From an optimization exercise on the open Yosys and OpenROAD flow, aimed at small area, a short achievable clock period and few clock cycles; shortcuts taken in it are not production practice.
RTL that was checked went through simulation tests only; none was proved equivalent to the original.
Not every run is shown, and edits may drop behaviour that the tests do not exercise.
Function not checked in runs 3 to 6: the RTL went through the layout flow alone.

Fig. 1: run 1, wires after detailed routing
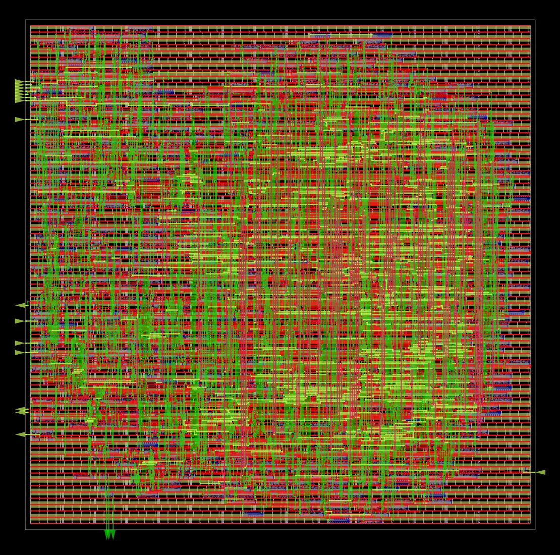
Fig. 2: run 1, cells by drive strength
The bar under the picture is 50 um long.
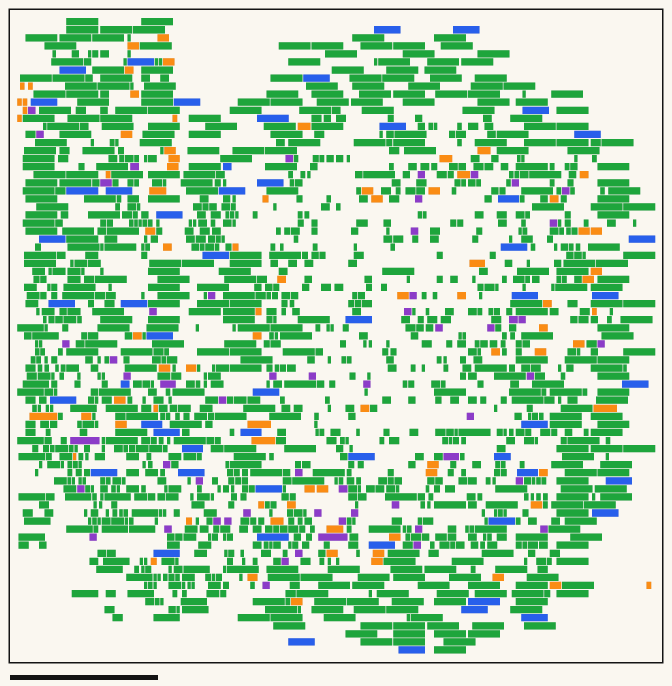
Fig. 3: run 1, the metal 3 layer
The bar under the picture is 50 um long. Cells faint in the background.
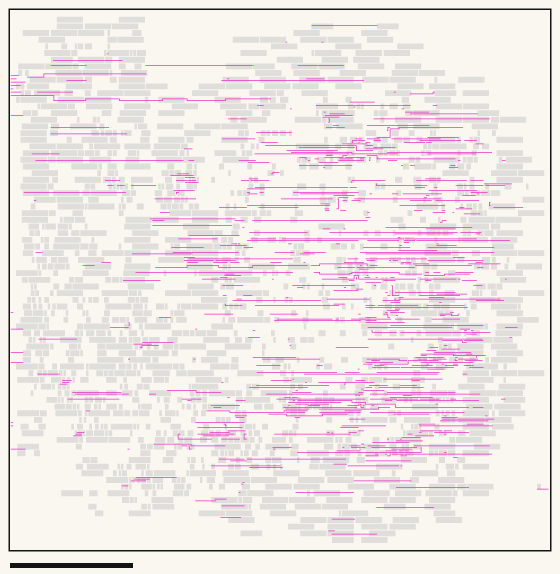
### design/flow/run.sh
#!/bin/bash
# synth_recipe.tcl (not shown) runs the flow's synth.tcl, then flattens the netlist and writes it again
# the make line also repeats each setting of config.mk as NAME=value (left out here)
make -C /OpenROAD-flow-scripts/flow DESIGN_CONFIG=/design/flow/config.mk WORK_HOME=/design/flow/orfs CLKGATE_MAP_FILE= SYNTH_SCRIPT=/design/flow/synth_recipe.tcl finish
### design/flow/config.mk
export PLATFORM = sky130hd
export DESIGN_NAME = SME
export DESIGN_NICKNAME = SME
export VERILOG_FILES = /design/flow/design.v
export SDC_FILE = /design/flow/constraint.sdc
export NUM_CORES = 4
export LEC_CHECK = 0
export CAP_MARGIN = 20
export CORE_MARGIN = 2
export CORE_UTILIZATION = 40
export SLEW_MARGIN = 20
### design/flow/constraint.sdc
create_clock -name core_clock -period 6.2 [get_ports {clk}]
set_input_delay 1.2400 -clock core_clock [delete_from_list [all_inputs] [get_ports {clk}]]
set_output_delay 1.2400 -clock core_clock [all_outputs]
set_load 0.01 [all_outputs]
### design/flow/design.v
module SME(clk,reset,chardata,isstring,ispattern,valid,match,match_index);
  input clk;
  input reset;
  input [7:0] chardata;
  input isstring;
  input ispattern;
  output match;
  output [4:0] match_index;
  output valid;
  reg match;
  reg [4:0] match_index;
  reg valid;
  reg [7:0] string_data [31:0];
  reg [5:0] string_length;
  reg [7:0] pattern_data [7:0];
  reg [3:0] pattern_length;
  reg [1:0] state;
  reg [5:0] string_counter;
  reg [3:0] pattern_counter;
  reg fresh;             
  reg [5:0] head;        
  reg star_seen;         
  reg [3:0] star_pattern;  
  reg [5:0] star_string;   
  parameter DATA_READ   = 0;
  parameter FIND_HEAD   = 1;
  parameter CHECK_DATA  = 2;
  parameter DATA_OUT    = 3;
  always@(*) valid <= (state == DATA_OUT);
  wire anchored = (pattern_data[0] == "^");
  wire [7:0] pchar = pattern_data[pattern_counter[2:0]];
  wire [7:0] schar = string_data[string_counter[4:0]];
  wire [7:0] prev_char = string_data[head[4:0] - 5'd1];
  wire at_end = (string_counter >= string_length);
  always @(posedge clk or posedge reset) begin
    if(reset)begin
      state <= DATA_READ;
      string_length <= 0;
      pattern_length <= 0;
      match_index <= 0;
      match <= 0;
      fresh <= 1;
      head <= 0;
      star_seen <= 0;
    end
    else begin
      case(state)
        DATA_READ:begin
          if(isstring)begin
            if(fresh)begin
              string_length <= 1;
              string_data[0] <= chardata;
            end
            else begin
              string_length <= string_length + 1;
              string_data[string_length[4:0]] <= chardata;
            end
            pattern_length <= 0;
            fresh <= 0;
          end
          else if(ispattern)begin
            pattern_length <= pattern_length + 1;
            pattern_data[pattern_length[2:0]] <= chardata;
            fresh <= 0;
          end
          else if(pattern_length != 0)begin
            state <= FIND_HEAD;
            head <= 0;
          end
        end
        FIND_HEAD:begin
          if(head >= string_length)begin
            state <= DATA_OUT;
            match <= 0;
            match_index <= 0;
          end
          else if(anchored && head != 0 && prev_char != " ")begin
            head <= head + 1;
          end
          else begin
            state <= CHECK_DATA;
            string_counter <= head;
            pattern_counter <= anchored ? 4'd1 : 4'd0;
            star_seen <= 0;
          end
        end
        CHECK_DATA:begin
          if(pattern_counter >= pattern_length)begin  
            state <= DATA_OUT;
            match <= 1;
            match_index <= head[4:0];
          end
          else if(pchar == "*")begin
            star_seen <= 1;
            star_pattern <= pattern_counter + 1;
            star_string <= string_counter;
            pattern_counter <= pattern_counter + 1;
          end
          else if(pchar == "$" && at_end)begin
            pattern_counter <= pattern_counter + 1;
          end
          else if(!at_end && ( schar == pchar || pchar == "."
                              || (pchar == "$" && schar == " ") ))begin
            string_counter <= string_counter + 1;
            pattern_counter <= pattern_counter + 1;
          end
          else if(star_seen && star_string < string_length)begin
            star_string <= star_string + 1;
            string_counter <= star_string + 1;
            pattern_counter <= star_pattern;
          end
          else begin
            state <= FIND_HEAD;
            head <= head + 1;
          end
        end
        DATA_OUT:begin
          match <= 0;
          match_index <= 0;
          fresh <= 1;
          pattern_length <= 0;
          state <= DATA_READ;
          if(isstring)begin
            string_length <= 1;
            string_data[0] <= chardata;
            fresh <= 0;
          end
          else if(ispattern)begin
            pattern_length <= 1;
            pattern_data[0] <= chardata;
            fresh <= 0;
          end
        end
        default begin
          state <= DATA_READ;
        end
      endcase
    end
  end
endmodule
==> key figures, run 1 <==
Final layout
  – Most frequent cells in the layout: sky130_fd_sc_hd__edfxtp_1 (340), sky130_fd_sc_hd__nand2_1 (100), sky130_fd_sc_hd__nand3_1 (76)
  – Signed area change from the synthesized netlist to the final layout: 11.7%
  – Count of fill cells added during filler insertion: 4148
  – Proportion of layout cells with a drive suffix above 1: 12.2%
  – Number of nets in the layout: 1589
  – Most frequent standard cell in the layout excluding fill and tap cells: sky130_fd_sc_hd__edfxtp_1

Setup path
  – Critical setup path kind: reg -> reg
  – Arrival time of data at the critical path endpoint: 5.78 ns
  – Category of the worst setup path launch point: flip-flop
  – CP Max Fanout: 13

Synth
  – Synthesized netlist cell count: 1499
  – Fraction of synthesis flops using an asynchronous set or reset pin: 7.10%
  – Mean post-synth cell area: 12.5 um2
  – Synthesis-stage register bit count: 366
  – Number of flops mapped to enable cells by yosys: 340
  – Net count of the mapped netlist: 1568
  – Cell variety after synth: 100
  – Mapped Area: 18700 um2

STA
  – RSZ-0062 raised after global routing: false
  – Period Utilization, post-route: 89.6%
  – Clock Skews: 0.0156 ns
  – Tightest slew margin relative to the limit: 22.0%
  – Setup slack of the critical path after layout: 0.647 ns
  – Final min period: 5.55 ns
  – Setup TNS: 0 ns
  – Max Fclk: 180 MHz
  – Final number of setup-violating endpoints: 0
  – Final count of pins violating max slew: 0

Placement
  – Number of buffer cells added on primary ports: 18
  – DP HPWL: 55600 um
  – Minimum setup slack after placement: 0.921 ns

Min path
  – Kind of path behind the tightest hold check: reg -> reg

Detailed routing
  – Routed wire length: 77100 um
  – Detail Route Antenna Nets: 0
  – First-pass iteration count of the detailed router: 8
  – First-iteration detailed-routing DRC count: 2053

Floorplanning
  – Initial core utilization: 40.3%
  – Area enclosed by the die boundary: 48500 um2
  – Die W: 220 um

CTS
  – Post-CTS Hold Fix Bufs: 0
  – Post-CTS setup-driven buffer insertion count: 0
  – Insertion delay to the later sink of the worst-skew pair: 0.60 ns
  – Clock-pin slew reported for the worst setup and hold paths after clock tree synthesis: 0.06 ns
  – Maximum buffer depth of the clock tree: 3
  – Resize count post-CTS: 0
  – Sink Count: 366

Flow run
  – Max-cap check violation count: 0

Status
  – Status: complete, no violations

GRT
  – First-pass GRT wire length: 108000 um
  – Total congestion overflow: 0
Testbench counts for the RTL of run 1, summed over its fixed seeds: cycles 68,754.
Back to the opening pictures, Fig. 1:
top sig layer: met4
Routed WL per cell: 35.7 um

Back to the opening pictures, Fig. 2:
| color | size | cells | share |
|---|---|---|---|
| purple | x3 and x4 | 55 | 3.5% |
| orange | x2 | 81 | 5.2% |
| green | x1 and smaller | 1362 | 88% |
| blue | x6 and larger | 54 | 3.5% |

Back to the opening pictures, Fig. 3:
wire length on this layer: 6400 um
nets with wire on the layer: 338
main direction: horizontal
longest straight run: 63.9 um

## run 1: synth_stat cells, drive strengths merged (34+ instances only)
cell type / number / area (um2)
a21oi: 34 / 174
a22oi: 40 / 300
inv: 35 / 131
nand3: 76 / 380
mux2i: 47 / 470
o21ai: 62 / 318
nor2: 68 / 258
ha: 57 / 713
edfxtp: 340 / 10200
buf: 57 / 392
nor3: 37 / 195
nand2: 100 / 375
## run 1: flip-flops by register name, indices dropped and copies added (netlist names)
name / flops
match_index: 5
star_pattern: 4
star_string: 6
pattern_counter: 4
state: 2
pattern_data: 64
string_data: 256
match: 1
string_counter: 6
star_seen: 1
head: 6
fresh: 1
string_length: 6
pattern_length: 4
## run 1: worst paths after layout
check	start	cells past startpoint	slack (ns)	endpoint
min reg2reg	string_length[5]	1	0.48	string_length[5]
max reg2reg	string_counter[3]	13	0.65	string_counter[0]
min in group asynchronous	reset	2	1.35	head[3]
min	string_length[5]	1	0.48	string_length[5]
max in group asynchronous	reset	2	4.46	pattern_length[0]
max	string_counter[3]	13	0.65	string_counter[0]
## run 1: routing by layer
metal	global-route usage, %	part of all wire, %
met5	0	0
met4	20.2	7.8
met3	5.26	8.3
met2	50.1	45
met1	41.5	39
## run 1: worst max-delay path: stages, from the launching register on
cell and delay (ns):
sky130_fd_sc_hd__edfxtp_1 0.69, sky130_fd_sc_hd__and3_1 0.30, sky130_fd_sc_hd__ha_1 0.40, sky130_fd_sc_hd__a22oi_1 0.84
sky130_fd_sc_hd__nand3_1 0.31, sky130_fd_sc_hd__or4_1 0.69, sky130_fd_sc_hd__o21ai_1 0.14, sky130_fd_sc_hd__xor2_1 0.09
sky130_fd_sc_hd__or4b_1 0.53, sky130_fd_sc_hd__o21ai_1 0.30, sky130_fd_sc_hd__o21ai_2 0.14, sky130_fd_sc_hd__nor2b_1 0.17
sky130_fd_sc_hd__o21a_1 0.17, sky130_fd_sc_hd__nor2_1 0.41
## run 1: area by class of cell
cell class | count | area [um2] | share of cell area, %
sequential | 366 | 10900 | 52.0
multi-input combinational | 1008 | 7210 | 34.6
clock buffer | 48 | 1070 | 5.14
tap | 607 | 759 | 3.64
timing repair buffer | 67 | 551 | 2.64
clock inverter | 28 | 284 | 1.36
inverter | 35 | 131 | 0.629
## run 1: cell families (layout without fill, tap and decap cells)
group	count (synthesis)	count (layout)	synth area share, %
AND/OR/NAND/NOR	475	475	13.9
AO/OA/AOI/OAI	375	375	14.9
flip-flops	366	366	58.1
buffers and inverters	125	178	3.46
multiplexers	83	83	4.91
adder cells (fa/ha/maj)	57	57	3.81
XOR/XNOR	18	18	0.883
## run 1: stage by stage
| stage | hold WS [ns] | instance area [um2] | util, % | std cells |
|---|---|---|---|---|
| final | 0.481 | 20900 | 45.0 | 2159 |
| after global routing | 0.515 | 20900 | 45.0 | 2159 |
| after CTS | 0.482 | 20900 | 45.0 | 2159 |
| after detailed placement | 0.471 | 19500 | 42.1 | 2083 |
| after global placement | 0.463 | 19500 | 42.1 | 2083 |
| after floorplan | 0.448 | 18700 | - | 1499 |
Fig. 4: run 1, clock tree after CTS
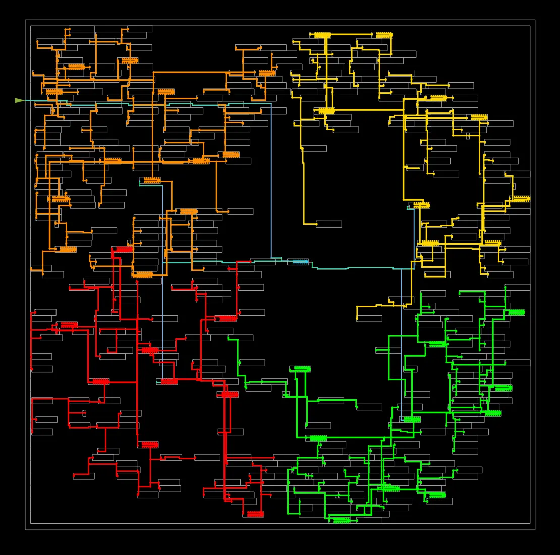

==> run 2, diff against run 1 <==
==> design/flow/design.v (replaced) <==
module SME(clk,reset,chardata,isstring,ispattern,valid,match,match_index);
  input clk;
  input reset;
  input [7:0] chardata;
  input isstring;
  input ispattern;
  output match;
  output [4:0] match_index;
  output valid;
  reg match;
  reg [4:0] match_index;
  reg valid;
  reg [7:0] s [0:31];        
  reg [5:0] len;             
  reg       prev_str;        
  reg [31:0] eq_r;
  reg        v_r;            
  reg        first_r;        
  reg        lit_r, dot_r, dol_r, star_r, car_r;
  reg [32:0] D;              
  reg [4:0]  off;            
  reg        star_seen;
  reg [4:0]  start0;         
  integer k;
  wire newstr = isstring & ~prev_str;
  always @(posedge clk) begin
    if (isstring) begin
      for (k = 0; k < 31; k = k + 1) s[k] <= s[k+1];
      s[31] <= chardata;
      len <= newstr ? 6'd1 : len + 6'd1;
    end
  end
  always @(posedge clk) begin
    for (k = 0; k < 32; k = k + 1) eq_r[k] <= (s[k] == chardata);
    dot_r  <= (chardata == ".");
    dol_r  <= (chardata == "$");
    star_r <= (chardata == "*");
    car_r  <= (chardata == "^");
    lit_r  <= (chardata != ".") & (chardata != "$") & (chardata != "*") & (chardata != "^");
  end
  always @(posedge clk or posedge reset) begin
    if (reset) begin
      prev_str <= 1'b0;
      v_r <= 1'b0;
      first_r <= 1'b0;
      valid <= 1'b0;
    end else begin
      prev_str <= isstring;
      v_r <= ispattern;
      first_r <= ispattern & ~v_r;
      valid <= v_r & ~ispattern;
    end
  end
  reg [31:0] occ, sp;
  always @(*) begin
    for (k = 0; k < 32; k = k + 1) begin
      occ[k] = ({1'b0, k[5:0]} + {1'b0, len}) >= 7'd32;
      sp[k]  = (s[k] == 8'h20);
    end
  end
  wire [32:0] Dcur   = first_r ? {1'b0, occ} : D;
  wire [4:0]  offcur = first_r ? len[4:0] : off;
  reg [32:0] X, Dn, pre;
  reg [31:0] anch;
  always @(*) begin
    X = Dcur;
    if (lit_r)  X = {1'b0, Dcur[31:0] & eq_r};
    if (dot_r)  X = {1'b0, Dcur[31:0]};
    if (dol_r)  X = {Dcur[32], Dcur[31:0] & sp};
    pre[0] = X[0];
    for (k = 1; k < 33; k = k + 1) pre[k] = pre[k-1] | X[k];
    anch[0] = occ[0];
    for (k = 1; k < 32; k = k + 1) anch[k] = occ[k] & (~occ[k-1] | sp[k-1]);
    Dn = {X[31:0], 1'b0};
    if (dol_r)  Dn = X;
    if (star_r) Dn = pre;
    if (car_r)  Dn = {1'b0, anch};
  end
  reg [4:0] lo;
  always @(*) begin
    lo = 5'd0;
    for (k = 31; k >= 0; k = k - 1) if (X[k]) lo = k[4:0];
  end
  wire [4:0] idx_now = lo + offcur;
  always @(posedge clk) begin
    if (v_r) begin
      D <= Dn;
      off <= offcur - {4'd0, lit_r | dot_r};
      star_seen <= (star_seen & ~first_r) | star_r;
      if (star_r) start0 <= idx_now;
    end
    match <= |X;
    match_index <= (star_seen & ~first_r) ? start0 : idx_now;
  end
endmodule
Fig. 5: run 2, clock tree after CTS
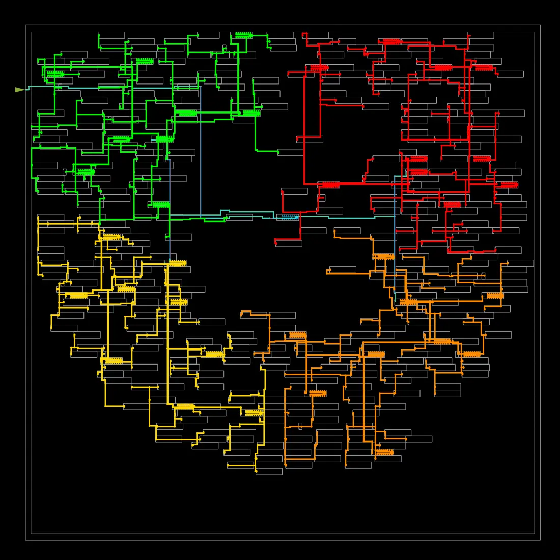
FFs & Latches: 353
Sink Count: 353
clock root buffer: sky130_fd_sc_hd__clkbuf_16
number of H-tree branching levels: 2
number of clock buffers inserted by TritonCTS: 38

Fig. 6: run 2, cell density map
The bar under the picture is 50 um long. The die is cut into 21 by 21 equal tiles; black is low, pale yellow is high, 0 to 100% covered.
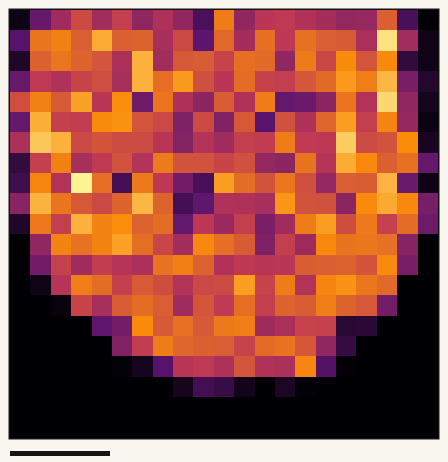
fullest tile: 97%
mean over tiles: 41%
emptiest ninth of the die: bottom left
nearly empty tiles: 22%
tiles over 75% full: 7.0%

Fig. 7: run 2, wires after detailed routing
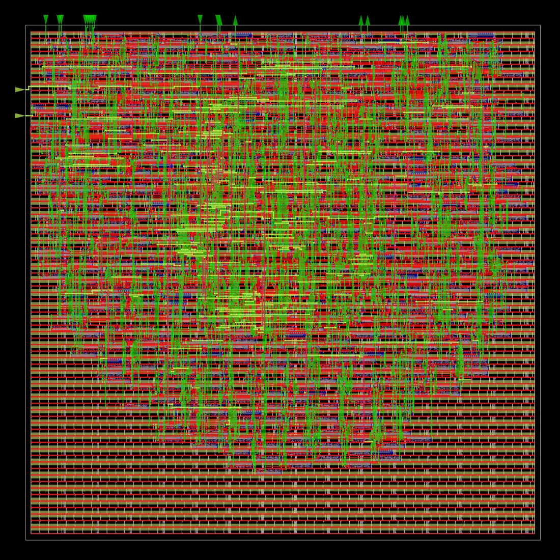
vias post-DR: 12100
Routed WL per cell: 21.3 um
met3 wirelength from detailed routing: 2390 um
global-route usage over all layers: 19.0%
met1 layer wirelength in the final routing: 20100 um

Fig. 8: run 2, pin placement
The bar under the picture is 50 um long. Pins as bars across the die edge, other pins in gray.
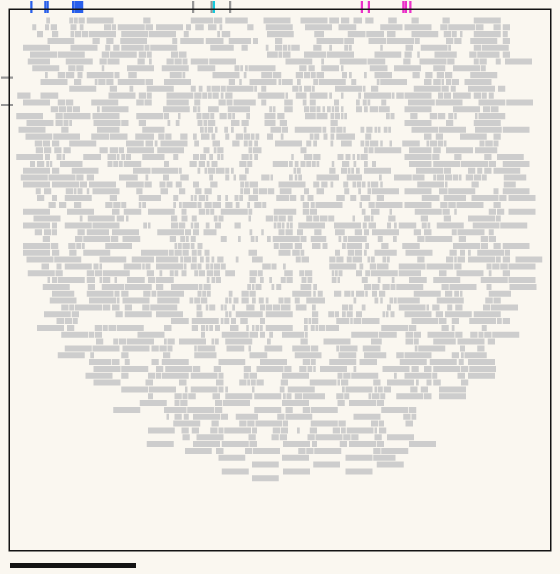
| color | port | pins | direction | edge |
|---|---|---|---|---|
| blue | chardata | 8 | input | top |
| cyan | valid | 1 | output | top |
| magenta | match_index | 5 | output | top |

==> key figures, run 2 <==
Final layout
  – Most frequent cells in the layout: sky130_fd_sc_hd__edfxtp_1 (306), sky130_fd_sc_hd__xnor2_1 (262), sky130_fd_sc_hd__nor2_1 (105) (was sky130_fd_sc_hd__edfxtp_1 (340), sky130_fd_sc_hd__nand2_1 (100), sky130_fd_sc_hd__nand3_1 (76))
  – Flip-flop count of the largest register, all copies and words added: 256 (unchanged)
  – Proportion of layout cells with a drive suffix above 1: 9.74% (was 12.2%)
  – Register containing the most flip-flops in the final layout: s (was string_data)
  – Most frequent standard cell in the layout excluding fill and tap cells: sky130_fd_sc_hd__edfxtp_1 (unchanged)

Setup path
  – Category of the worst setup path launch point: flip-flop (unchanged)
  – Arrival time of data at the critical path endpoint: 5.73 ns (was 5.78 ns)

CTS
  – Post-CTS Hold Fix Bufs: 0 (unchanged)
  – Clock-pin slew reported for the worst setup and hold paths after clock tree synthesis: 0.06 ns (about the same)
  – Resize count post-CTS: 0 (unchanged)
  – Insertion delay to the later sink of the worst-skew pair: 0.54 ns (was 0.60 ns)

Min path
  – Kind of path behind the tightest hold check: reg -> reg (unchanged)

Detailed routing
  – First-iteration detailed-routing DRC count: 1135 (was 2053)

Synth
  – Mapped Area: 17800 um2 (was 18700 um2)
  – Mean post-synth cell area: 12.1 um2 (was 12.5 um2)
  – Area leader, netlist: sky130_fd_sc_hd__edfxtp_1 (unchanged)
  – Cell variety after synth: 99 (was 100)
  – Synthesis-stage register bit count: 353 (was 366)
  – Net count of the mapped netlist: 1488 (was 1568)
  – Synthesized netlist cell count: 1466 (was 1499)

STA
  – Period Utilization, post-route: 87.7% (was 89.6%)
  – Max Fclk: 184 MHz (was 180 MHz)
  – Tightest slew margin relative to the limit: 33.6% (was 22.0%)

Floorplanning
  – Die W: 215 um (was 220 um)
  – Initial core utilization: 40.4% (was 40.3%)

Flow run
  – Max-cap check violation count: 0 (unchanged)

Placement
  – DP HPWL: 29000 um (was 55600 um)

GRT
  – First-pass GRT wire length: 70000 um (was 108000 um)

Status
  – Status: complete, no violations (unchanged)
Testbench counts for the RTL of run 2, summed over its fixed seeds: cycles 16,721.
==> run 2: stage by stage <==
step           cells  instance area (um2)
3_3_place_gp    2021                18500
4_1_cts         2091                19800
6_report        2091                19800
2_1_floorplan   1466                17800
5_1_grt         2091                19800
3_5_place_dp    2021                18500
==> run 2: final timing paths <==
path / startpoint / to / slack (ns) / depth (start not counted)
worst max-delay path: len[5] / start0[4] / 0.76 / 16
worst min-delay path: start0[3] / match_index[3] / 0.48 / 1
worst max register to register: len[5] / start0[4] / 0.76 / 16
worst min register to register: start0[3] / match_index[3] / 0.48 / 1
max in group asynchronous: reset / v_r / 5.14 / 2
min in group asynchronous: reset / valid / 0.89 / 2
==> run 2: cell type report <==
class,instances,area (um2)
flip-flops and latches,353,10200
clock inverters,8,88.8
repair buffers,49,390
inverters,27,101
well taps,592,741
clock buffers,62,1190
multi-input cells,1000,7120
fillers,4003,24300
==> run 2: critical path, stage by stage, from the launching register on <==
cell                        delay (ns)
sky130_fd_sc_hd__edfxtp_1         1.01
sky130_fd_sc_hd__a211o_1          0.25
sky130_fd_sc_hd__o311ai_1         0.19
sky130_fd_sc_hd__a211oi_1         0.82
sky130_fd_sc_hd__a21oi_1          0.12
sky130_fd_sc_hd__a2111oi_0        0.52
sky130_fd_sc_hd__a21oi_1          0.21
sky130_fd_sc_hd__a211oi_1         0.36
sky130_fd_sc_hd__ha_1             0.24
sky130_fd_sc_hd__inv_1            0.05
sky130_fd_sc_hd__fa_1             0.39
sky130_fd_sc_hd__inv_1            0.07
sky130_fd_sc_hd__a21o_1           0.10
sky130_fd_sc_hd__a21oi_1          0.07
sky130_fd_sc_hd__xnor2_1          0.13
sky130_fd_sc_hd__or4_1            0.49
sky130_fd_sc_hd__and2_1           0.17
==> run 2: per-layer routing <==
metal  part of all wire, %  wire (um)  GRT usage, %  up-vias
met5                     0          0             0        -
li1                      -          -             -     5570
met4                   2.4       1070          5.39        0
met3                   5.3       2390          2.94       86
met2                    47      21100          31.4      362
met1                    45      20100          26.0     6090
==> run 2: kinds of logic after synthesis <==
kind of cell	Yosys count	share of synthesized area [%]
compound gates	277	11.3
xor+xnor	264	13.0
fa+ha+maj	10	0.745
buf+inv	113	3.02
flops	353	57.0
mux	19	1.13
simple gates	430	13.8
Fig. 9: run 2, cells by drive strength
The bar under the picture is 50 um long.
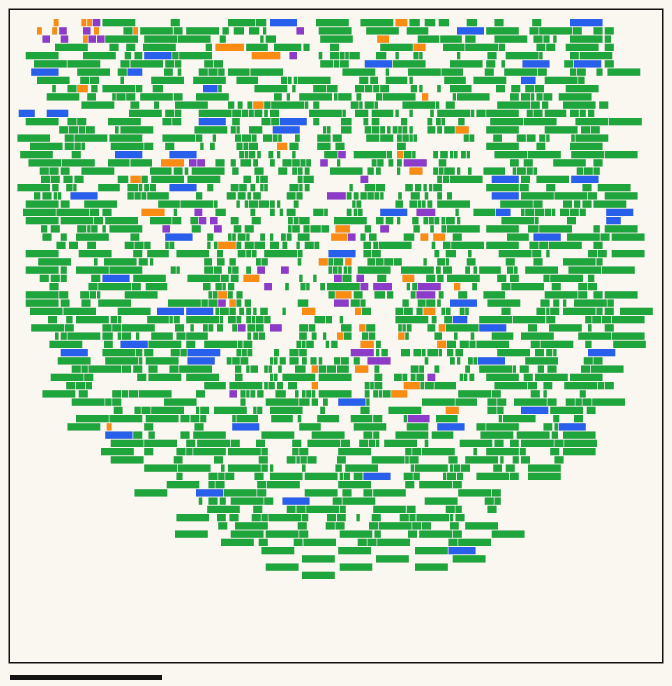

==> run 3, diff against run 2 <==
==> design/flow/design.v (replaced) <==
module SME(clk,reset,chardata,isstring,ispattern,valid,match,match_index);
  input clk;
  input reset;
  input [7:0] chardata;
  input isstring;
  input ispattern;
  output match;
  output [4:0] match_index;
  output valid;
  reg match;
  reg [4:0] match_index;
  reg valid;
  reg [7:0] s [0:31];        
  reg [5:0] len;             
  reg       prev_str;        
  reg [31:0] eq_r;
  reg        v_r;            
  reg        lit_r, dol_r, star_r, shift_r;
  reg [32:0] D;              
  reg [4:0]  off;            
  reg        star_seen;
  reg [4:0]  start0;         
  integer k, j;
  wire newstr = isstring & ~prev_str;
  always @(posedge clk) begin
    if (isstring) begin
      for (k = 0; k < 31; k = k + 1) s[k] <= s[k+1];
      s[31] <= chardata;
      len <= newstr ? 6'd1 : len + 6'd1;
    end
  end
  reg [31:0] occ, sp;
  always @(*)
    for (k = 0; k < 32; k = k + 1) begin
      occ[k] = ({1'b0, k[5:0]} + {1'b0, len}) >= 7'd32;
      sp[k]  = (s[k] == 8'h20);
    end
  reg [31:0] anch;
  always @(*) begin
    anch[0] = occ[0];
    for (k = 1; k < 32; k = k + 1) anch[k] = occ[k] & (~occ[k-1] | sp[k-1]);
  end
  wire is_dot  = (chardata == ".");
  wire is_dol  = (chardata == "$");
  wire is_star = (chardata == "*");
  wire is_car  = (chardata == "^");
  wire first = ispattern & ~v_r;    
  always @(posedge clk) begin
    for (k = 0; k < 32; k = k + 1) eq_r[k] <= (s[k] == chardata);
    dol_r   <= is_dol;
    star_r  <= is_star;
    lit_r   <= ~(is_dot | is_dol | is_star | is_car);
    shift_r <= ~(is_dol | is_star | is_car);
  end
  always @(posedge clk or posedge reset) begin
    if (reset) begin
      prev_str <= 1'b0;
      v_r <= 1'b0;
      valid <= 1'b0;
    end else begin
      prev_str <= isstring;
      v_r <= ispattern;
      valid <= v_r & ~ispattern;
    end
  end
  reg [32:0] X, Dn;
  reg [32:0] pre [0:6];
  always @(*) begin
    X[31:0] = D[31:0] & (eq_r | {32{~lit_r}}) & (sp | {32{~dol_r}});
    X[32]   = D[32] & ~shift_r;
    pre[0] = X;
    for (j = 0; j < 6; j = j + 1)
      for (k = 0; k < 33; k = k + 1)
        pre[j+1][k] = ((k >> j) & 1) ? (pre[j][k] | pre[j][((k >> j) << j) - 1]) : pre[j][k];
    Dn = X;
    if (shift_r) Dn = {X[31:0], 1'b0};
    if (star_r)  Dn = pre[6];
  end
  reg [31:0] a1; reg [15:0] a2; reg [7:0] a4; reg [3:0] a8; reg [1:0] a16;
  reg [0:0] i1 [0:15]; reg [1:0] i2 [0:7]; reg [2:0] i3 [0:3]; reg [3:0] i4 [0:1];
  reg [4:0] lo;
  always @(*) begin
    for (k = 0; k < 16; k = k + 1) begin
      a2[k] = X[2*k] | X[2*k+1];
      i1[k] = ~X[2*k];
    end
    for (k = 0; k < 8; k = k + 1) begin
      a4[k] = a2[2*k] | a2[2*k+1];
      i2[k] = a2[2*k] ? {1'b0, i1[2*k]} : {1'b1, i1[2*k+1]};
    end
    for (k = 0; k < 4; k = k + 1) begin
      a8[k] = a4[2*k] | a4[2*k+1];
      i3[k] = a4[2*k] ? {1'b0, i2[2*k]} : {1'b1, i2[2*k+1]};
    end
    for (k = 0; k < 2; k = k + 1) begin
      a16[k] = a8[2*k] | a8[2*k+1];
      i4[k] = a8[2*k] ? {1'b0, i3[2*k]} : {1'b1, i3[2*k+1]};
    end
    lo = a16[0] ? {1'b0, i4[0]} : (a16[1] ? {1'b1, i4[1]} : 5'd0);
  end
  wire [4:0] idx_now = lo + off;
  always @(posedge clk) begin
    D <= first ? {1'b0, is_car ? anch : occ} : Dn;
    off <= first ? len[4:0] : off - {4'd0, lit_r | (shift_r & ~lit_r)};
    star_seen <= ~first & (star_seen | star_r);
    if (star_r) start0 <= idx_now;
    match <= |X;
    match_index <= star_seen ? start0 : idx_now;
  end
endmodule
--- a/design/flow/config.mk
+++ b/design/flow/config.mk
@@ -6,6 +6,8 @@
 export NUM_CORES = 4
 export LEC_CHECK = 0
+export ABC_CLOCK_PERIOD_IN_PS = 2800
 export CAP_MARGIN = 20
 export CORE_MARGIN = 2
 export CORE_UTILIZATION = 40
+export SETUP_SLACK_MARGIN = 3.4
 export SLEW_MARGIN = 20
Fig. 10: run 3, cells by drive strength
The bar under the picture is 50 um long.
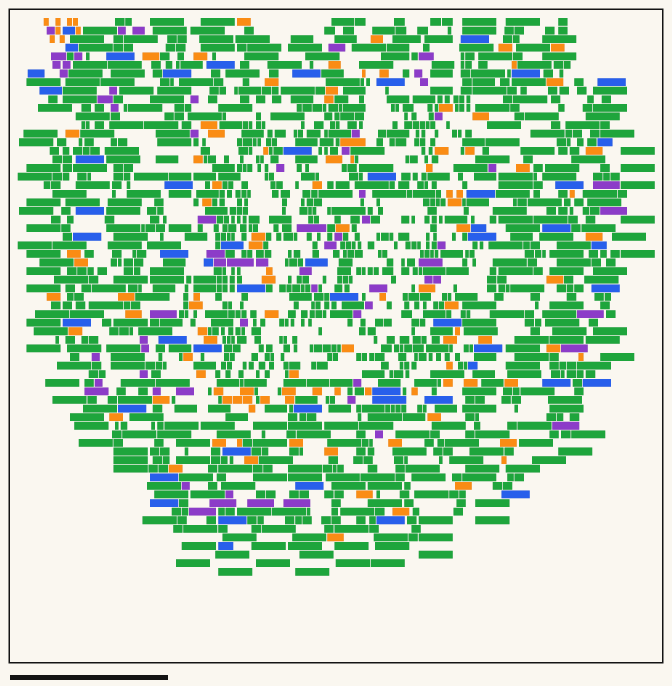
| color | size | cells | share |
|---|---|---|---|
| orange | x2 | 108 | 7.4% |
| purple | x3 and x4 | 65 | 4.5% |
| blue | x6 and larger | 53 | 3.7% |
| green | x1 and smaller | 1226 | 84% |

Fig. 11: run 3, the metal 3 layer
The bar under the picture is 50 um long. Cells faint in the background.
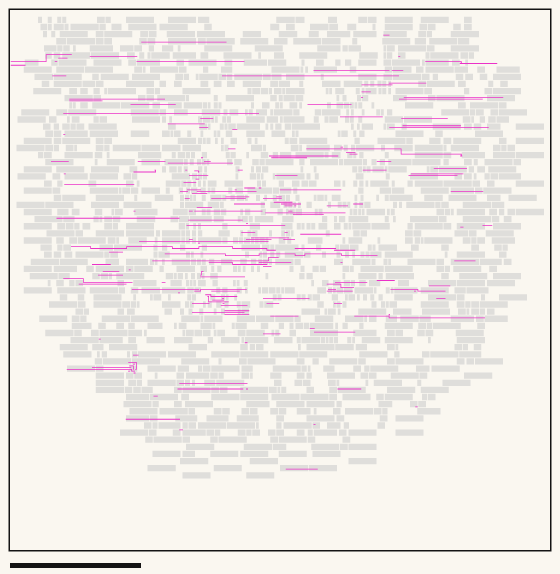
nets with wire on the layer: 94
wire length on this layer: 2200 um
share of all routed wire: 5.6%
main direction: horizontal

Fig. 12: run 3, cell density map
The bar under the picture is 50 um long. The die is cut into 21 by 21 equal tiles; black is low, pale yellow is high, 0 to 100% covered.
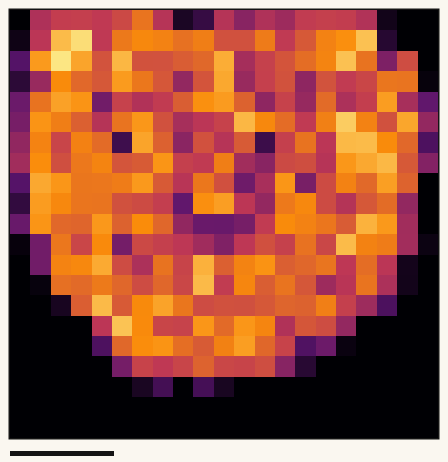
nearly empty tiles: 24%
fullest tile: 95%
tiles over 75% full: 13%
mean over tiles: 43%
emptiest ninth of the die: bottom right

Fig. 13: run 3, pin placement
The bar under the picture is 50 um long. Pins as bars across the die edge, other pins in gray.
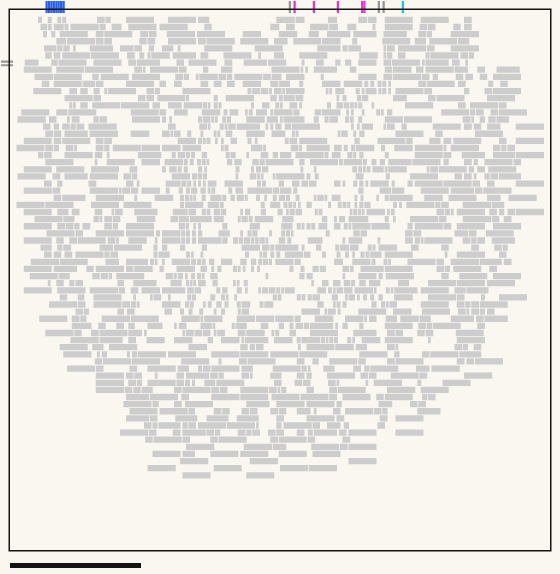
| color | port | pins | direction | edge |
|---|---|---|---|---|
| blue | chardata | 8 | input | top |
| magenta | match_index | 5 | output | top |
| cyan | valid | 1 | output | top |

==> key figures, run 3 <==
Final layout
  – Flip-flop count of the largest register, all copies and words added: 256 (unchanged)
  – Signed area change from the synthesized netlist to the final layout: 16.5% (was 11.1%)
  – Registers with the most flip-flops: s x256, D x32, eq_r x32 (was s x256, D x33, eq_r x32)
  – Most frequent standard cell in the layout excluding fill and tap cells: sky130_fd_sc_hd__edfxtp_1 (unchanged)
  – Most frequent cells in the layout: sky130_fd_sc_hd__edfxtp_1 (267), sky130_fd_sc_hd__xnor2_1 (263), sky130_fd_sc_hd__nor2_1 (111) (was sky130_fd_sc_hd__edfxtp_1 (306), sky130_fd_sc_hd__xnor2_1 (262), sky130_fd_sc_hd__nor2_1 (105))
  – Register containing the most flip-flops in the final layout: s (unchanged)

Detailed routing
  – Detail Route Antenna Nets: 0 (unchanged)
  – First-iteration detailed-routing DRC count: 855 (was 1135)

STA
  – Setup TNS: 0 ns (unchanged)
  – Clock Skews: 0.0229 ns (was 0.0138 ns)
  – Period Utilization, post-route: 57.5% (was 87.7%)

Status
  – Status: complete, no violations (unchanged)

Flow run
  – Max-cap check violation count: 0 (unchanged)

Setup path
  – Category of the worst setup path launch point: flip-flop (unchanged)

CTS
  – Insertion delay to the later sink of the worst-skew pair: 0.53 ns (was 0.54 ns)
  – Maximum buffer depth of the clock tree: 3 (unchanged)

Min path
  – Kind of path behind the tightest hold check: reg -> reg (unchanged)
  – Worst hold path cell count: 2 (was 1)

Synth
  – Most instantiated library cell after synthesis: sky130_fd_sc_hd__edfxtp_1 (unchanged)
  – Synthesized netlist cell count: 1399 (was 1466)
  – Fraction of synthesis flops using an asynchronous set or reset pin: 0.855% (was 1.13%)
  – Mean post-synth cell area: 11.7 um2 (was 12.1 um2)
  – Number of flops mapped to enable cells by yosys: 267 (was 306)

GRT
  – Total congestion overflow: 0 (unchanged)
## run 3: cell count changes in the layout (fill, tap and decap cells not counted), sizes merged, moves of 7 or more
cell | before | now
a311o | 1 | 9
inv | 26 | 17
edfxtp | 306 | 267
o31ai | 13 | 3
o21ai | 38 | 93
a221oi | 16 | 0
nand2 | 66 | 82
a211oi | 26 | 10
buf | 40 | 50
mux2i | 13 | 1
a21oi | 68 | 75
dfxtp | 43 | 81
nor2b | 13 | 4
## run 3: worst paths after layout
kind | from | endpoint | slack (ns)
setup / recovery | s[28][4] | match_index[4] | 2.64
hold / removal | start0[1] | match_index[1] | 0.47
setup reg to reg | s[28][4] | match_index[4] | 2.64
hold reg to reg | start0[1] | match_index[1] | 0.47
max in group asynchronous | reset | valid | 5.21
min in group asynchronous | reset | v_r | 0.86
## run 3: repair_timing
item                       4_1_cts  5_1_grt
pin swaps                       11        3
gates cloned                     1        0
setup endpoints to repair       41       35
buffers inserted                21        2
resized for setup               52       13
## run 3: layout make-up
cell class	instances	area (um2)
sequential	351	9720
multi-input combinational	958	6950
fill	3588	21600
clock buffer	57	1100
clock inverter	12	87.6
tap	532	666
timing repair buffer	59	498
inverter	15	63.8
## run 3: cells by family after synthesis
| kind of cell | Yosys count | synth area share (%) |
|---|---|---|
| xor+xnor | 267 | 14.3 |
| compound gates | 266 | 9.93 |
| fa+ha+maj | 10 | 0.809 |
| flops | 351 | 59.3 |
| buf+inv | 91 | 2.21 |
| mux | 6 | 0.405 |
| simple gates | 408 | 13.1 |
## run 3: critical path, cell delays in order, from the launching register on
cell	delay [ns]
sky130_fd_sc_hd__edfxtp_1	0.45
sky130_fd_sc_hd__nor4b_2	0.38
sky130_fd_sc_hd__a21oi_1	0.17
sky130_fd_sc_hd__o22a_1	0.28
sky130_fd_sc_hd__and2_1	0.21
sky130_fd_sc_hd__a211oi_2	0.21
sky130_fd_sc_hd__o21ai_1	0.13
sky130_fd_sc_hd__a211oi_2	0.27
sky130_fd_sc_hd__ha_2	0.22
sky130_fd_sc_hd__inv_2	0.04
sky130_fd_sc_hd__fa_2	0.33
sky130_fd_sc_hd__inv_1	0.06
sky130_fd_sc_hd__a21o_1	0.12
sky130_fd_sc_hd__a21oi_2	0.06
sky130_fd_sc_hd__xnor2_1	0.13
sky130_fd_sc_hd__xnor2_1	0.13
sky130_fd_sc_hd__mux2_2	0.26
## run 3: metal layers
metal	track usage [%]	vias to the layer above	share of wire (%)
met2	29.7	304	47
met3	3.19	84	5.6
met4	5.69	0	2.4
met1	26.4	5426	45
met5	0	-	0
li1	-	5209	-
## run 3: metrics by stage
stage | cell area [um2] | instances | hold slack [ns] | worst slack, ns
after CTS | 19000 | 1982 | 0.473 | 2.67
after global routing | 19100 | 1984 | 0.491 | 2.45
after detailed placement | 17300 | 1891 | 0.453 | 2.33
final | 19100 | 1984 | 0.466 | 2.64
after global placement | 17300 | 1891 | 0.448 | 2.34
after floorplan | 16700 | 1399 | 0.422 | 2.95
Fig. 14: run 3, clock tree after CTS
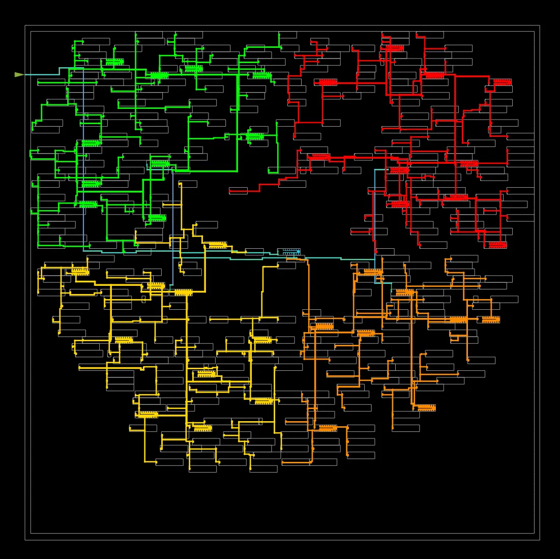

==> run 4, diff against run 3 <==
--- a/design/flow/config.mk
+++ b/design/flow/config.mk
@@ -6,8 +6,6 @@
 export NUM_CORES = 4
 export LEC_CHECK = 0
-export ABC_CLOCK_PERIOD_IN_PS = 2800
 export CAP_MARGIN = 20
 export CORE_MARGIN = 2
 export CORE_UTILIZATION = 40
-export SETUP_SLACK_MARGIN = 3.4
 export SLEW_MARGIN = 20
Fig. 15: run 4, clock tree after CTS
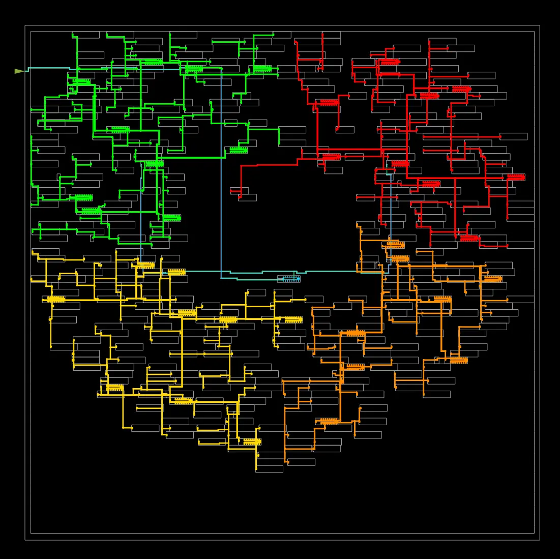
number of clock buffers inserted by TritonCTS: 37
Sink Count: 351
FFs & Latches: 351

Fig. 16: run 4, cell density map
The bar under the picture is 50 um long. The die is cut into 21 by 21 equal tiles; black is low, pale yellow is high, 0 to 100% covered.
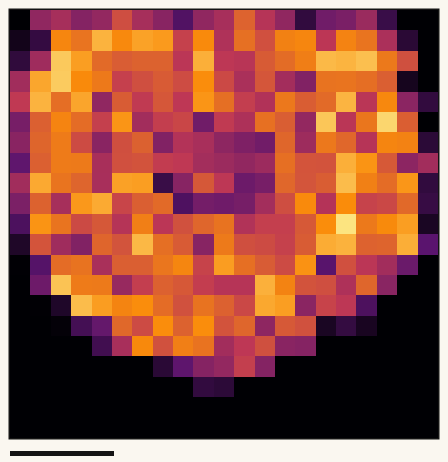
nearly empty tiles: 25%
tiles over 75% full: 11%
emptiest ninth of the die: bottom right
fullest tile: 94%
mean over tiles: 41%

==> key figures, run 4 <==
Placement
  – Number of buffer cells added on primary ports: 18 (unchanged)

Synth
  – Area leader, netlist: sky130_fd_sc_hd__edfxtp_1 (unchanged)
  – Post-synthesis compound-gate area fraction: 9.93% (unchanged)
  – Synthesized netlist cell count: 1399 (unchanged)
  – Synthesis-stage register bit count: 351 (unchanged)
  – Combinational family with the most area after synthesis: XOR/XNOR gates (unchanged)
  – Post-synthesis share of cell area spent on xor and xnor gates: 14.3% (unchanged)
  – Cell variety after synth: 64 (unchanged)
  – Mean post-synth cell area: 11.7 um2 (unchanged)

Setup path
  – Crit path max-delay family: compound AO/OA/AOI/OAI gates (unchanged)
  – Category of the worst setup path launch point: flip-flop (unchanged)
  – Slowest stage cell on the critical path: sky130_fd_sc_hd__o22ai_1 (was sky130_fd_sc_hd__edfxtp_1)
  – Worst Reg2Reg Path Length in Cells: 16 (unchanged)
  – Arrival time of data at the critical path endpoint: 4.57 ns (was 3.97 ns)

CTS
  – Clock root buffer: sky130_fd_sc_hd__clkbuf_16 (unchanged)
  – Maximum buffer depth of the clock tree: 3 (unchanged)

GRT
  – Global-route usage over all layers: 18.0% (was 18.8%)

Final layout
  – Area taken by multi-input logic gates: 6320 um2 (was 6950 um2)
  – Combined flip-flop and latch cell area: 9710 um2 (was 9720 um2)
  – Flip-flop count of the largest register, all copies and words added: 256 (unchanged)
  – Count of fill cells added during filler insertion: 3674 (was 3588)
  – Register containing the most flip-flops in the final layout: s (unchanged)
  – Most frequent standard cell in the layout excluding fill and tap cells: sky130_fd_sc_hd__edfxtp_1 (unchanged)
  – Signed area change from the synthesized netlist to the final layout: 10.9% (was 16.5%)
  – Most frequent cells in the layout: sky130_fd_sc_hd__edfxtp_1 (267), sky130_fd_sc_hd__xnor2_1 (263), sky130_fd_sc_hd__nor2_1 (111) (unchanged)
  – Proportion of layout cells with a drive suffix above 1: 7.60% (was 15.6%)

STA
  – Clock Skews: 0.0145 ns (was 0.0229 ns)
  – Final number of setup-violating endpoints: 0 (unchanged)
  – Period Utilization, post-route: 67.0% (was 57.5%)
  – Max Fclk: 241 MHz (was 281 MHz)
  – Final min period: 4.16 ns (was 3.56 ns)

Detailed routing
  – Routed WL per cell: 19.4 um (was 19.9 um)
  – First-iteration detailed-routing DRC count: 891 (was 855)

Floorplanning
  – Initial core utilization: 40.3% (unchanged)

Status
  – Status: complete, no violations (unchanged)

Min path
  – Kind of path behind the tightest hold check: reg -> reg (unchanged)
Fig. 17: run 4, cells by drive strength
The bar under the picture is 50 um long.
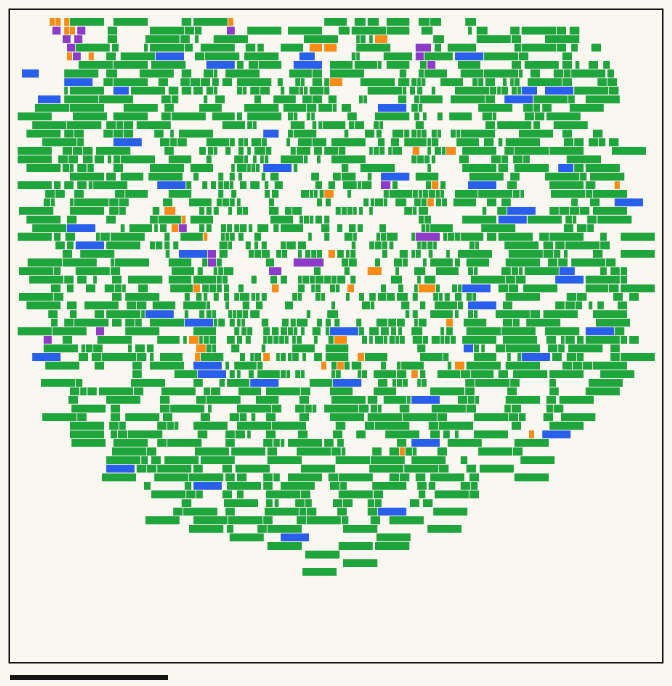
| color | size | cells | share |
|---|---|---|---|
| orange | x2 | 41 | 2.9% |
| green | x1 and smaller | 1313 | 92% |
| purple | x3 and x4 | 19 | 1.3% |
| blue | x6 and larger | 48 | 3.4% |

Fig. 18: run 4, the metal 3 layer
The bar under the picture is 50 um long. Cells faint in the background.
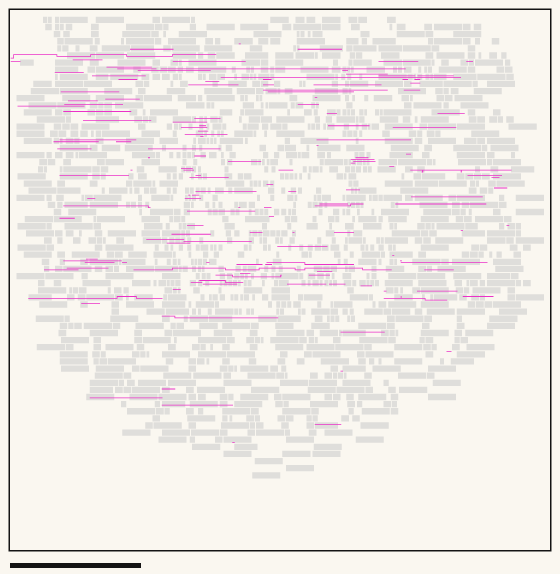
share of all routed wire: 5.6%
main direction: horizontal
longest straight run: 93.4 um
wire length on this layer: 2120 um

==> run 4: cell counts after synthesis <==
Identical to the previous run, type by type.
==> run 4: cell families after synthesis <==
logic type	count (synthesis)
AO/OA/AOI/OAI	266
XOR/XNOR	267
adder cells (fa/ha/maj)	10
buffers and inverters	91
flip-flops	351
multiplexers	6
AND/OR/NAND/NOR	408
==> run 4: stage by stage <==
step	area [um2]	hold WS (ns)	std cells	setup WS, ns
6_report	18200	0.474	1953	2.04
5_1_grt	18200	0.493	1953	1.62
4_1_cts	18200	0.480	1953	2.03
3_5_place_dp	17000	0.466	1887	2.03
3_3_place_gp	17000	0.450	1887	2.08
2_1_floorplan	16400	0.422	1399	2.73
==> run 4: worst min path at each step <==
stage | from | end | cells past startpoint
4_1_cts | start0[2] | match_index[2] | 1
5_1_grt | start0[2] | match_index[2] | 1
3_5_place_dp | start0[2] | match_index[2] | 1
2_1_floorplan | start0[1] | match_index[1] | 2
3_3_place_gp | start0[1] | match_index[1] | 2
6_report | start0[1] | match_index[1] | 2
==> run 4: area by class of cell <==
cell class	count	share of cell area, %
Sequential cell	351	53.4
Timing Repair Buffer	32	1.45
Multi-Input combinational cell	957	34.8
Clock buffer	58	6.09
Tap cell	532	3.66
Clock inverter	8	0.275
Inverter	15	0.310
==> run 4: worst register-to-register path: cells and delay by family (launching register included) <==
| family | cells | cell delay [ns] |
|---|---|---|
| adder cells (fa/ha/maj) | 2 | 0.64 |
| AND/OR/NAND/NOR | 4 | 1.09 |
| multiplexers | 1 | 0.27 |
| buffers and inverters | 2 | 0.13 |
| XOR/XNOR | 2 | 0.28 |
| AO/OA/AOI/OAI | 5 | 1.25 |
| flip-flops | 1 | 0.40 |
==> run 4: layer usage <==
metal | GRT usage, % | part of all wire (%) | vias up
met4 | 4.26 | 1.8 | 0
li1 | - | - | 5146
met5 | 0 | 0 | -
met3 | 3.12 | 5.6 | 58
met1 | 25.0 | 46 | 5380
met2 | 29.2 | 47 | 272
Fig. 19: run 4, pin placement
The bar under the picture is 50 um long. Pins as bars across the die edge, other pins in gray.
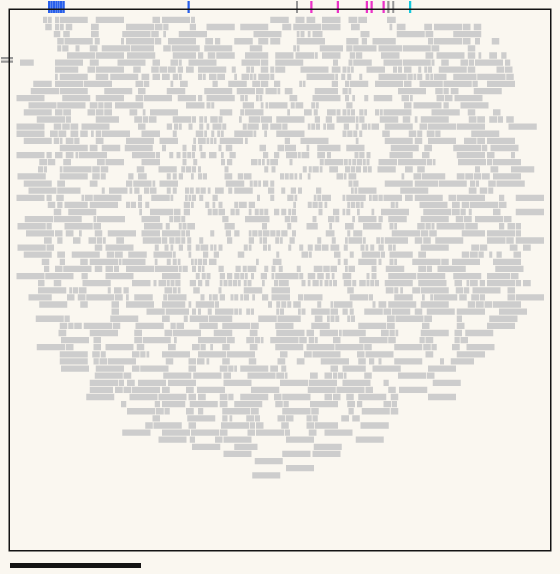

==> run 5, diff against run 4 <==
--- a/design/flow/design.v
+++ b/design/flow/design.v
@@ -16,5 +16,5 @@
   reg [31:0] eq_r;
   reg        v_r;            
-  reg        lit_r, dol_r, star_r, shift_r;
+  reg        need_r, dol_r, star_r, shift_r, car_r;
   reg [32:0] D;              
   reg [4:0]  off;            
@@ -30,15 +30,8 @@
     end
   end
-  reg [31:0] occ, sp;
+  reg [31:0] occ;
   always @(*)
-    for (k = 0; k < 32; k = k + 1) begin
+    for (k = 0; k < 32; k = k + 1)
       occ[k] = ({1'b0, k[5:0]} + {1'b0, len}) >= 7'd32;
-      sp[k]  = (s[k] == 8'h20);
-    end
-  reg [31:0] anch;
-  always @(*) begin
-    anch[0] = occ[0];
-    for (k = 1; k < 32; k = k + 1) anch[k] = occ[k] & (~occ[k-1] | sp[k-1]);
-  end
   wire is_dot  = (chardata == ".");
   wire is_dol  = (chardata == "$");
@@ -46,9 +39,13 @@
   wire is_car  = (chardata == "^");
   wire first = ispattern & ~v_r;    
+  wire [7:0] cmp = {chardata[7], chardata[6] & ~is_car, chardata[5] | is_car,
+                    chardata[4:3] & {2{~is_car}}, chardata[2] & ~(is_car | is_dol),
+                    chardata[1] & ~is_car, chardata[0]};
   always @(posedge clk) begin
-    for (k = 0; k < 32; k = k + 1) eq_r[k] <= (s[k] == chardata);
+    for (k = 0; k < 32; k = k + 1) eq_r[k] <= (s[k] == cmp);
     dol_r   <= is_dol;
     star_r  <= is_star;
-    lit_r   <= ~(is_dot | is_dol | is_star | is_car);
+    need_r  <= ~(is_dot | is_star | is_car);
+    car_r   <= is_car;
     shift_r <= ~(is_dol | is_star | is_car);
   end
@@ -67,5 +64,5 @@
   reg [32:0] pre [0:6];
   always @(*) begin
-    X[31:0] = D[31:0] & (eq_r | {32{~lit_r}}) & (sp | {32{~dol_r}});
+    X[31:0] = D[31:0] & (eq_r | {32{~need_r}});
     X[32]   = D[32] & ~shift_r;
     pre[0] = X;
@@ -76,4 +73,6 @@
     if (shift_r) Dn = {X[31:0], 1'b0};
     if (star_r)  Dn = pre[6];
+    if (car_r)
+      for (k = 1; k < 33; k = k + 1) Dn[k] = X[k] & (~X[k-1] | eq_r[k-1]);
   end
   reg [31:0] a1; reg [15:0] a2; reg [7:0] a4; reg [3:0] a8; reg [1:0] a16;
@@ -99,8 +98,13 @@
     lo = a16[0] ? {1'b0, i4[0]} : (a16[1] ? {1'b1, i4[1]} : 5'd0);
   end
-  wire [4:0] idx_now = lo + off;
+  wire [4:0] g = lo & off, p = lo ^ off;
+  wire c1 = g[0];
+  wire c2 = g[1] | (p[1] & g[0]);
+  wire c3 = g[2] | (p[2] & g[1]) | (p[2] & p[1] & g[0]);
+  wire c4 = g[3] | (p[3] & g[2]) | (p[3] & p[2] & g[1]) | (p[3] & p[2] & p[1] & g[0]);
+  wire [4:0] idx_now = p ^ {c4, c3, c2, c1, 1'b0};
   always @(posedge clk) begin
-    D <= first ? {1'b0, is_car ? anch : occ} : Dn;
-    off <= first ? len[4:0] : off - {4'd0, lit_r | (shift_r & ~lit_r)};
+    D <= first ? {1'b0, occ} : Dn;
+    off <= first ? len[4:0] : off - {4'd0, shift_r};
     star_seen <= ~first & (star_seen | star_r);
     if (star_r) start0 <= idx_now;
--- a/design/flow/config.mk
+++ b/design/flow/config.mk
@@ -6,6 +6,8 @@
 export NUM_CORES = 4
 export LEC_CHECK = 0
+export ABC_CLOCK_PERIOD_IN_PS = 2000
 export CAP_MARGIN = 20
 export CORE_MARGIN = 2
 export CORE_UTILIZATION = 40
+export SETUP_SLACK_MARGIN = 3.6
 export SLEW_MARGIN = 20
Fig. 20: run 5, pin placement
The bar under the picture is 50 um long. Pins as bars across the die edge, other pins in gray.
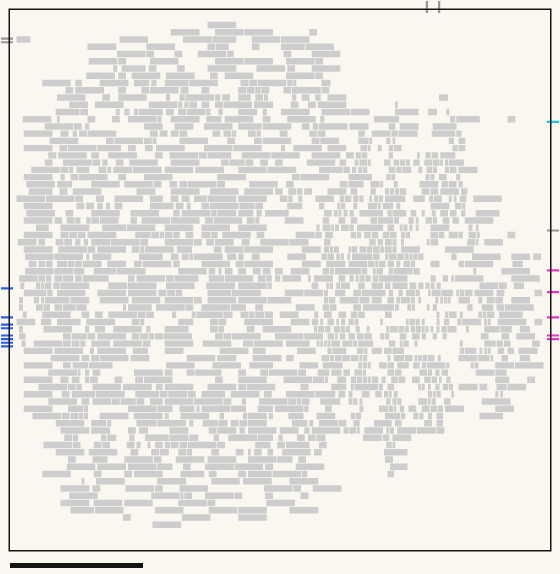
| color | port | pins | direction | edge |
|---|---|---|---|---|
| blue | chardata | 8 | input | left |
| magenta | match_index | 5 | output | right |
| cyan | valid | 1 | output | right |
all pins by edge: 10 left, 7 right, 2 top

Fig. 21: run 5, clock tree after CTS
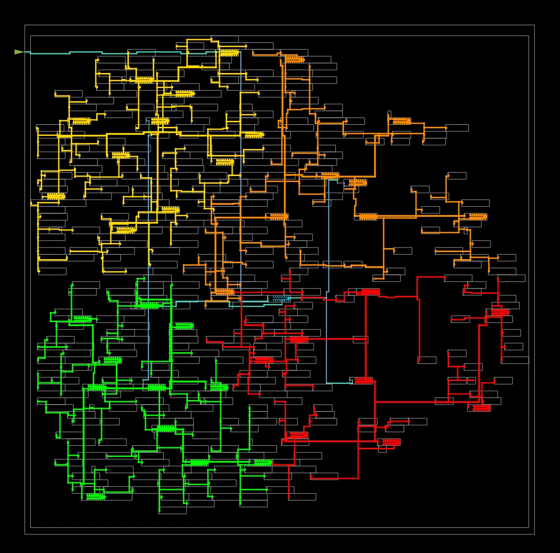
number of clock buffers inserted by TritonCTS: 39

==> key figures, run 5 <==
Synth
  – Area leader, netlist: sky130_fd_sc_hd__edfxtp_1 (unchanged)
  – Synthesized netlist cell count: 1256 (was 1399)
  – Post-synthesis compound-gate area fraction: 10.4% (was 9.93%)
  – Combinational family with the most area after synthesis: XOR/XNOR gates (unchanged)
  – Commonest cells in the netlist: sky130_fd_sc_hd__edfxtp_1 (267), sky130_fd_sc_hd__xnor2_1 (196), sky130_fd_sc_hd__dfxtp_1 (81) (was sky130_fd_sc_hd__edfxtp_1 (267), sky130_fd_sc_hd__xnor2_1 (263), sky130_fd_sc_hd__nor2_1 (112))
  – Mean post-synth cell area: 12.6 um2 (was 11.7 um2)
  – Top cells by area in the synthesized netlist: sky130_fd_sc_hd__edfxtp_1 (51%), sky130_fd_sc_hd__xnor2_1 (11%), sky130_fd_sc_hd__dfxtp_1 (10%) (was sky130_fd_sc_hd__edfxtp_1 (49%), sky130_fd_sc_hd__xnor2_1 (14%), sky130_fd_sc_hd__dfxtp_1 (9.9%))

Final layout
  – Most frequent standard cell in the layout excluding fill and tap cells: sky130_fd_sc_hd__edfxtp_1 (unchanged)
  – Proportion of layout cells with a drive suffix above 1: 19.6% (was 7.60%)
  – Register containing the most flip-flops in the final layout: s (unchanged)
  – Signed area change from the synthesized netlist to the final layout: 21.6% (was 10.9%)

Min path
  – Sink of the worst hold path: s[16][4] (was match_index[1])
  – Worst hold path cell count: 0 (was 2)
  – Kind of path behind the tightest hold check: reg -> reg (unchanged)

STA
  – Clock Skews: 0.0116 ns (was 0.0145 ns)
  – Final number of setup-violating endpoints: 0 (unchanged)
  – Tightest slew margin relative to the limit: 30.1% (was 36.0%)
  – Max Fclk: 314 MHz (was 241 MHz)
  – Fin Hold WS: 0.465 ns (was 0.474 ns)
  – RSZ-0062 raised after global routing: true (was false)
  – Setup slack of the critical path after layout: 3.02 ns (was 2.04 ns)
  – Setup TNS: 0 ns (unchanged)

Placement
  – Number of buffer cells added on primary ports: 18 (unchanged)
  – Minimum setup slack after placement: 1.71 ns (was 2.03 ns)

CTS
  – Number of H-tree branching levels: 2 (unchanged)
  – Insertion delay to the later sink of the worst-skew pair: 0.55 ns (was 0.53 ns)
  – Clock root buffer: sky130_fd_sc_hd__clkbuf_16 (unchanged)
  – Maximum buffer depth of the clock tree: 3 (unchanged)

Setup path
  – CP Max Fanout: 5 (was 14)
  – Category of the worst setup path launch point: flip-flop (unchanged)
  – Flop2flop setup slack: 3.02 ns (was 2.04 ns)
  – Reg-to-reg critical path startpoint: need_r (was s[0][0])

Detailed routing
  – Detail Route Antenna Nets: 0 (unchanged)

Flow run
  – Max-cap check violation count: 0 (unchanged)

Floorplanning
  – Area enclosed by the die boundary: 41100 um2 (was 42600 um2)
  – Initial core utilization: 40.7% (was 40.3%)

GRT
  – Total congestion overflow: 0 (unchanged)
  – First-pass GRT wire length: 60300 um (was 60200 um)

Status
  – Status: complete, no violations (unchanged)
Fig. 22: run 5, the metal 3 layer
The bar under the picture is 50 um long. Cells faint in the background.
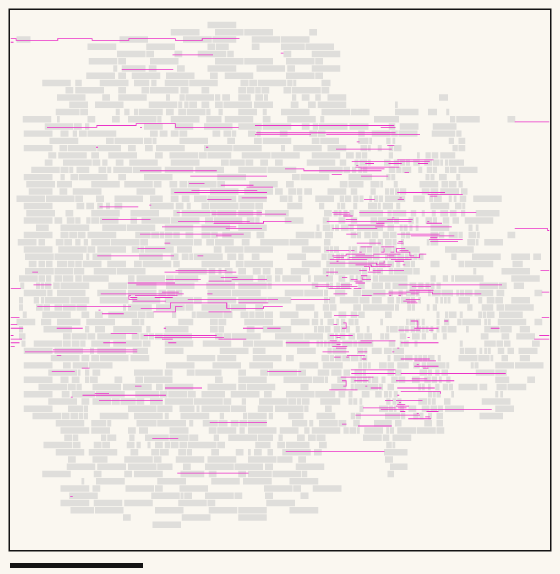
nets with wire on the layer: 153
longest straight run: 72.2 um
main direction: horizontal
share of all routed wire: 7.2%

Fig. 23: run 5, wires after detailed routing
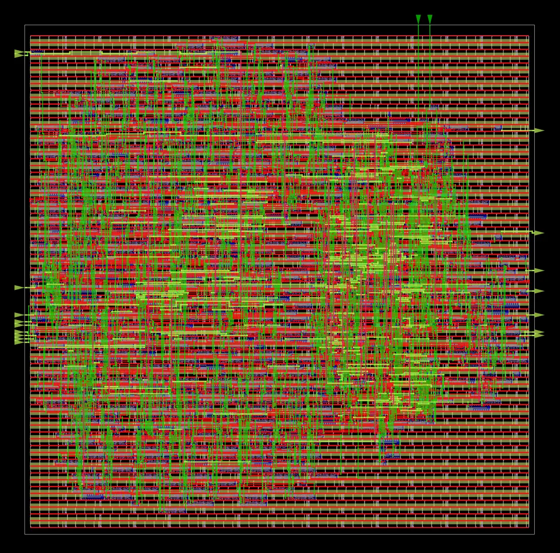
routed wire length: 41000 um
Routed WL per cell: 21.7 um
routed wire length on met2: 19100 um
vias post-DR: 10600
global-route usage over all layers: 19.3%

run 5: changes by cell type in the layout (fill, tap and decap cells not counted), moves of 27 or more:
cell / previous run / this run
sky130_fd_sc_hd__buf_4: 13 / 56
sky130_fd_sc_hd__xor2_1: 4 / 68
sky130_fd_sc_hd__xnor2_1: 263 / 169
sky130_fd_sc_hd__nand3_1: 24 / 51
sky130_fd_sc_hd__nand2_1: 81 / 38
sky130_fd_sc_hd__xnor2_2: 0 / 27
sky130_fd_sc_hd__nor4b_1: 32 / 4
sky130_fd_sc_hd__nand4_1: 67 / 35
sky130_fd_sc_hd__nor2_1: 111 / 49
sky130_fd_sc_hd__nor4_1: 37 / 2
run 5: worst max path at each step:
stage           startpoint             end  slack (ns)  cells past startpoint
3_5_place_dp   chardata[0]         eq_r[7]        1.71                      8
5_1_grt             need_r  match_index[4]        2.93                     14
2_1_floorplan         D[2]  match_index[4]        3.11                     13
4_1_cts             need_r  match_index[4]        2.97                     13
6_report            need_r  match_index[4]        3.02                     13
3_3_place_gp   chardata[0]         eq_r[1]        1.88                      8
run 5: through the flow:
step	util (%)
after global routing	49.5
after detailed placement	42.9
after global placement	42.8
after floorplan	-
after CTS	48.4
final	49.5
run 5: per-layer routing:
| layer | track usage [%] | up-vias | share of wire [%] |
|---|---|---|---|
| met1 | 26.6 | 5213 | 43 |
| met2 | 30.4 | 468 | 47 |
| met5 | 0 | - | 0 |
| li1 | - | 4794 | - |
| met4 | 7.85 | 0 | 3.2 |
| met3 | 3.27 | 98 | 7.2 |
run 5: cell type report:
type | count | area [um2]
clock inverter | 16 | 209
multi-input combinational | 817 | 6300
inverter | 26 | 101
clock buffer | 54 | 1100
timing repair buffer | 102 | 1150
fill | 3331 | 19600
tap | 518 | 648
sequential | 351 | 9720
timing repair inverter | 1 | 7.51
run 5: cell families after synthesis:
group,after synthesis
adders and majority gates,10
buffers and inverters,95
and+or+nand+nor,277
muxes,7
AOI/OAI and AO/OA,249
DFF,351
xor gates and xnor gates,267
run 5: critical path, cell delays in order, from the launching register on:
cell and delay, ns:
sky130_fd_sc_hd__dfxtp_4 0.41, sky130_fd_sc_hd__buf_12 0.15, sky130_fd_sc_hd__o21bai_4 0.12, sky130_fd_sc_hd__nand4_1 0.17, sky130_fd_sc_hd__or2_4 0.28, sky130_fd_sc_hd__or4_4 0.41, sky130_fd_sc_hd__a22oi_2 0.25, sky130_fd_sc_hd__ha_1 0.28
sky130_fd_sc_hd__a21o_1 0.17, sky130_fd_sc_hd__a21o_1 0.17, sky130_fd_sc_hd__a21oi_2 0.12, sky130_fd_sc_hd__xor2_1 0.17, sky130_fd_sc_hd__xnor2_1 0.10, sky130_fd_sc_hd__mux2_2 0.26
run 5: repair_timing:
item                       in CTS  in global routing
buffers inserted               39                 23
pin swaps                      26                 22
gates cloned                   11                  4
setup endpoints to repair      68                 43
gates resized for setup       119                 45
Fig. 24: run 5, cell density map
The bar under the picture is 50 um long. The die is cut into 20 by 20 equal tiles; black is low, pale yellow is high, 0 to 100% covered.
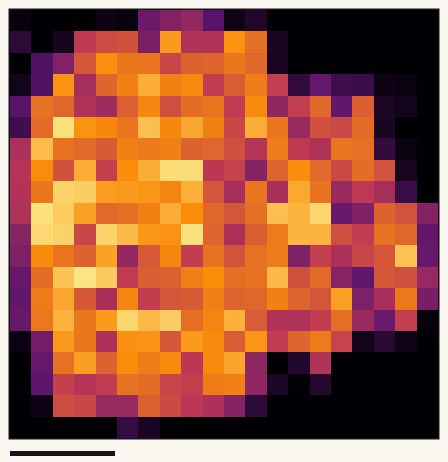

==> run 6, diff against run 5 <==
--- a/design/flow/config.mk
+++ b/design/flow/config.mk
@@ -6,8 +6,8 @@
 export NUM_CORES = 4
 export LEC_CHECK = 0
-export ABC_CLOCK_PERIOD_IN_PS = 2000
+export ABC_CLOCK_PERIOD_IN_PS = 2800
 export CAP_MARGIN = 20
 export CORE_MARGIN = 2
 export CORE_UTILIZATION = 40
-export SETUP_SLACK_MARGIN = 3.6
+export SETUP_SLACK_MARGIN = 3.4
 export SLEW_MARGIN = 20
Fig. 25: run 6, cell density map
The bar under the picture is 50 um long. The die is cut into 20 by 20 equal tiles; black is low, pale yellow is high, 0 to 100% covered.
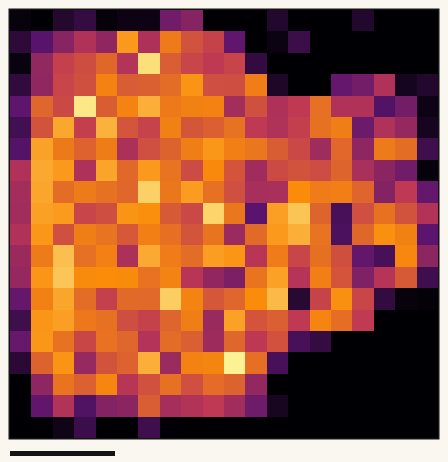
tiles over 75% full: 11%
emptiest ninth of the die: bottom right
mean over tiles: 43%

Fig. 26: run 6, cells by drive strength
The bar under the picture is 50 um long.
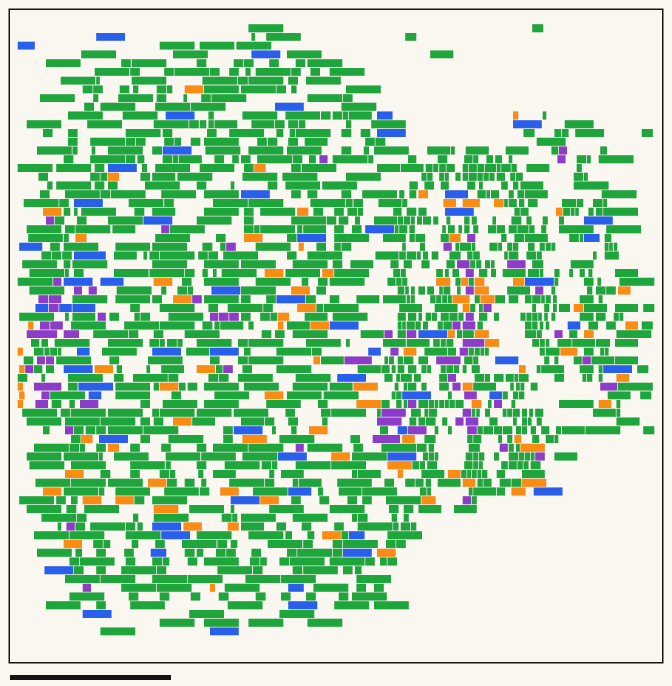
| color | size | cells | share |
|---|---|---|---|
| purple | x3 and x4 | 70 | 5.3% |
| green | x1 and smaller | 1112 | 83% |
| blue | x6 and larger | 62 | 4.7% |
| orange | x2 | 89 | 6.7% |

==> key figures, run 6 <==
Synth
  – Post-synthesis share of cell area spent on xor and xnor gates: 14.8% (unchanged)
  – Mapped Area: 15800 um2 (unchanged)
  – Simple-gate area share of the yosys netlist: 9.19% (unchanged)
  – Combinational family with the most area after synthesis: XOR/XNOR gates (unchanged)
  – Number of flops mapped to enable cells by yosys: 267 (unchanged)
  – Fraction of synthesis flops using an asynchronous set or reset pin: 0.855% (unchanged)
  – Area share of the largest cell type after synthesis: 50.7% (unchanged)
  – Multiplexer area fraction after synthesis: 0.483% (unchanged)
  – Most instantiated library cell after synthesis: sky130_fd_sc_hd__edfxtp_1 (unchanged)
  – Mean post-synth cell area: 12.6 um2 (unchanged)
  – Top cells by area in the synthesized netlist: sky130_fd_sc_hd__edfxtp_1 (51%), sky130_fd_sc_hd__xnor2_1 (11%), sky130_fd_sc_hd__dfxtp_1 (10%) (unchanged)
  – Synth Area in Adders: 0.839% (unchanged)
  – Synthesis-stage register bit count: 351 (unchanged)

Final layout
  – Number of nets in the layout: 1325 (was 1360)
  – Registers with the most flip-flops: s x256, D x32, eq_r x32 (unchanged)
  – Signed area change from the synthesized netlist to the final layout: 17.1% (was 21.6%)
  – Register containing the most flip-flops in the final layout: s (unchanged)
  – Filler-free cell count of the finished design: 1851 (was 1885)
  – Most frequent standard cell in the layout excluding fill and tap cells: sky130_fd_sc_hd__edfxtp_1 (unchanged)
  – Flip-flop count of the largest register, all copies and words added: 256 (unchanged)
  – Most frequent cells in the layout: sky130_fd_sc_hd__edfxtp_1 (267), sky130_fd_sc_hd__xnor2_1 (169), sky130_fd_sc_hd__dfxtp_1 (72) (was sky130_fd_sc_hd__edfxtp_1 (267), sky130_fd_sc_hd__xnor2_1 (169), sky130_fd_sc_hd__dfxtp_1 (78))

Min path
  – Kind of path behind the tightest hold check: reg -> reg (unchanged)
  – Worst hold path cell count: 0 (unchanged)

Setup path
  – Worst setup path end: match_index[4] (unchanged)
  – Worst setup path start: D[2] (was need_r)
  – Most used cell along the critical path: sky130_fd_sc_hd__a21o_1 (unchanged)
  – Worst-path cell chain: nor4_2 -> o211ai_1 -> or2_4 -> or4_4 -> a22oi_2 -> ha_1 -> a21o_1 -> a21o_1 -> a21oi_2 -> xor2_1 -> xnor2_1 -> mux2_2 (was buf_12 -> o21bai_4 -> nand4_1 -> or2_4 -> or4_4 -> a22oi_2 -> ha_1 -> a21o_1 -> a21o_1 -> a21oi_2 -> xor2_1 -> xnor2_1 -> mux2_2)
  – Critical setup path kind: reg -> reg (unchanged)
  – Reg-to-reg critical path startpoint: D[2] (was need_r)
  – Worst Reg2Reg Path Length in Cells: 12 (was 13)

STA
  – Clock Skews: 0.0188 ns (was 0.0116 ns)
  – Max Fclk: 313 MHz (was 314 MHz)
  – Period Utilization, post-route: 51.5% (was 51.3%)
  – Final number of setup-violating endpoints: 0 (unchanged)
  – RSZ-0062 raised after global routing: true (unchanged)

Placement
  – Placed standard-cell area: 16700 um2 (about the same)
  – Dpl cells: 1740 (was 1738)

CTS
  – Maximum buffer depth of the clock tree: 3 (unchanged)
  – Number of H-tree branching levels: 2 (unchanged)
  – Number of clock buffers inserted by TritonCTS: 39 (unchanged)
  – Clock-pin slew reported for the worst setup and hold paths after clock tree synthesis: 0.06 ns (about the same)
  – Clock root buffer: sky130_fd_sc_hd__clkbuf_16 (unchanged)

Floorplanning
  – Area enclosed by the die boundary: 41100 um2 (unchanged)
  – Initial core utilization: 40.7% (unchanged)
  – Die W: 203 um (unchanged)

GRT
  – Global-route usage over all layers: 18.4% (was 19.3%)

Status
  – Status: complete, no violations (unchanged)

Detailed routing
  – First-iteration detailed-routing DRC count: 1185 (was 1132)
  – Detail Route Antenna Nets: 0 (unchanged)
Fig. 27: run 6, wires after detailed routing
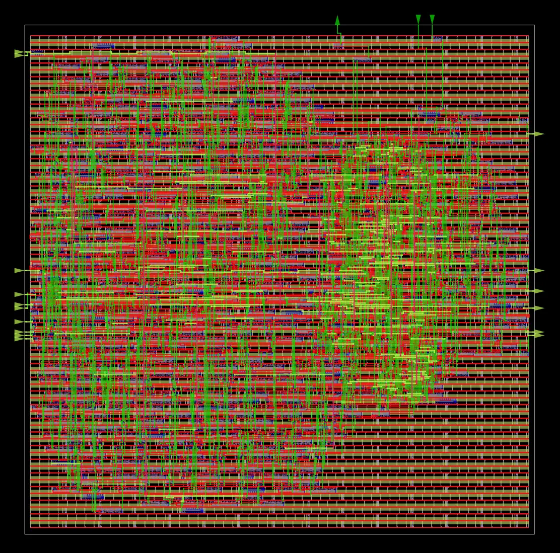
met1 layer wirelength in the final routing: 17400 um
vias post-DR: 10300
Routed WL per cell: 20.9 um
routed wire length on met2: 17700 um
routed wire length: 38700 um

Fig. 28: run 6, the metal 3 layer
The bar under the picture is 50 um long. Cells faint in the background.
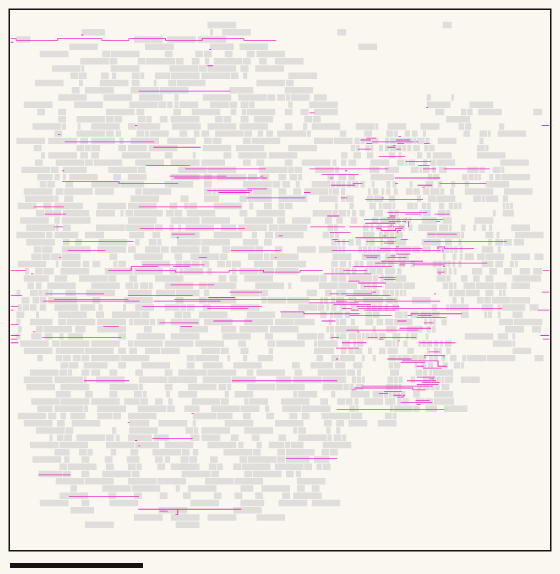
main direction: horizontal
share of all routed wire: 6.6%

[run 6: routing by layer]
metal  up-vias  wire (um)  global-route usage [%]  share of wire [%]
met2       391      17700                    28.9                 46
met1      5057      17400                    25.8                 45
li1       4719          -                       -                  -
met5         -          0                       0                  0
met4         0       1040                    6.33                2.7
met3        97       2540                    3.40                6.6
[run 6: layout make-up]
cell class	count	area (um2)
clock inverter	13	120
fill	3383	20300
clock buffer	58	1100
timing repair buffer	69	662
multi-input combinational	816	6170
sequential	351	9730
tap	518	648
inverter	26	97.6
[run 6: through the flow]
step                hold WS (ns)  util, %  worst slack, ns
floorplan                  0.447        -             3.09
global placement           0.450     42.9             1.88
detailed placement         0.454     42.9             1.82
CTS                        0.463     47.0             3.04
global route               0.469     47.7             2.89
finish                     0.464     47.7             3.01
[run 6: worst min path at each step]
stage	start	endpoint	slack, ns
after CTS	s[27][5]	s[26][5]	0.46
final	s[27][5]	s[26][5]	0.46
after global routing	s[11][7]	s[10][7]	0.47
after global placement	s[7][5]	s[6][5]	0.45
after detailed placement	s[27][5]	s[26][5]	0.45
after floorplan	s[9][5]	s[8][5]	0.45
[run 6: timing repair]
| action | 4_1_cts | 5_1_grt |
|---|---|---|
| buffers inserted | 21 | 12 |
| hold buffers | 0 | 0 |
| endpoints found under the setup margin | 42 | 42 |
| gates cloned | 4 | 3 |
| gates resized for setup | 64 | 45 |
| pin swaps | 20 | 13 |
[run 6: worst max-delay path: cells and delay by family (launching register included)]
family	cells	cell delay, ns
flops	1	0.34
mux	1	0.26
fa+ha+maj	1	0.26
compound gates	5	0.90
xor+xnor	2	0.28
simple gates	3	1.03
[run 6: cell families after synthesis]
logic type               Yosys count
AO/OA/AOI/OAI                    249
AND/OR/NAND/NOR                  277
adder cells (fa/ha/maj)           10
flip-flops                       351
XOR/XNOR                         267
multiplexers                       7
buffers and inverters             95
Fig. 29: run 6, clock tree after CTS
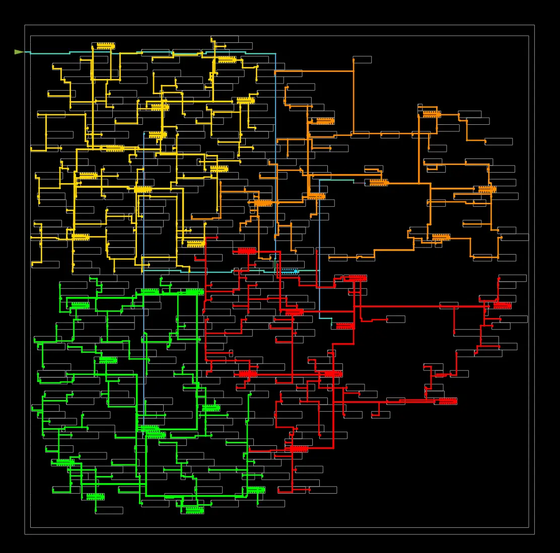

==> run 7, diff against run 6 <==
--- a/design/flow/design.v
+++ b/design/flow/design.v
@@ -14,7 +14,7 @@
   reg [5:0] len;             
   reg       prev_str;        
-  reg [31:0] eq_r;
+  reg [31:0] eq_r;           
   reg        v_r;            
-  reg        need_r, dol_r, star_r, shift_r, car_r;
+  reg        dol_r, star_r, shift_r, car_r;
   reg [32:0] D;              
   reg [4:0]  off;            
@@ -39,12 +39,12 @@
   wire is_car  = (chardata == "^");
   wire first = ispattern & ~v_r;    
+  wire need = ~(is_dot | is_star);    
   wire [7:0] cmp = {chardata[7], chardata[6] & ~is_car, chardata[5] | is_car,
                     chardata[4:3] & {2{~is_car}}, chardata[2] & ~(is_car | is_dol),
                     chardata[1] & ~is_car, chardata[0]};
   always @(posedge clk) begin
-    for (k = 0; k < 32; k = k + 1) eq_r[k] <= (s[k] == cmp);
+    for (k = 0; k < 32; k = k + 1) eq_r[k] <= (s[k] == cmp) | ~need;
     dol_r   <= is_dol;
     star_r  <= is_star;
-    need_r  <= ~(is_dot | is_star | is_car);
     car_r   <= is_car;
     shift_r <= ~(is_dol | is_star | is_car);
@@ -64,5 +64,5 @@
   reg [32:0] pre [0:6];
   always @(*) begin
-    X[31:0] = D[31:0] & (eq_r | {32{~need_r}});
+    X[31:0] = D[31:0] & eq_r;
     X[32]   = D[32] & ~shift_r;
     pre[0] = X;
@@ -74,5 +74,5 @@
     if (star_r)  Dn = pre[6];
     if (car_r)
-      for (k = 1; k < 33; k = k + 1) Dn[k] = X[k] & (~X[k-1] | eq_r[k-1]);
+      begin Dn[0] = D[0]; for (k = 1; k < 33; k = k + 1) Dn[k] = D[k] & (~D[k-1] | eq_r[k-1]); end
   end
   reg [31:0] a1; reg [15:0] a2; reg [7:0] a4; reg [3:0] a8; reg [1:0] a16;
Fig. 30: run 7, clock tree after CTS
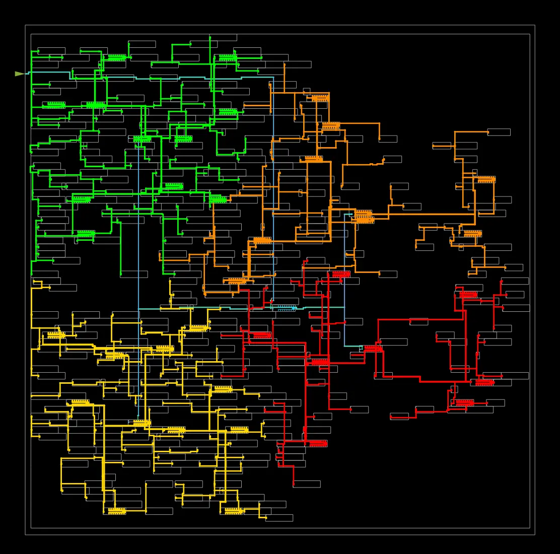
Sink Count: 350
number of clock buffers inserted by TritonCTS: 40
FFs & Latches: 350

Fig. 31: run 7, cell density map
The bar under the picture is 50 um long. The die is cut into 20 by 20 equal tiles; black is low, pale yellow is high, 0 to 100% covered.
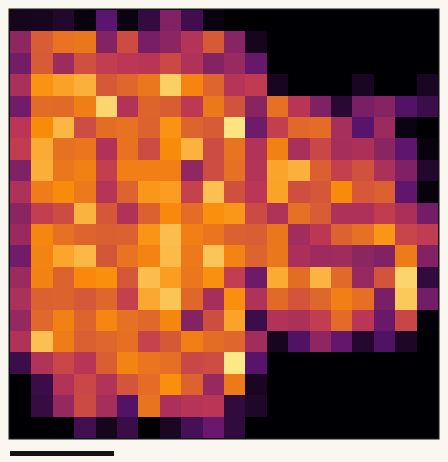
nearly empty tiles: 18%
fullest tile: 95%
emptiest ninth of the die: top right
mean over tiles: 43%
tiles over 75% full: 11%

Fig. 32: run 7, wires after detailed routing
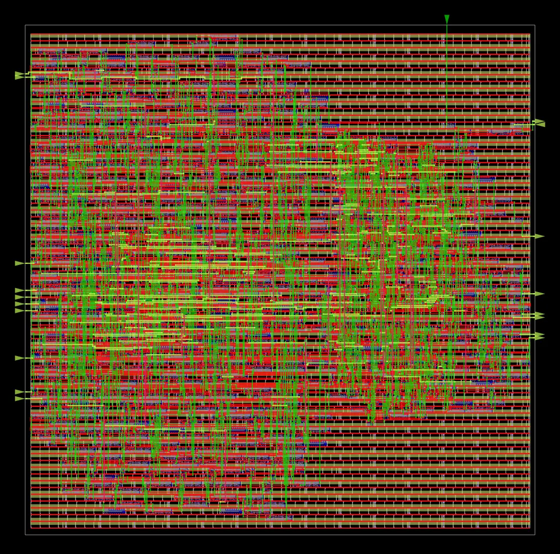
global-route usage over all layers: 19.5%
vias post-DR: 10700

Fig. 33: run 7, cells by drive strength
The bar under the picture is 50 um long.
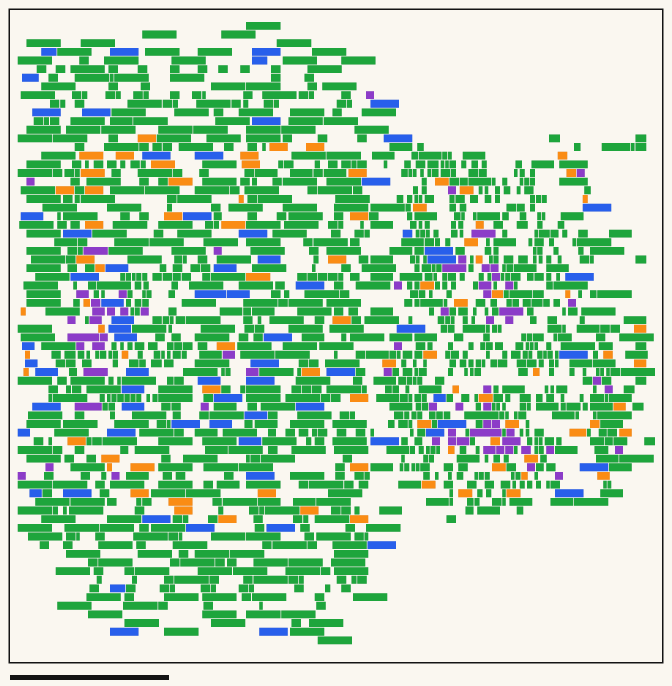
| color | size | cells | share |
|---|---|---|---|
| green | x1 and smaller | 1157 | 84% |
| purple | x3 and x4 | 67 | 4.9% |
| orange | x2 | 81 | 5.9% |
| blue | x6 and larger | 71 | 5.2% |

==> key figures, run 7 <==
Status
  – Status: complete, no violations (unchanged)

GRT
  – Total congestion overflow: 0 (unchanged)

Synth
  – Cell variety after synth: 69 (was 79)
  – Mapped Area: 16100 um2 (was 15800 um2)
  – Area leader, netlist: sky130_fd_sc_hd__edfxtp_1 (unchanged)
  – Mean post-synth cell area: 12.5 um2 (was 12.6 um2)
  – Fraction of synthesis flops using an asynchronous set or reset pin: 0.857% (was 0.855%)
  – Commonest cells in the netlist: sky130_fd_sc_hd__edfxtp_1 (268), sky130_fd_sc_hd__xor2_1 (160), sky130_fd_sc_hd__xnor2_1 (86) (was sky130_fd_sc_hd__edfxtp_1 (267), sky130_fd_sc_hd__xnor2_1 (196), sky130_fd_sc_hd__dfxtp_1 (81))

STA
  – Period Utilization, post-route: 46.8% (was 51.5%)
  – Setup TNS: 0 ns (unchanged)
  – Final min period: 2.90 ns (was 3.19 ns)
  – Clock Skews: 0.0179 ns (was 0.0188 ns)

Placement
  – DP HPWL: 24800 um (was 23000 um)
  – Dpl cells: 1778 (was 1740)

Final layout
  – Filler-free cell count of the finished design: 1901 (was 1851)
  – Registers with the most flip-flops: s x256, D x32, eq_r x32 (unchanged)
  – Proportion of layout cells with a drive suffix above 1: 15.9% (was 16.6%)

Detailed routing
  – Detail Route Antenna Nets: 0 (unchanged)
  – First-iteration detailed-routing DRC count: 1134 (was 1185)

Setup path
  – Most used cell along the critical path: sky130_fd_sc_hd__a21o_1 (unchanged)

Min path
  – Kind of path behind the tightest hold check: reg -> reg (unchanged)

CTS
  – Clock root buffer: sky130_fd_sc_hd__clkbuf_16 (unchanged)
  – Clock-pin slew reported for the worst setup and hold paths after clock tree synthesis: 0.06 ns (about the same)

Flow run
  – Max-cap check violation count: 0 (unchanged)
Testbench counts for the RTL of run 7, summed over its fixed seeds: cycles 16,721.
[run 7: logic make-up after synthesis]
group | count (synthesis) | share of synthesized area (%)
compound gates | 283 | 12.9
xor+xnor | 246 | 13.3
fa+ha+maj | 10 | 0.822
buf+inv | 93 | 2.81
flops | 350 | 60.1
mux | 9 | 0.597
simple gates | 304 | 9.46
[run 7: layout make-up]
class | count | area, um2
repair buffers | 73 | 732
flip-flops and latches | 350 | 9720
clock buffers | 60 | 1110
well taps | 525 | 657
clock inverters | 13 | 78.8
fillers | 3606 | 21000
inverters | 20 | 75.1
multi-input cells | 860 | 6470
[run 7: path summary, 6_finish.rpt]
| path | startpoint | endpoint | slack [ns] | cells past startpoint |
|---|---|---|---|---|
| setup reg to reg | eq_r[6] | match_index[4] | 3.30 | 13 |
| min in group asynchronous | reset | valid | 0.87 | 2 |
| max in group asynchronous | reset | prev_str | 5.19 | 2 |
| setup / recovery | eq_r[6] | match_index[4] | 3.30 | 13 |
| hold / removal | start0[1] | match_index[1] | 0.46 | 1 |
| hold reg to reg | start0[1] | match_index[1] | 0.46 | 1 |
[run 7: timing repair]
action	4_1_cts	5_1_grt
pin swaps	27	15
gates cloned	9	2
buffers inserted	31	8
gates resized for setup	86	25
endpoints found under the setup margin	50	33
[run 7: routing by layer]
| metal | routed length [um] | part of all wire, % | up-vias |
|---|---|---|---|
| met2 | 18900 | 46 | 363 |
| li1 | - | - | 4920 |
| met1 | 18500 | 45 | 5295 |
| met3 | 2640 | 6.4 | 80 |
| met5 | 0 | 0 | - |
| met4 | 1220 | 3.0 | 0 |
[run 7: stage by stage]
stage | instance area (um2)
floorplan | 16300
global placement | 16800
detailed placement | 16800
CTS | 18600
global route | 18800
finish | 18800
[run 7: critical path, delay by kind of cell, from the launching register on]
family          cells  cell delay, ns
compound gates      5            1.06
flops               1            0.41
simple gates        3            0.32
fa+ha+maj           1            0.29
xor+xnor            2            0.26
mux                 1            0.26
buf+inv             1            0.18
Fig. 34: run 7, the metal 3 layer
The bar under the picture is 50 um long. Cells faint in the background.
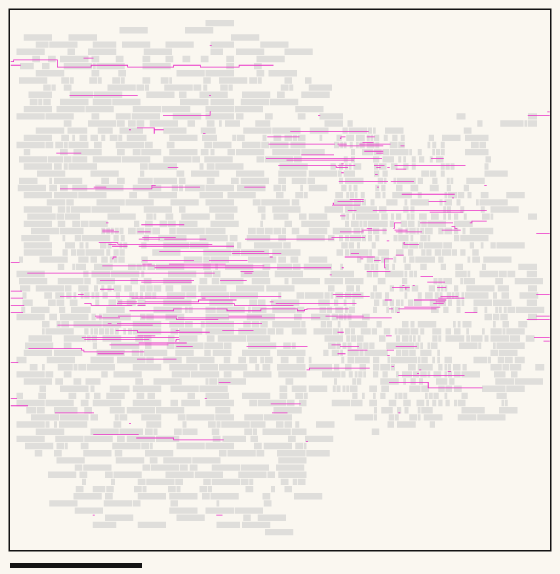

==> run 8, diff against run 7 <==
--- a/design/flow/config.mk
+++ b/design/flow/config.mk
@@ -10,4 +10,7 @@
 export CORE_MARGIN = 2
 export CORE_UTILIZATION = 40
+export CTS_BUF_LIST = sky130_fd_sc_hd__clkbuf_8
+export CTS_CLUSTER_DIAMETER = 60
+export CTS_CLUSTER_SIZE = 16
 export SETUP_SLACK_MARGIN = 3.4
 export SLEW_MARGIN = 20
Fig. 35: run 8, the metal 3 layer
The bar under the picture is 50 um long. Cells faint in the background.
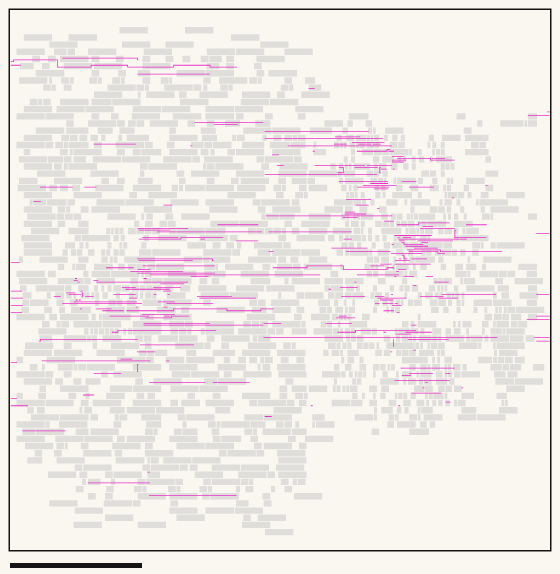
main direction: horizontal
wire length on this layer: 2520 um

Fig. 36: run 8, cell density map
The bar under the picture is 50 um long. The die is cut into 20 by 20 equal tiles; black is low, pale yellow is high, 0 to 100% covered.
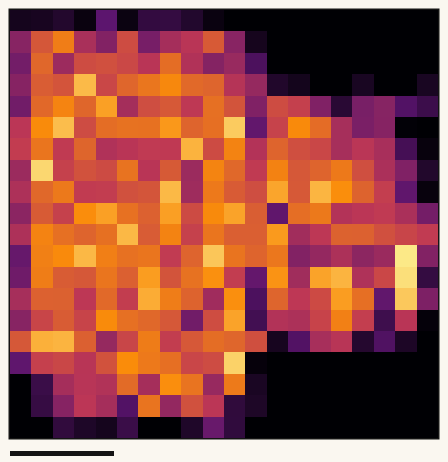
nearly empty tiles: 19%
mean over tiles: 42%
tiles over 75% full: 8.7%
fullest tile: 95%
emptiest ninth of the die: top right

Fig. 37: run 8, clock tree after CTS
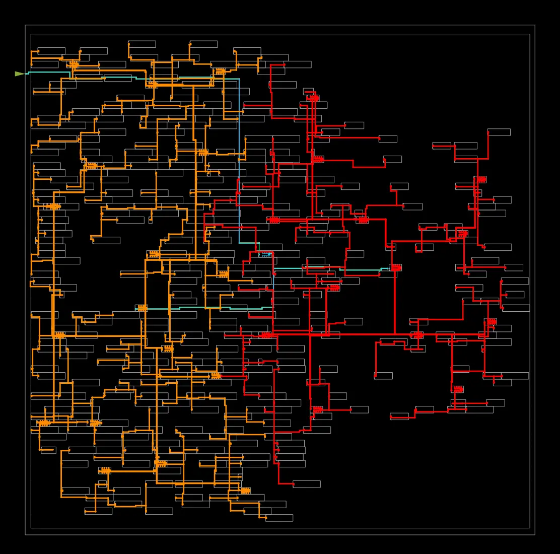
clock root buffer: sky130_fd_sc_hd__clkbuf_8
number of H-tree branching levels: 1

Fig. 38: run 8, wires after detailed routing
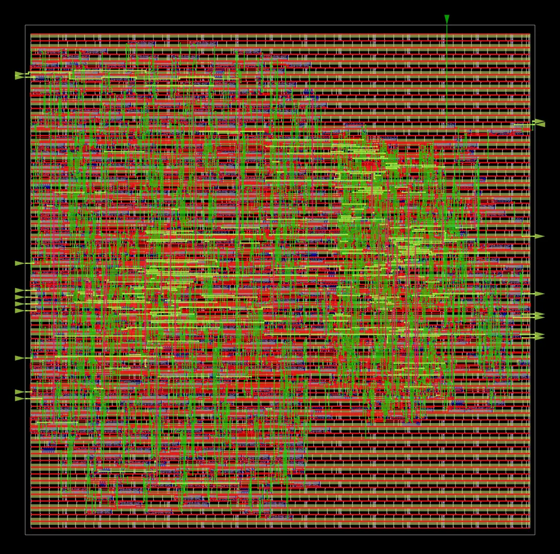
vias post-DR: 10700
routed wire length: 40800 um
met3 wirelength from detailed routing: 2520 um

==> key figures, run 8 <==
Setup path
  – Slowest stage cell on the critical path: sky130_fd_sc_hd__edfxtp_1 (was sky130_fd_sc_hd__dfxtp_1)
  – Worst setup path end: match_index[4] (unchanged)
  – Category of the worst setup path launch point: flip-flop (unchanged)
  – CP Max Fanout: 4 (was 6)
  – Flop2flop setup slack: 3.26 ns (was 3.30 ns)

STA
  – Final count of pins violating max slew: 0 (unchanged)
  – Final number of setup-violating endpoints: 0 (unchanged)
  – Period Utilization, post-route: 47.5% (was 46.8%)
  – Final min period: 2.94 ns (was 2.90 ns)
  – Setup TNS: 0 ns (unchanged)
  – Clock Skews: 0.0509 ns (was 0.0179 ns)

Synth
  – Number of flops mapped to enable cells by yosys: 268 (unchanged)
  – Fraction of synthesis flops using an asynchronous set or reset pin: 0.857% (unchanged)
  – Synthesis-stage register bit count: 350 (unchanged)
  – Area share of the largest cell type after synthesis: 49.8% (unchanged)
  – Most instantiated library cell after synthesis: sky130_fd_sc_hd__edfxtp_1 (unchanged)

Flow run
  – Max-cap check violation count: 0 (unchanged)

CTS
  – Post-CTS Hold Fix Bufs: 0 (unchanged)
  – Number of clock buffers inserted by TritonCTS: 31 (was 40)
  – Maximum buffer depth of the clock tree: 3 (unchanged)
  – Sink Count: 350 (unchanged)

Final layout
  – Registers with the most flip-flops: s x256, D x32, eq_r x32 (unchanged)
  – Most frequent standard cell in the layout excluding fill and tap cells: sky130_fd_sc_hd__edfxtp_1 (unchanged)
  – Proportion of layout cells with a drive suffix above 1: 16.8% (was 15.9%)
  – Number of nets in the layout: 1364 (was 1367)
  – Signed area change from the synthesized netlist to the final layout: 13.4% (was 16.7%)

Floorplanning
  – Area enclosed by the die boundary: 42000 um2 (unchanged)
  – Die W: 205 um (unchanged)

Status
  – Status: complete, no violations (unchanged)

GRT
  – Global routing met1 resource utilization: 27.6% (was 27.2%)
  – Global-route usage over all layers: 19.1% (was 19.5%)
  – GR met3 Demand/Resource: 2.72% (was 3.66%)
  – GR Util met2: 30.3% (was 30.5%)
  – Total congestion overflow: 0 (unchanged)
  – Most Used Layer, Global Route: met2 (unchanged)

Placement
  – Dpl cells: 1778 (unchanged)
run 8: cell counts after synthesis:
No cell type changed its count.
run 8: worst min path at each step:
stage,endpoint,slack (ns),cells past startpoint
6_report,s[10][7],0.46,0
5_1_grt,s[17][0],0.47,0
4_1_cts,s[17][0],0.46,0
3_5_place_dp,s[4][7],0.46,0
3_3_place_gp,s[26][6],0.45,0
2_1_floorplan,s[14][1],0.44,0
run 8: final cells by class:
cell class	count	area (um2)	share of cell area, %
tap	525	657	3.59
sequential	350	9750	53.3
inverter	20	75.1	0.410
clock buffer	32	440	2.41
clock inverter	24	173	0.944
multi-input combinational	859	6440	35.2
timing repair buffer	80	766	4.18
run 8: routing by layer:
metal	wire length, um	part of all wire (%)	vias to the layer above
li1	-	-	4901
met1	18500	45	5277
met2	18600	46	400
met3	2520	6.2	87
met4	1110	2.7	0
met5	0	0	-
run 8: worst max-delay path, delay by kind of cell (launching register included):
family	cells	cell delay (ns)
buffers and inverters	1	0.16
AND/OR/NAND/NOR	3	0.34
AO/OA/AOI/OAI	5	1.10
XOR/XNOR	2	0.27
flip-flops	1	0.42
multiplexers	1	0.26
adder cells (fa/ha/maj)	1	0.29
run 8: logic make-up after synthesis:
logic type | after synthesis | share of synthesized area [%]
AOI/OAI and AO/OA | 283 | 12.9
xor gates and xnor gates | 246 | 13.3
adders and majority gates | 10 | 0.822
buffers and inverters | 93 | 2.81
DFF | 350 | 60.1
muxes | 9 | 0.597
and+or+nand+nor | 304 | 9.46
run 8: through the flow:
step	utilization, %	hold slack, ns	area (um2)	worst slack [ns]
after floorplan	-	0.442	16300	3.16
after global placement	42.2	0.449	16800	1.61
after detailed placement	42.2	0.456	16800	1.49
after CTS	45.4	0.463	18100	3.30
after global routing	46.0	0.469	18300	3.11
final	46.0	0.464	18300	3.26
run 8: what timing repair did:
| action | 4_1_cts | 5_1_grt |
|---|---|---|
| endpoints found under the setup margin | 48 | 29 |
| gates cloned | 7 | 1 |
| pin swaps | 35 | 15 |
| buffers inserted | 34 | 14 |
| gates resized for setup | 96 | 32 |
Fig. 39: run 8, pin placement
The bar under the picture is 50 um long. Pins as bars across the die edge, other pins in gray.
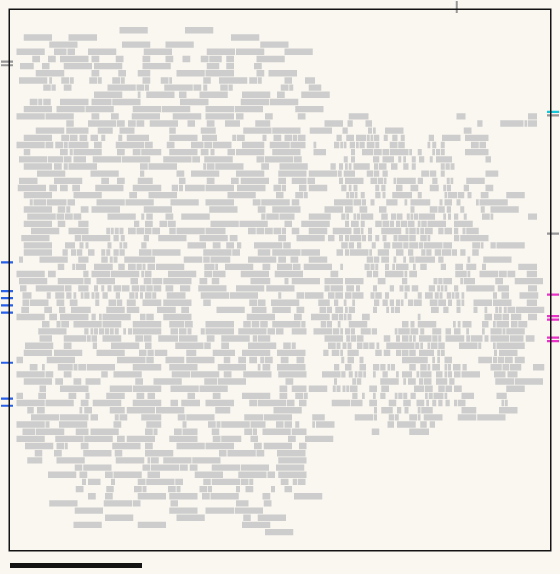

==> run 9, diff against run 8 <==
--- a/design/flow/config.mk
+++ b/design/flow/config.mk
@@ -10,7 +10,7 @@
 export CORE_MARGIN = 2
 export CORE_UTILIZATION = 40
-export CTS_BUF_LIST = sky130_fd_sc_hd__clkbuf_8
-export CTS_CLUSTER_DIAMETER = 60
-export CTS_CLUSTER_SIZE = 16
+export CTS_BUF_LIST = sky130_fd_sc_hd__clkbuf_16
+export CTS_CLUSTER_DIAMETER = 80
+export CTS_CLUSTER_SIZE = 25
 export SETUP_SLACK_MARGIN = 3.4
 export SLEW_MARGIN = 20
Fig. 40: run 9, pin placement
The bar under the picture is 50 um long. Pins as bars across the die edge, other pins in gray.
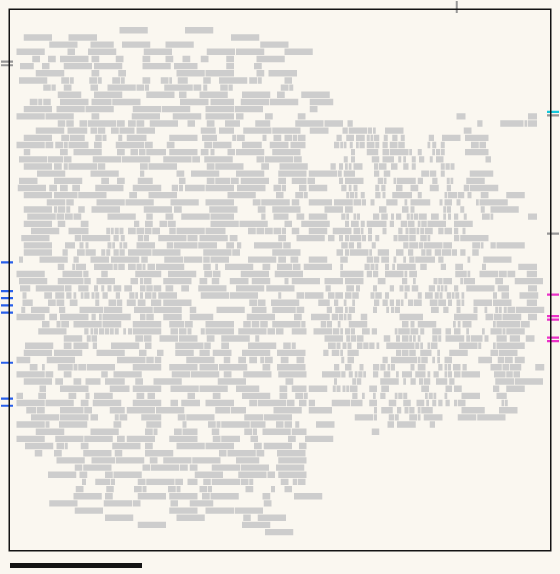
| color | port | pins | direction | edge |
|---|---|---|---|---|
| magenta | match_index | 5 | output | right |
| blue | chardata | 8 | input | left |
| cyan | valid | 1 | output | right |
all pins by edge: 10 left, 8 right, 1 top

Fig. 41: run 9, the metal 3 layer
The bar under the picture is 50 um long. Cells faint in the background.
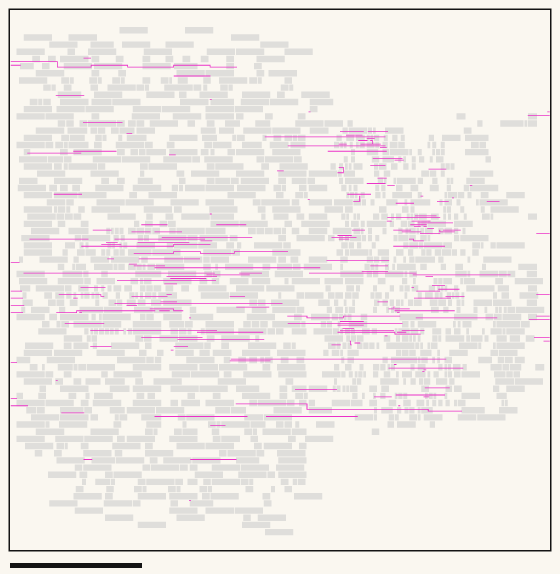
nets with wire on the layer: 128
longest straight run: 81.4 um
share of all routed wire: 5.7%

Fig. 42: run 9, cells by drive strength
The bar under the picture is 50 um long.
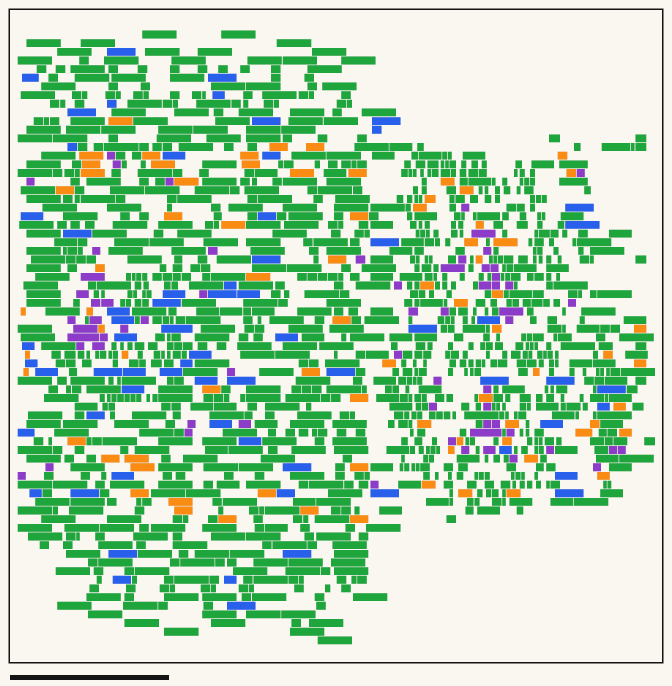
| color | size | cells | share |
|---|---|---|---|
| blue | x6 and larger | 66 | 4.9% |
| purple | x3 and x4 | 63 | 4.7% |
| green | x1 and smaller | 1141 | 85% |
| orange | x2 | 76 | 5.6% |

Fig. 43: run 9, wires after detailed routing
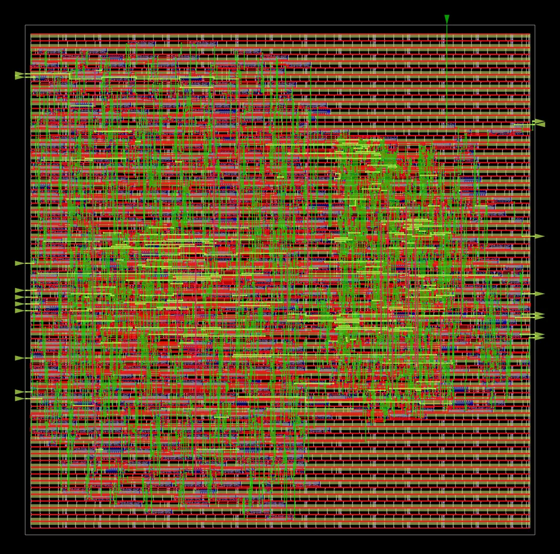
global-route usage over all layers: 19.1%
met3 wirelength from detailed routing: 2300 um
routed wire length: 40200 um

==> key figures, run 9 <==
Final layout
  – Number of nets in the layout: 1349 (was 1364)
  – Flip-flop count of the largest register, all copies and words added: 256 (unchanged)
  – Most frequent cells in the layout: sky130_fd_sc_hd__edfxtp_1 (268), sky130_fd_sc_hd__xor2_1 (160), sky130_fd_sc_hd__xnor2_1 (85) (unchanged)
  – Register containing the most flip-flops in the final layout: s (unchanged)

Synth
  – Top cells by area in the synthesized netlist: sky130_fd_sc_hd__edfxtp_1 (50%), sky130_fd_sc_hd__dfxtp_1 (9.8%), sky130_fd_sc_hd__xor2_1 (8.7%) (unchanged)
  – Post-synthesis compound-gate area fraction: 12.9% (unchanged)
  – Mapped Area: 16100 um2 (unchanged)
  – Commonest cells in the netlist: sky130_fd_sc_hd__edfxtp_1 (268), sky130_fd_sc_hd__xor2_1 (160), sky130_fd_sc_hd__xnor2_1 (86) (unchanged)
  – Synth Area in Adders: 0.822% (unchanged)
  – Fraction of synthesis flops using an asynchronous set or reset pin: 0.857% (unchanged)
  – Cell variety after synth: 69 (unchanged)
  – Number of flops mapped to enable cells by yosys: 268 (unchanged)
  – Multiplexer area fraction after synthesis: 0.597% (unchanged)
  – Most instantiated library cell after synthesis: sky130_fd_sc_hd__edfxtp_1 (unchanged)
  – Area leader, netlist: sky130_fd_sc_hd__edfxtp_1 (unchanged)
  – Post-synthesis share of cell area spent on xor and xnor gates: 13.3% (unchanged)

Placement
  – Number of buffer cells added on primary ports: 18 (unchanged)
  – Placed standard-cell area: 16800 um2 (unchanged)

Min path
  – Sink of the worst hold path: match_index[4] (was s[10][7])

Setup path
  – Capture instance of the worst register-to-register path: match_index[4] (unchanged)
  – Category of the worst setup path launch point: flip-flop (unchanged)
  – CP Max Fanout: 6 (was 4)
  – Worst Reg2Reg Path Length in Cells: 13 (unchanged)
  – Slowest stage cell on the critical path: sky130_fd_sc_hd__dfxtp_1 (was sky130_fd_sc_hd__edfxtp_1)
  – CP Buf/Inv Count: 1 (unchanged)

CTS
  – Number of H-tree branching levels: 1 (unchanged)
  – Post-CTS Hold Fix Bufs: 0 (unchanged)

Status
  – Status: complete, no violations (unchanged)

STA
  – Period Utilization, post-route: 47.1% (was 47.5%)
  – Tightest slew margin relative to the limit: 35.9% (was 23.4%)
  – RSZ-0062 raised after global routing: true (unchanged)

Flow run
  – Max-cap check violation count: 0 (unchanged)

GRT
  – Total congestion overflow: 0 (unchanged)

Detailed routing
  – Detail Route Antenna Nets: 0 (unchanged)
[run 9: metal layers]
layer	global-route usage, %	up-vias
met5	0	-
met4	4.96	0
met3	2.75	51
met2	30.6	330
met1	27.2	5264
li1	-	4872
[run 9: cells by family after synthesis]
family	Yosys count
AO/OA/AOI/OAI	283
buffers and inverters	93
multiplexers	9
adder cells (fa/ha/maj)	10
XOR/XNOR	246
flip-flops	350
AND/OR/NAND/NOR	304
[run 9: timing repair]
action                     CTS  global route
buffers inserted            30             9
setup endpoints to repair   49            31
gates resized for setup     80            25
cloned                       8             0
pin swaps                   24            11
[run 9: metrics by stage]
stage          setup WS [ns]  hold WS, ns
5_1_grt                 3.16        0.476
2_1_floorplan           3.16        0.442
6_report                3.28        0.460
4_1_cts                 3.29        0.465
3_3_place_gp            1.61        0.449
3_5_place_dp            1.49        0.456
[run 9: final cells by class]
| type | instances | area (um2) |
|---|---|---|
| Tap cell | 525 | 657 |
| Sequential cell | 350 | 9720 |
| Clock inverter | 21 | 277 |
| Fill cell | 3657 | 21400 |
| Inverter | 20 | 75.1 |
| Timing Repair Buffer | 71 | 693 |
| Multi-Input combinational cell | 859 | 6400 |
| Clock buffer | 25 | 626 |
[run 9: how the worst max path moves through the flow]
stage | end | slack (ns) | depth (start not counted)
2_1_floorplan | eq_r[1] | 3.16 | 9
3_3_place_gp | eq_r[29] | 1.61 | 7
3_5_place_dp | eq_r[28] | 1.49 | 7
4_1_cts | match_index[4] | 3.29 | 13
5_1_grt | match_index[4] | 3.16 | 13
6_report | match_index[4] | 3.28 | 13
[run 9: worst reg2reg max path, cell delays in order (launching register included)]
cell,delay (ns)
sky130_fd_sc_hd__dfxtp_1,0.41
sky130_fd_sc_hd__a22oi_2,0.27
sky130_fd_sc_hd__nand4_1,0.13
sky130_fd_sc_hd__buf_4,0.19
sky130_fd_sc_hd__nor2_4,0.12
sky130_fd_sc_hd__nand3_2,0.11
sky130_fd_sc_hd__o31ai_4,0.27
sky130_fd_sc_hd__ha_1,0.29
sky130_fd_sc_hd__a21o_1,0.17
sky130_fd_sc_hd__a21o_1,0.18
sky130_fd_sc_hd__a21oi_2,0.14
sky130_fd_sc_hd__xor2_1,0.18
sky130_fd_sc_hd__xnor2_1,0.09
sky130_fd_sc_hd__mux2_2,0.26
Fig. 44: run 9, clock tree after CTS
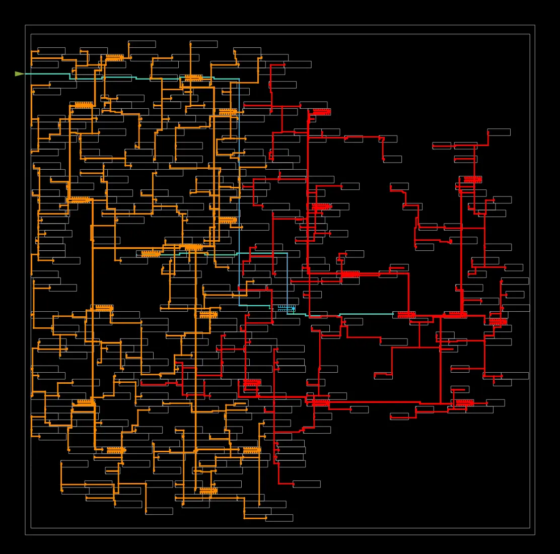

==> run 10, diff against run 9 <==
==> design/flow/flow/run.sh (new file) <==
#!/bin/bash
# The standard layout (standard.sh, unchanged synthesis and steps), with the
# port buffers made of buf_4 cells instead of the slow delay buffers that
# buffer_ports picks on its own.
set -euo pipefail
echo 'export BUFFER_PORTS_ARGS = -buffer_cell sky130_fd_sc_hd__buf_4' >> config.mk
bash standard.sh > standard.log 2>&1
==> design/flow/standard.sh (new file) <==
#!/bin/bash
# synth_recipe.tcl (not shown) runs the flow's synth.tcl, then flattens the netlist and writes it again
# the make line also repeats each setting of config.mk as NAME=value (left out here)
make -C /OpenROAD-flow-scripts/flow DESIGN_CONFIG=/design/flow/config.mk WORK_HOME=/design/flow/orfs CLKGATE_MAP_FILE= SYNTH_SCRIPT=/design/flow/synth_recipe.tcl "${@:-finish}"
--- a/design/flow/config.mk
+++ b/design/flow/config.mk
@@ -15,2 +15,3 @@
 export SETUP_SLACK_MARGIN = 3.4
 export SLEW_MARGIN = 20
+export BUFFER_PORTS_ARGS = -buffer_cell sky130_fd_sc_hd__buf_4
removed: design/flow/run.sh
Fig. 45: run 10, clock tree after CTS
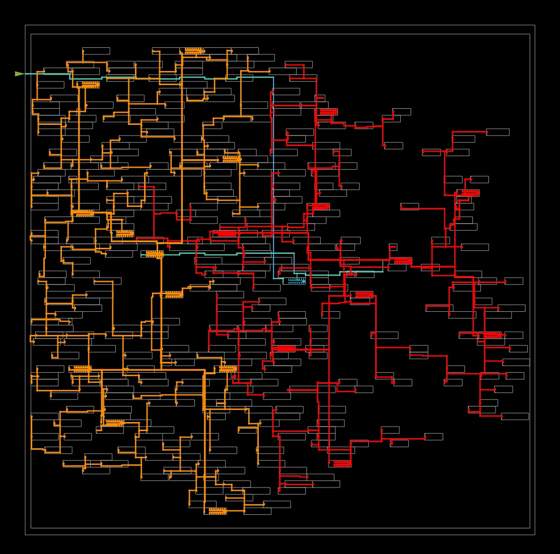
clock root buffer: sky130_fd_sc_hd__clkbuf_16
number of clock buffers inserted by TritonCTS: 21

Fig. 46: run 10, pin placement
The bar under the picture is 50 um long. Pins as bars across the die edge, other pins in gray.
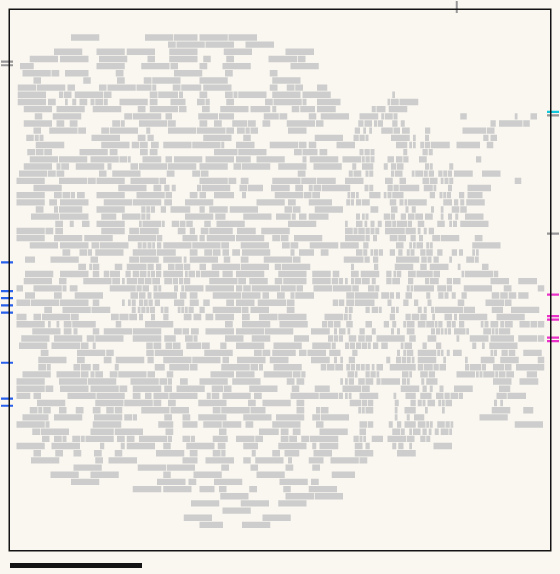
| color | port | pins | direction | edge |
|---|---|---|---|---|
| blue | chardata | 8 | input | left |
| cyan | valid | 1 | output | right |
| magenta | match_index | 5 | output | right |

==> key figures, run 10 <==
Status
  – Status: complete, no violations (unchanged)

Synth
  – Commonest cells in the netlist: sky130_fd_sc_hd__edfxtp_1 (268), sky130_fd_sc_hd__xor2_1 (160), sky130_fd_sc_hd__xnor2_1 (86) (unchanged)
  – Top cells by area in the synthesized netlist: sky130_fd_sc_hd__edfxtp_1 (50%), sky130_fd_sc_hd__dfxtp_1 (9.8%), sky130_fd_sc_hd__xor2_1 (8.7%) (unchanged)
  – Net count of the mapped netlist: 1317 (unchanged)
  – Area share of the largest cell type after synthesis: 49.8% (unchanged)
  – Mean post-synth cell area: 12.5 um2 (unchanged)

Setup path
  – Category of the worst setup path launch point: flip-flop (unchanged)
  – Arrival time of data at the critical path endpoint: 3.35 ns (was 3.40 ns)
  – CP Max Fanout: 5 (was 6)
  – Critical setup path kind: reg -> reg (unchanged)
  – Worst Reg2Reg Path Length in Cells: 12 (was 13)

Final layout
  – Final instance area: 18500 um2 (about the same)
  – Number of nets in the layout: 1360 (was 1349)
  – Signed area change from the synthesized netlist to the final layout: 14.3% (about the same)
  – Register containing the most flip-flops in the final layout: s (unchanged)

GRT
  – Most Used Layer, Global Route: met2 (unchanged)
  – Global routing met1 resource utilization: 27.0% (was 27.2%)
  – Total congestion overflow: 0 (unchanged)

STA
  – Tightest slew margin relative to the limit: 29.0% (was 35.9%)
  – Setup slack of the critical path after layout: 3.29 ns (was 3.28 ns)
  – Final count of pins violating max slew: 0 (unchanged)
  – Setup TNS: 0 ns (unchanged)
  – Max Fclk: 344 MHz (was 342 MHz)
  – RSZ-0062 raised after global routing: true (unchanged)

Detailed routing
  – Routed wire length: 40500 um (was 40200 um)
  – First-pass iteration count of the detailed router: 7 (was 5)
  – Routed WL per cell: 21.6 um (was 21.5 um)
  – Vias post-DR: 10600 (was 10500)

Floorplanning
  – Area enclosed by the die boundary: 42000 um2 (unchanged)

CTS
  – Sink Count: 350 (unchanged)
  – Number of H-tree branching levels: 1 (unchanged)
  – Maximum buffer depth of the clock tree: 3 (unchanged)

Min path
  – Kind of path behind the tightest hold check: reg -> reg (unchanged)

Flow run
  – Max-cap check violation count: 0 (unchanged)
Fig. 47: run 10, cells by drive strength
The bar under the picture is 50 um long.
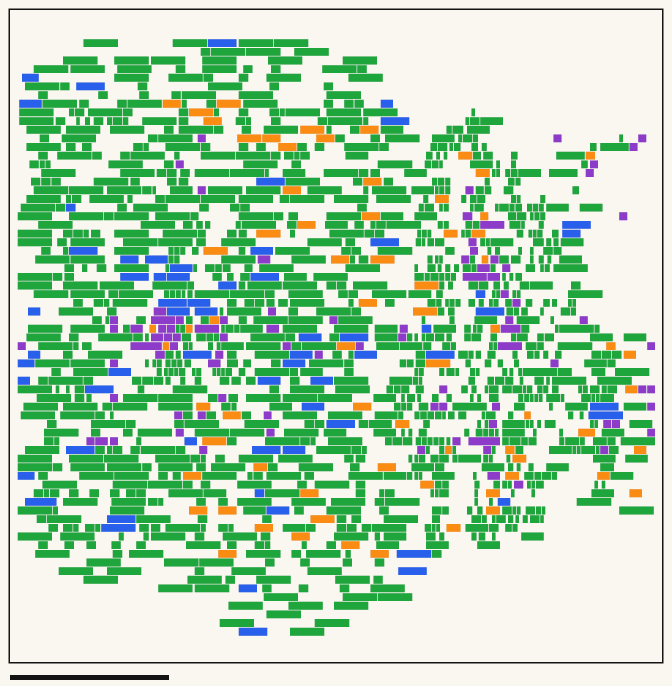
| color | size | cells | share |
|---|---|---|---|
| blue | x6 and larger | 62 | 4.6% |
| orange | x2 | 69 | 5.1% |
| purple | x3 and x4 | 87 | 6.4% |
| green | x1 and smaller | 1134 | 84% |

Fig. 48: run 10, the metal 3 layer
The bar under the picture is 50 um long. Cells faint in the background.
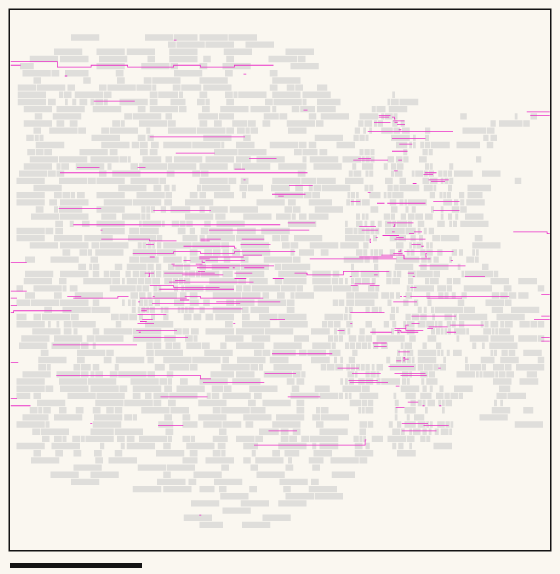
nets with wire on the layer: 139
wire length on this layer: 2130 um

==> run 10: cell count changes in the layout (fill, tap and decap cells not counted), sizes merged <==
cell and change:
buf +24, bufinv +2, clkbuf -4, clkdlybuf4s50 -9, clkinv -3, clkinvlp -2
inv -2
==> run 10: layer usage <==
| metal | vias up | part of all wire (%) |
|---|---|---|
| li1 | 4875 | - |
| met1 | 5295 | 46 |
| met2 | 351 | 46 |
| met3 | 60 | 5.3 |
| met4 | 0 | 2.6 |
| met5 | - | 0 |
==> run 10: cell type report <==
| type | instances | area, um2 |
|---|---|---|
| tap | 525 | 657 |
| fill | 3585 | 21400 |
| timing repair buffer | 86 | 850 |
| clock inverter | 16 | 224 |
| sequential | 350 | 9720 |
| multi-input combinational | 859 | 6400 |
| inverter | 20 | 75.1 |
| clock buffer | 21 | 526 |
==> run 10: final timing paths <==
path,from,endpoint,slack (ns)
worst min-delay path,s[25][4],s[24][4],0.47
worst max register to register,D[0],match_index[4],3.29
max in group asynchronous,reset,prev_str,5.50
worst max-delay path,D[0],match_index[4],3.29
min in group asynchronous,reset,valid,0.56
worst min register to register,s[25][4],s[24][4],0.47
==> run 10: logic make-up after synthesis <==
logic type	after synthesis	share of synthesized area (%)
DFF	350	60.1
xor gates and xnor gates	246	13.3
adders and majority gates	10	0.822
buffers and inverters	93	2.81
muxes	9	0.597
and+or+nand+nor	304	9.46
AOI/OAI and AO/OA	283	12.9
==> run 10: stage by stage <==
stage                     hold WS (ns)  instances  utilization (%)
final                            0.472       1877             46.3
after global routing             0.489       1877             46.3
after CTS                        0.477       1847             45.3
after detailed placement         0.455       1776             42.1
after global placement           0.451       1776             42.1
after floorplan                  0.442       1295                -
==> run 10: repair_timing <==
| action | in CTS | in global routing |
|---|---|---|
| hold buffers | 0 | 0 |
| setup endpoints to repair | 40 | 32 |
| gates cloned | 6 | 2 |
| gates resized for setup | 53 | 26 |
| pin swaps | 30 | 17 |
| buffers inserted | 28 | 28 |
==> run 10: worst max-delay path: stages, from the launching register on <==
cell	delay, ns
sky130_fd_sc_hd__edfxtp_1	0.44
sky130_fd_sc_hd__a22oi_2	0.28
sky130_fd_sc_hd__and4_4	0.34
sky130_fd_sc_hd__nand3b_1	0.16
sky130_fd_sc_hd__a31oi_4	0.25
sky130_fd_sc_hd__a2111oi_4	0.10
sky130_fd_sc_hd__ha_2	0.22
sky130_fd_sc_hd__a21o_1	0.20
sky130_fd_sc_hd__a21o_1	0.17
sky130_fd_sc_hd__a21oi_2	0.12
sky130_fd_sc_hd__xor2_1	0.18
sky130_fd_sc_hd__xnor2_1	0.09
sky130_fd_sc_hd__mux2_2	0.26

==> static timing again, ports no longer ideal <==
How much do the figures lean on ideal ports? The routed layouts below were timed once more, with nothing changed but the port constraints.
Step 1: set_driving_cell puts a clkbuf_16 on clk and a buf_2 on each other input, an assumption about the parent block.
Step 2 adds t to the input delays and takes it off the output delays; t is the mean of the earliest and latest rising clock arrival at the registers after step 1. Input paths then give back, and output paths get back, about the clock's delay inside the block.
a / b / c = ideal ports / drivers / drivers and shift; a / b = the first two.
run | t, ns | slack for setup (ns) | clock arrival spread, ns | worst register clock-pin slew, ns | pins driven straight from the clock port
run 1 | 0.643 | 0.647 / 0.647 / 0.647 | 0.015 / 0.016 | 0.07 / 0.07 | 1
run 2 | 0.583 | 0.765 / 0.765 / 0.765 | 0.014 / 0.014 | 0.06 / 0.06 | 1
run 3 | 0.577 | 2.638 / 2.638 / 2.638 | 0.022 / 0.023 | 0.06 / 0.06 | 1
run 4 | 0.575 | 2.043 / 2.043 / 2.043 | 0.016 / 0.016 | 0.06 / 0.06 | 1
run 5 | 0.605 | 3.018 / 3.018 / 3.011 | 0.012 / 0.013 | 0.06 / 0.06 | 1
run 6 | 0.603 | 3.007 / 3.007 / 2.909 | 0.020 / 0.020 | 0.06 / 0.06 | 1
run 7 | 0.601 | 3.299 / 3.299 / 2.865 | 0.019 / 0.019 | 0.06 / 0.06 | 1
run 8 | 0.701 | 3.258 / 3.258 / 2.718 | 0.052 / 0.052 | 0.11 / 0.11 | 1
run 9 | 0.633 | 3.277 / 3.277 / 2.886 | 0.037 / 0.036 | 0.09 / 0.09 | 1
run 10 | 0.605 | 3.290 / 3.290 / 2.797 | 0.025 / 0.026 | 0.10 / 0.10 | 1
After both steps setup and hold are still met in every run listed. For run 8, which loses most, drivers alone change the setup slack by 0.000 ns; drivers and shift together by -0.540 ns.
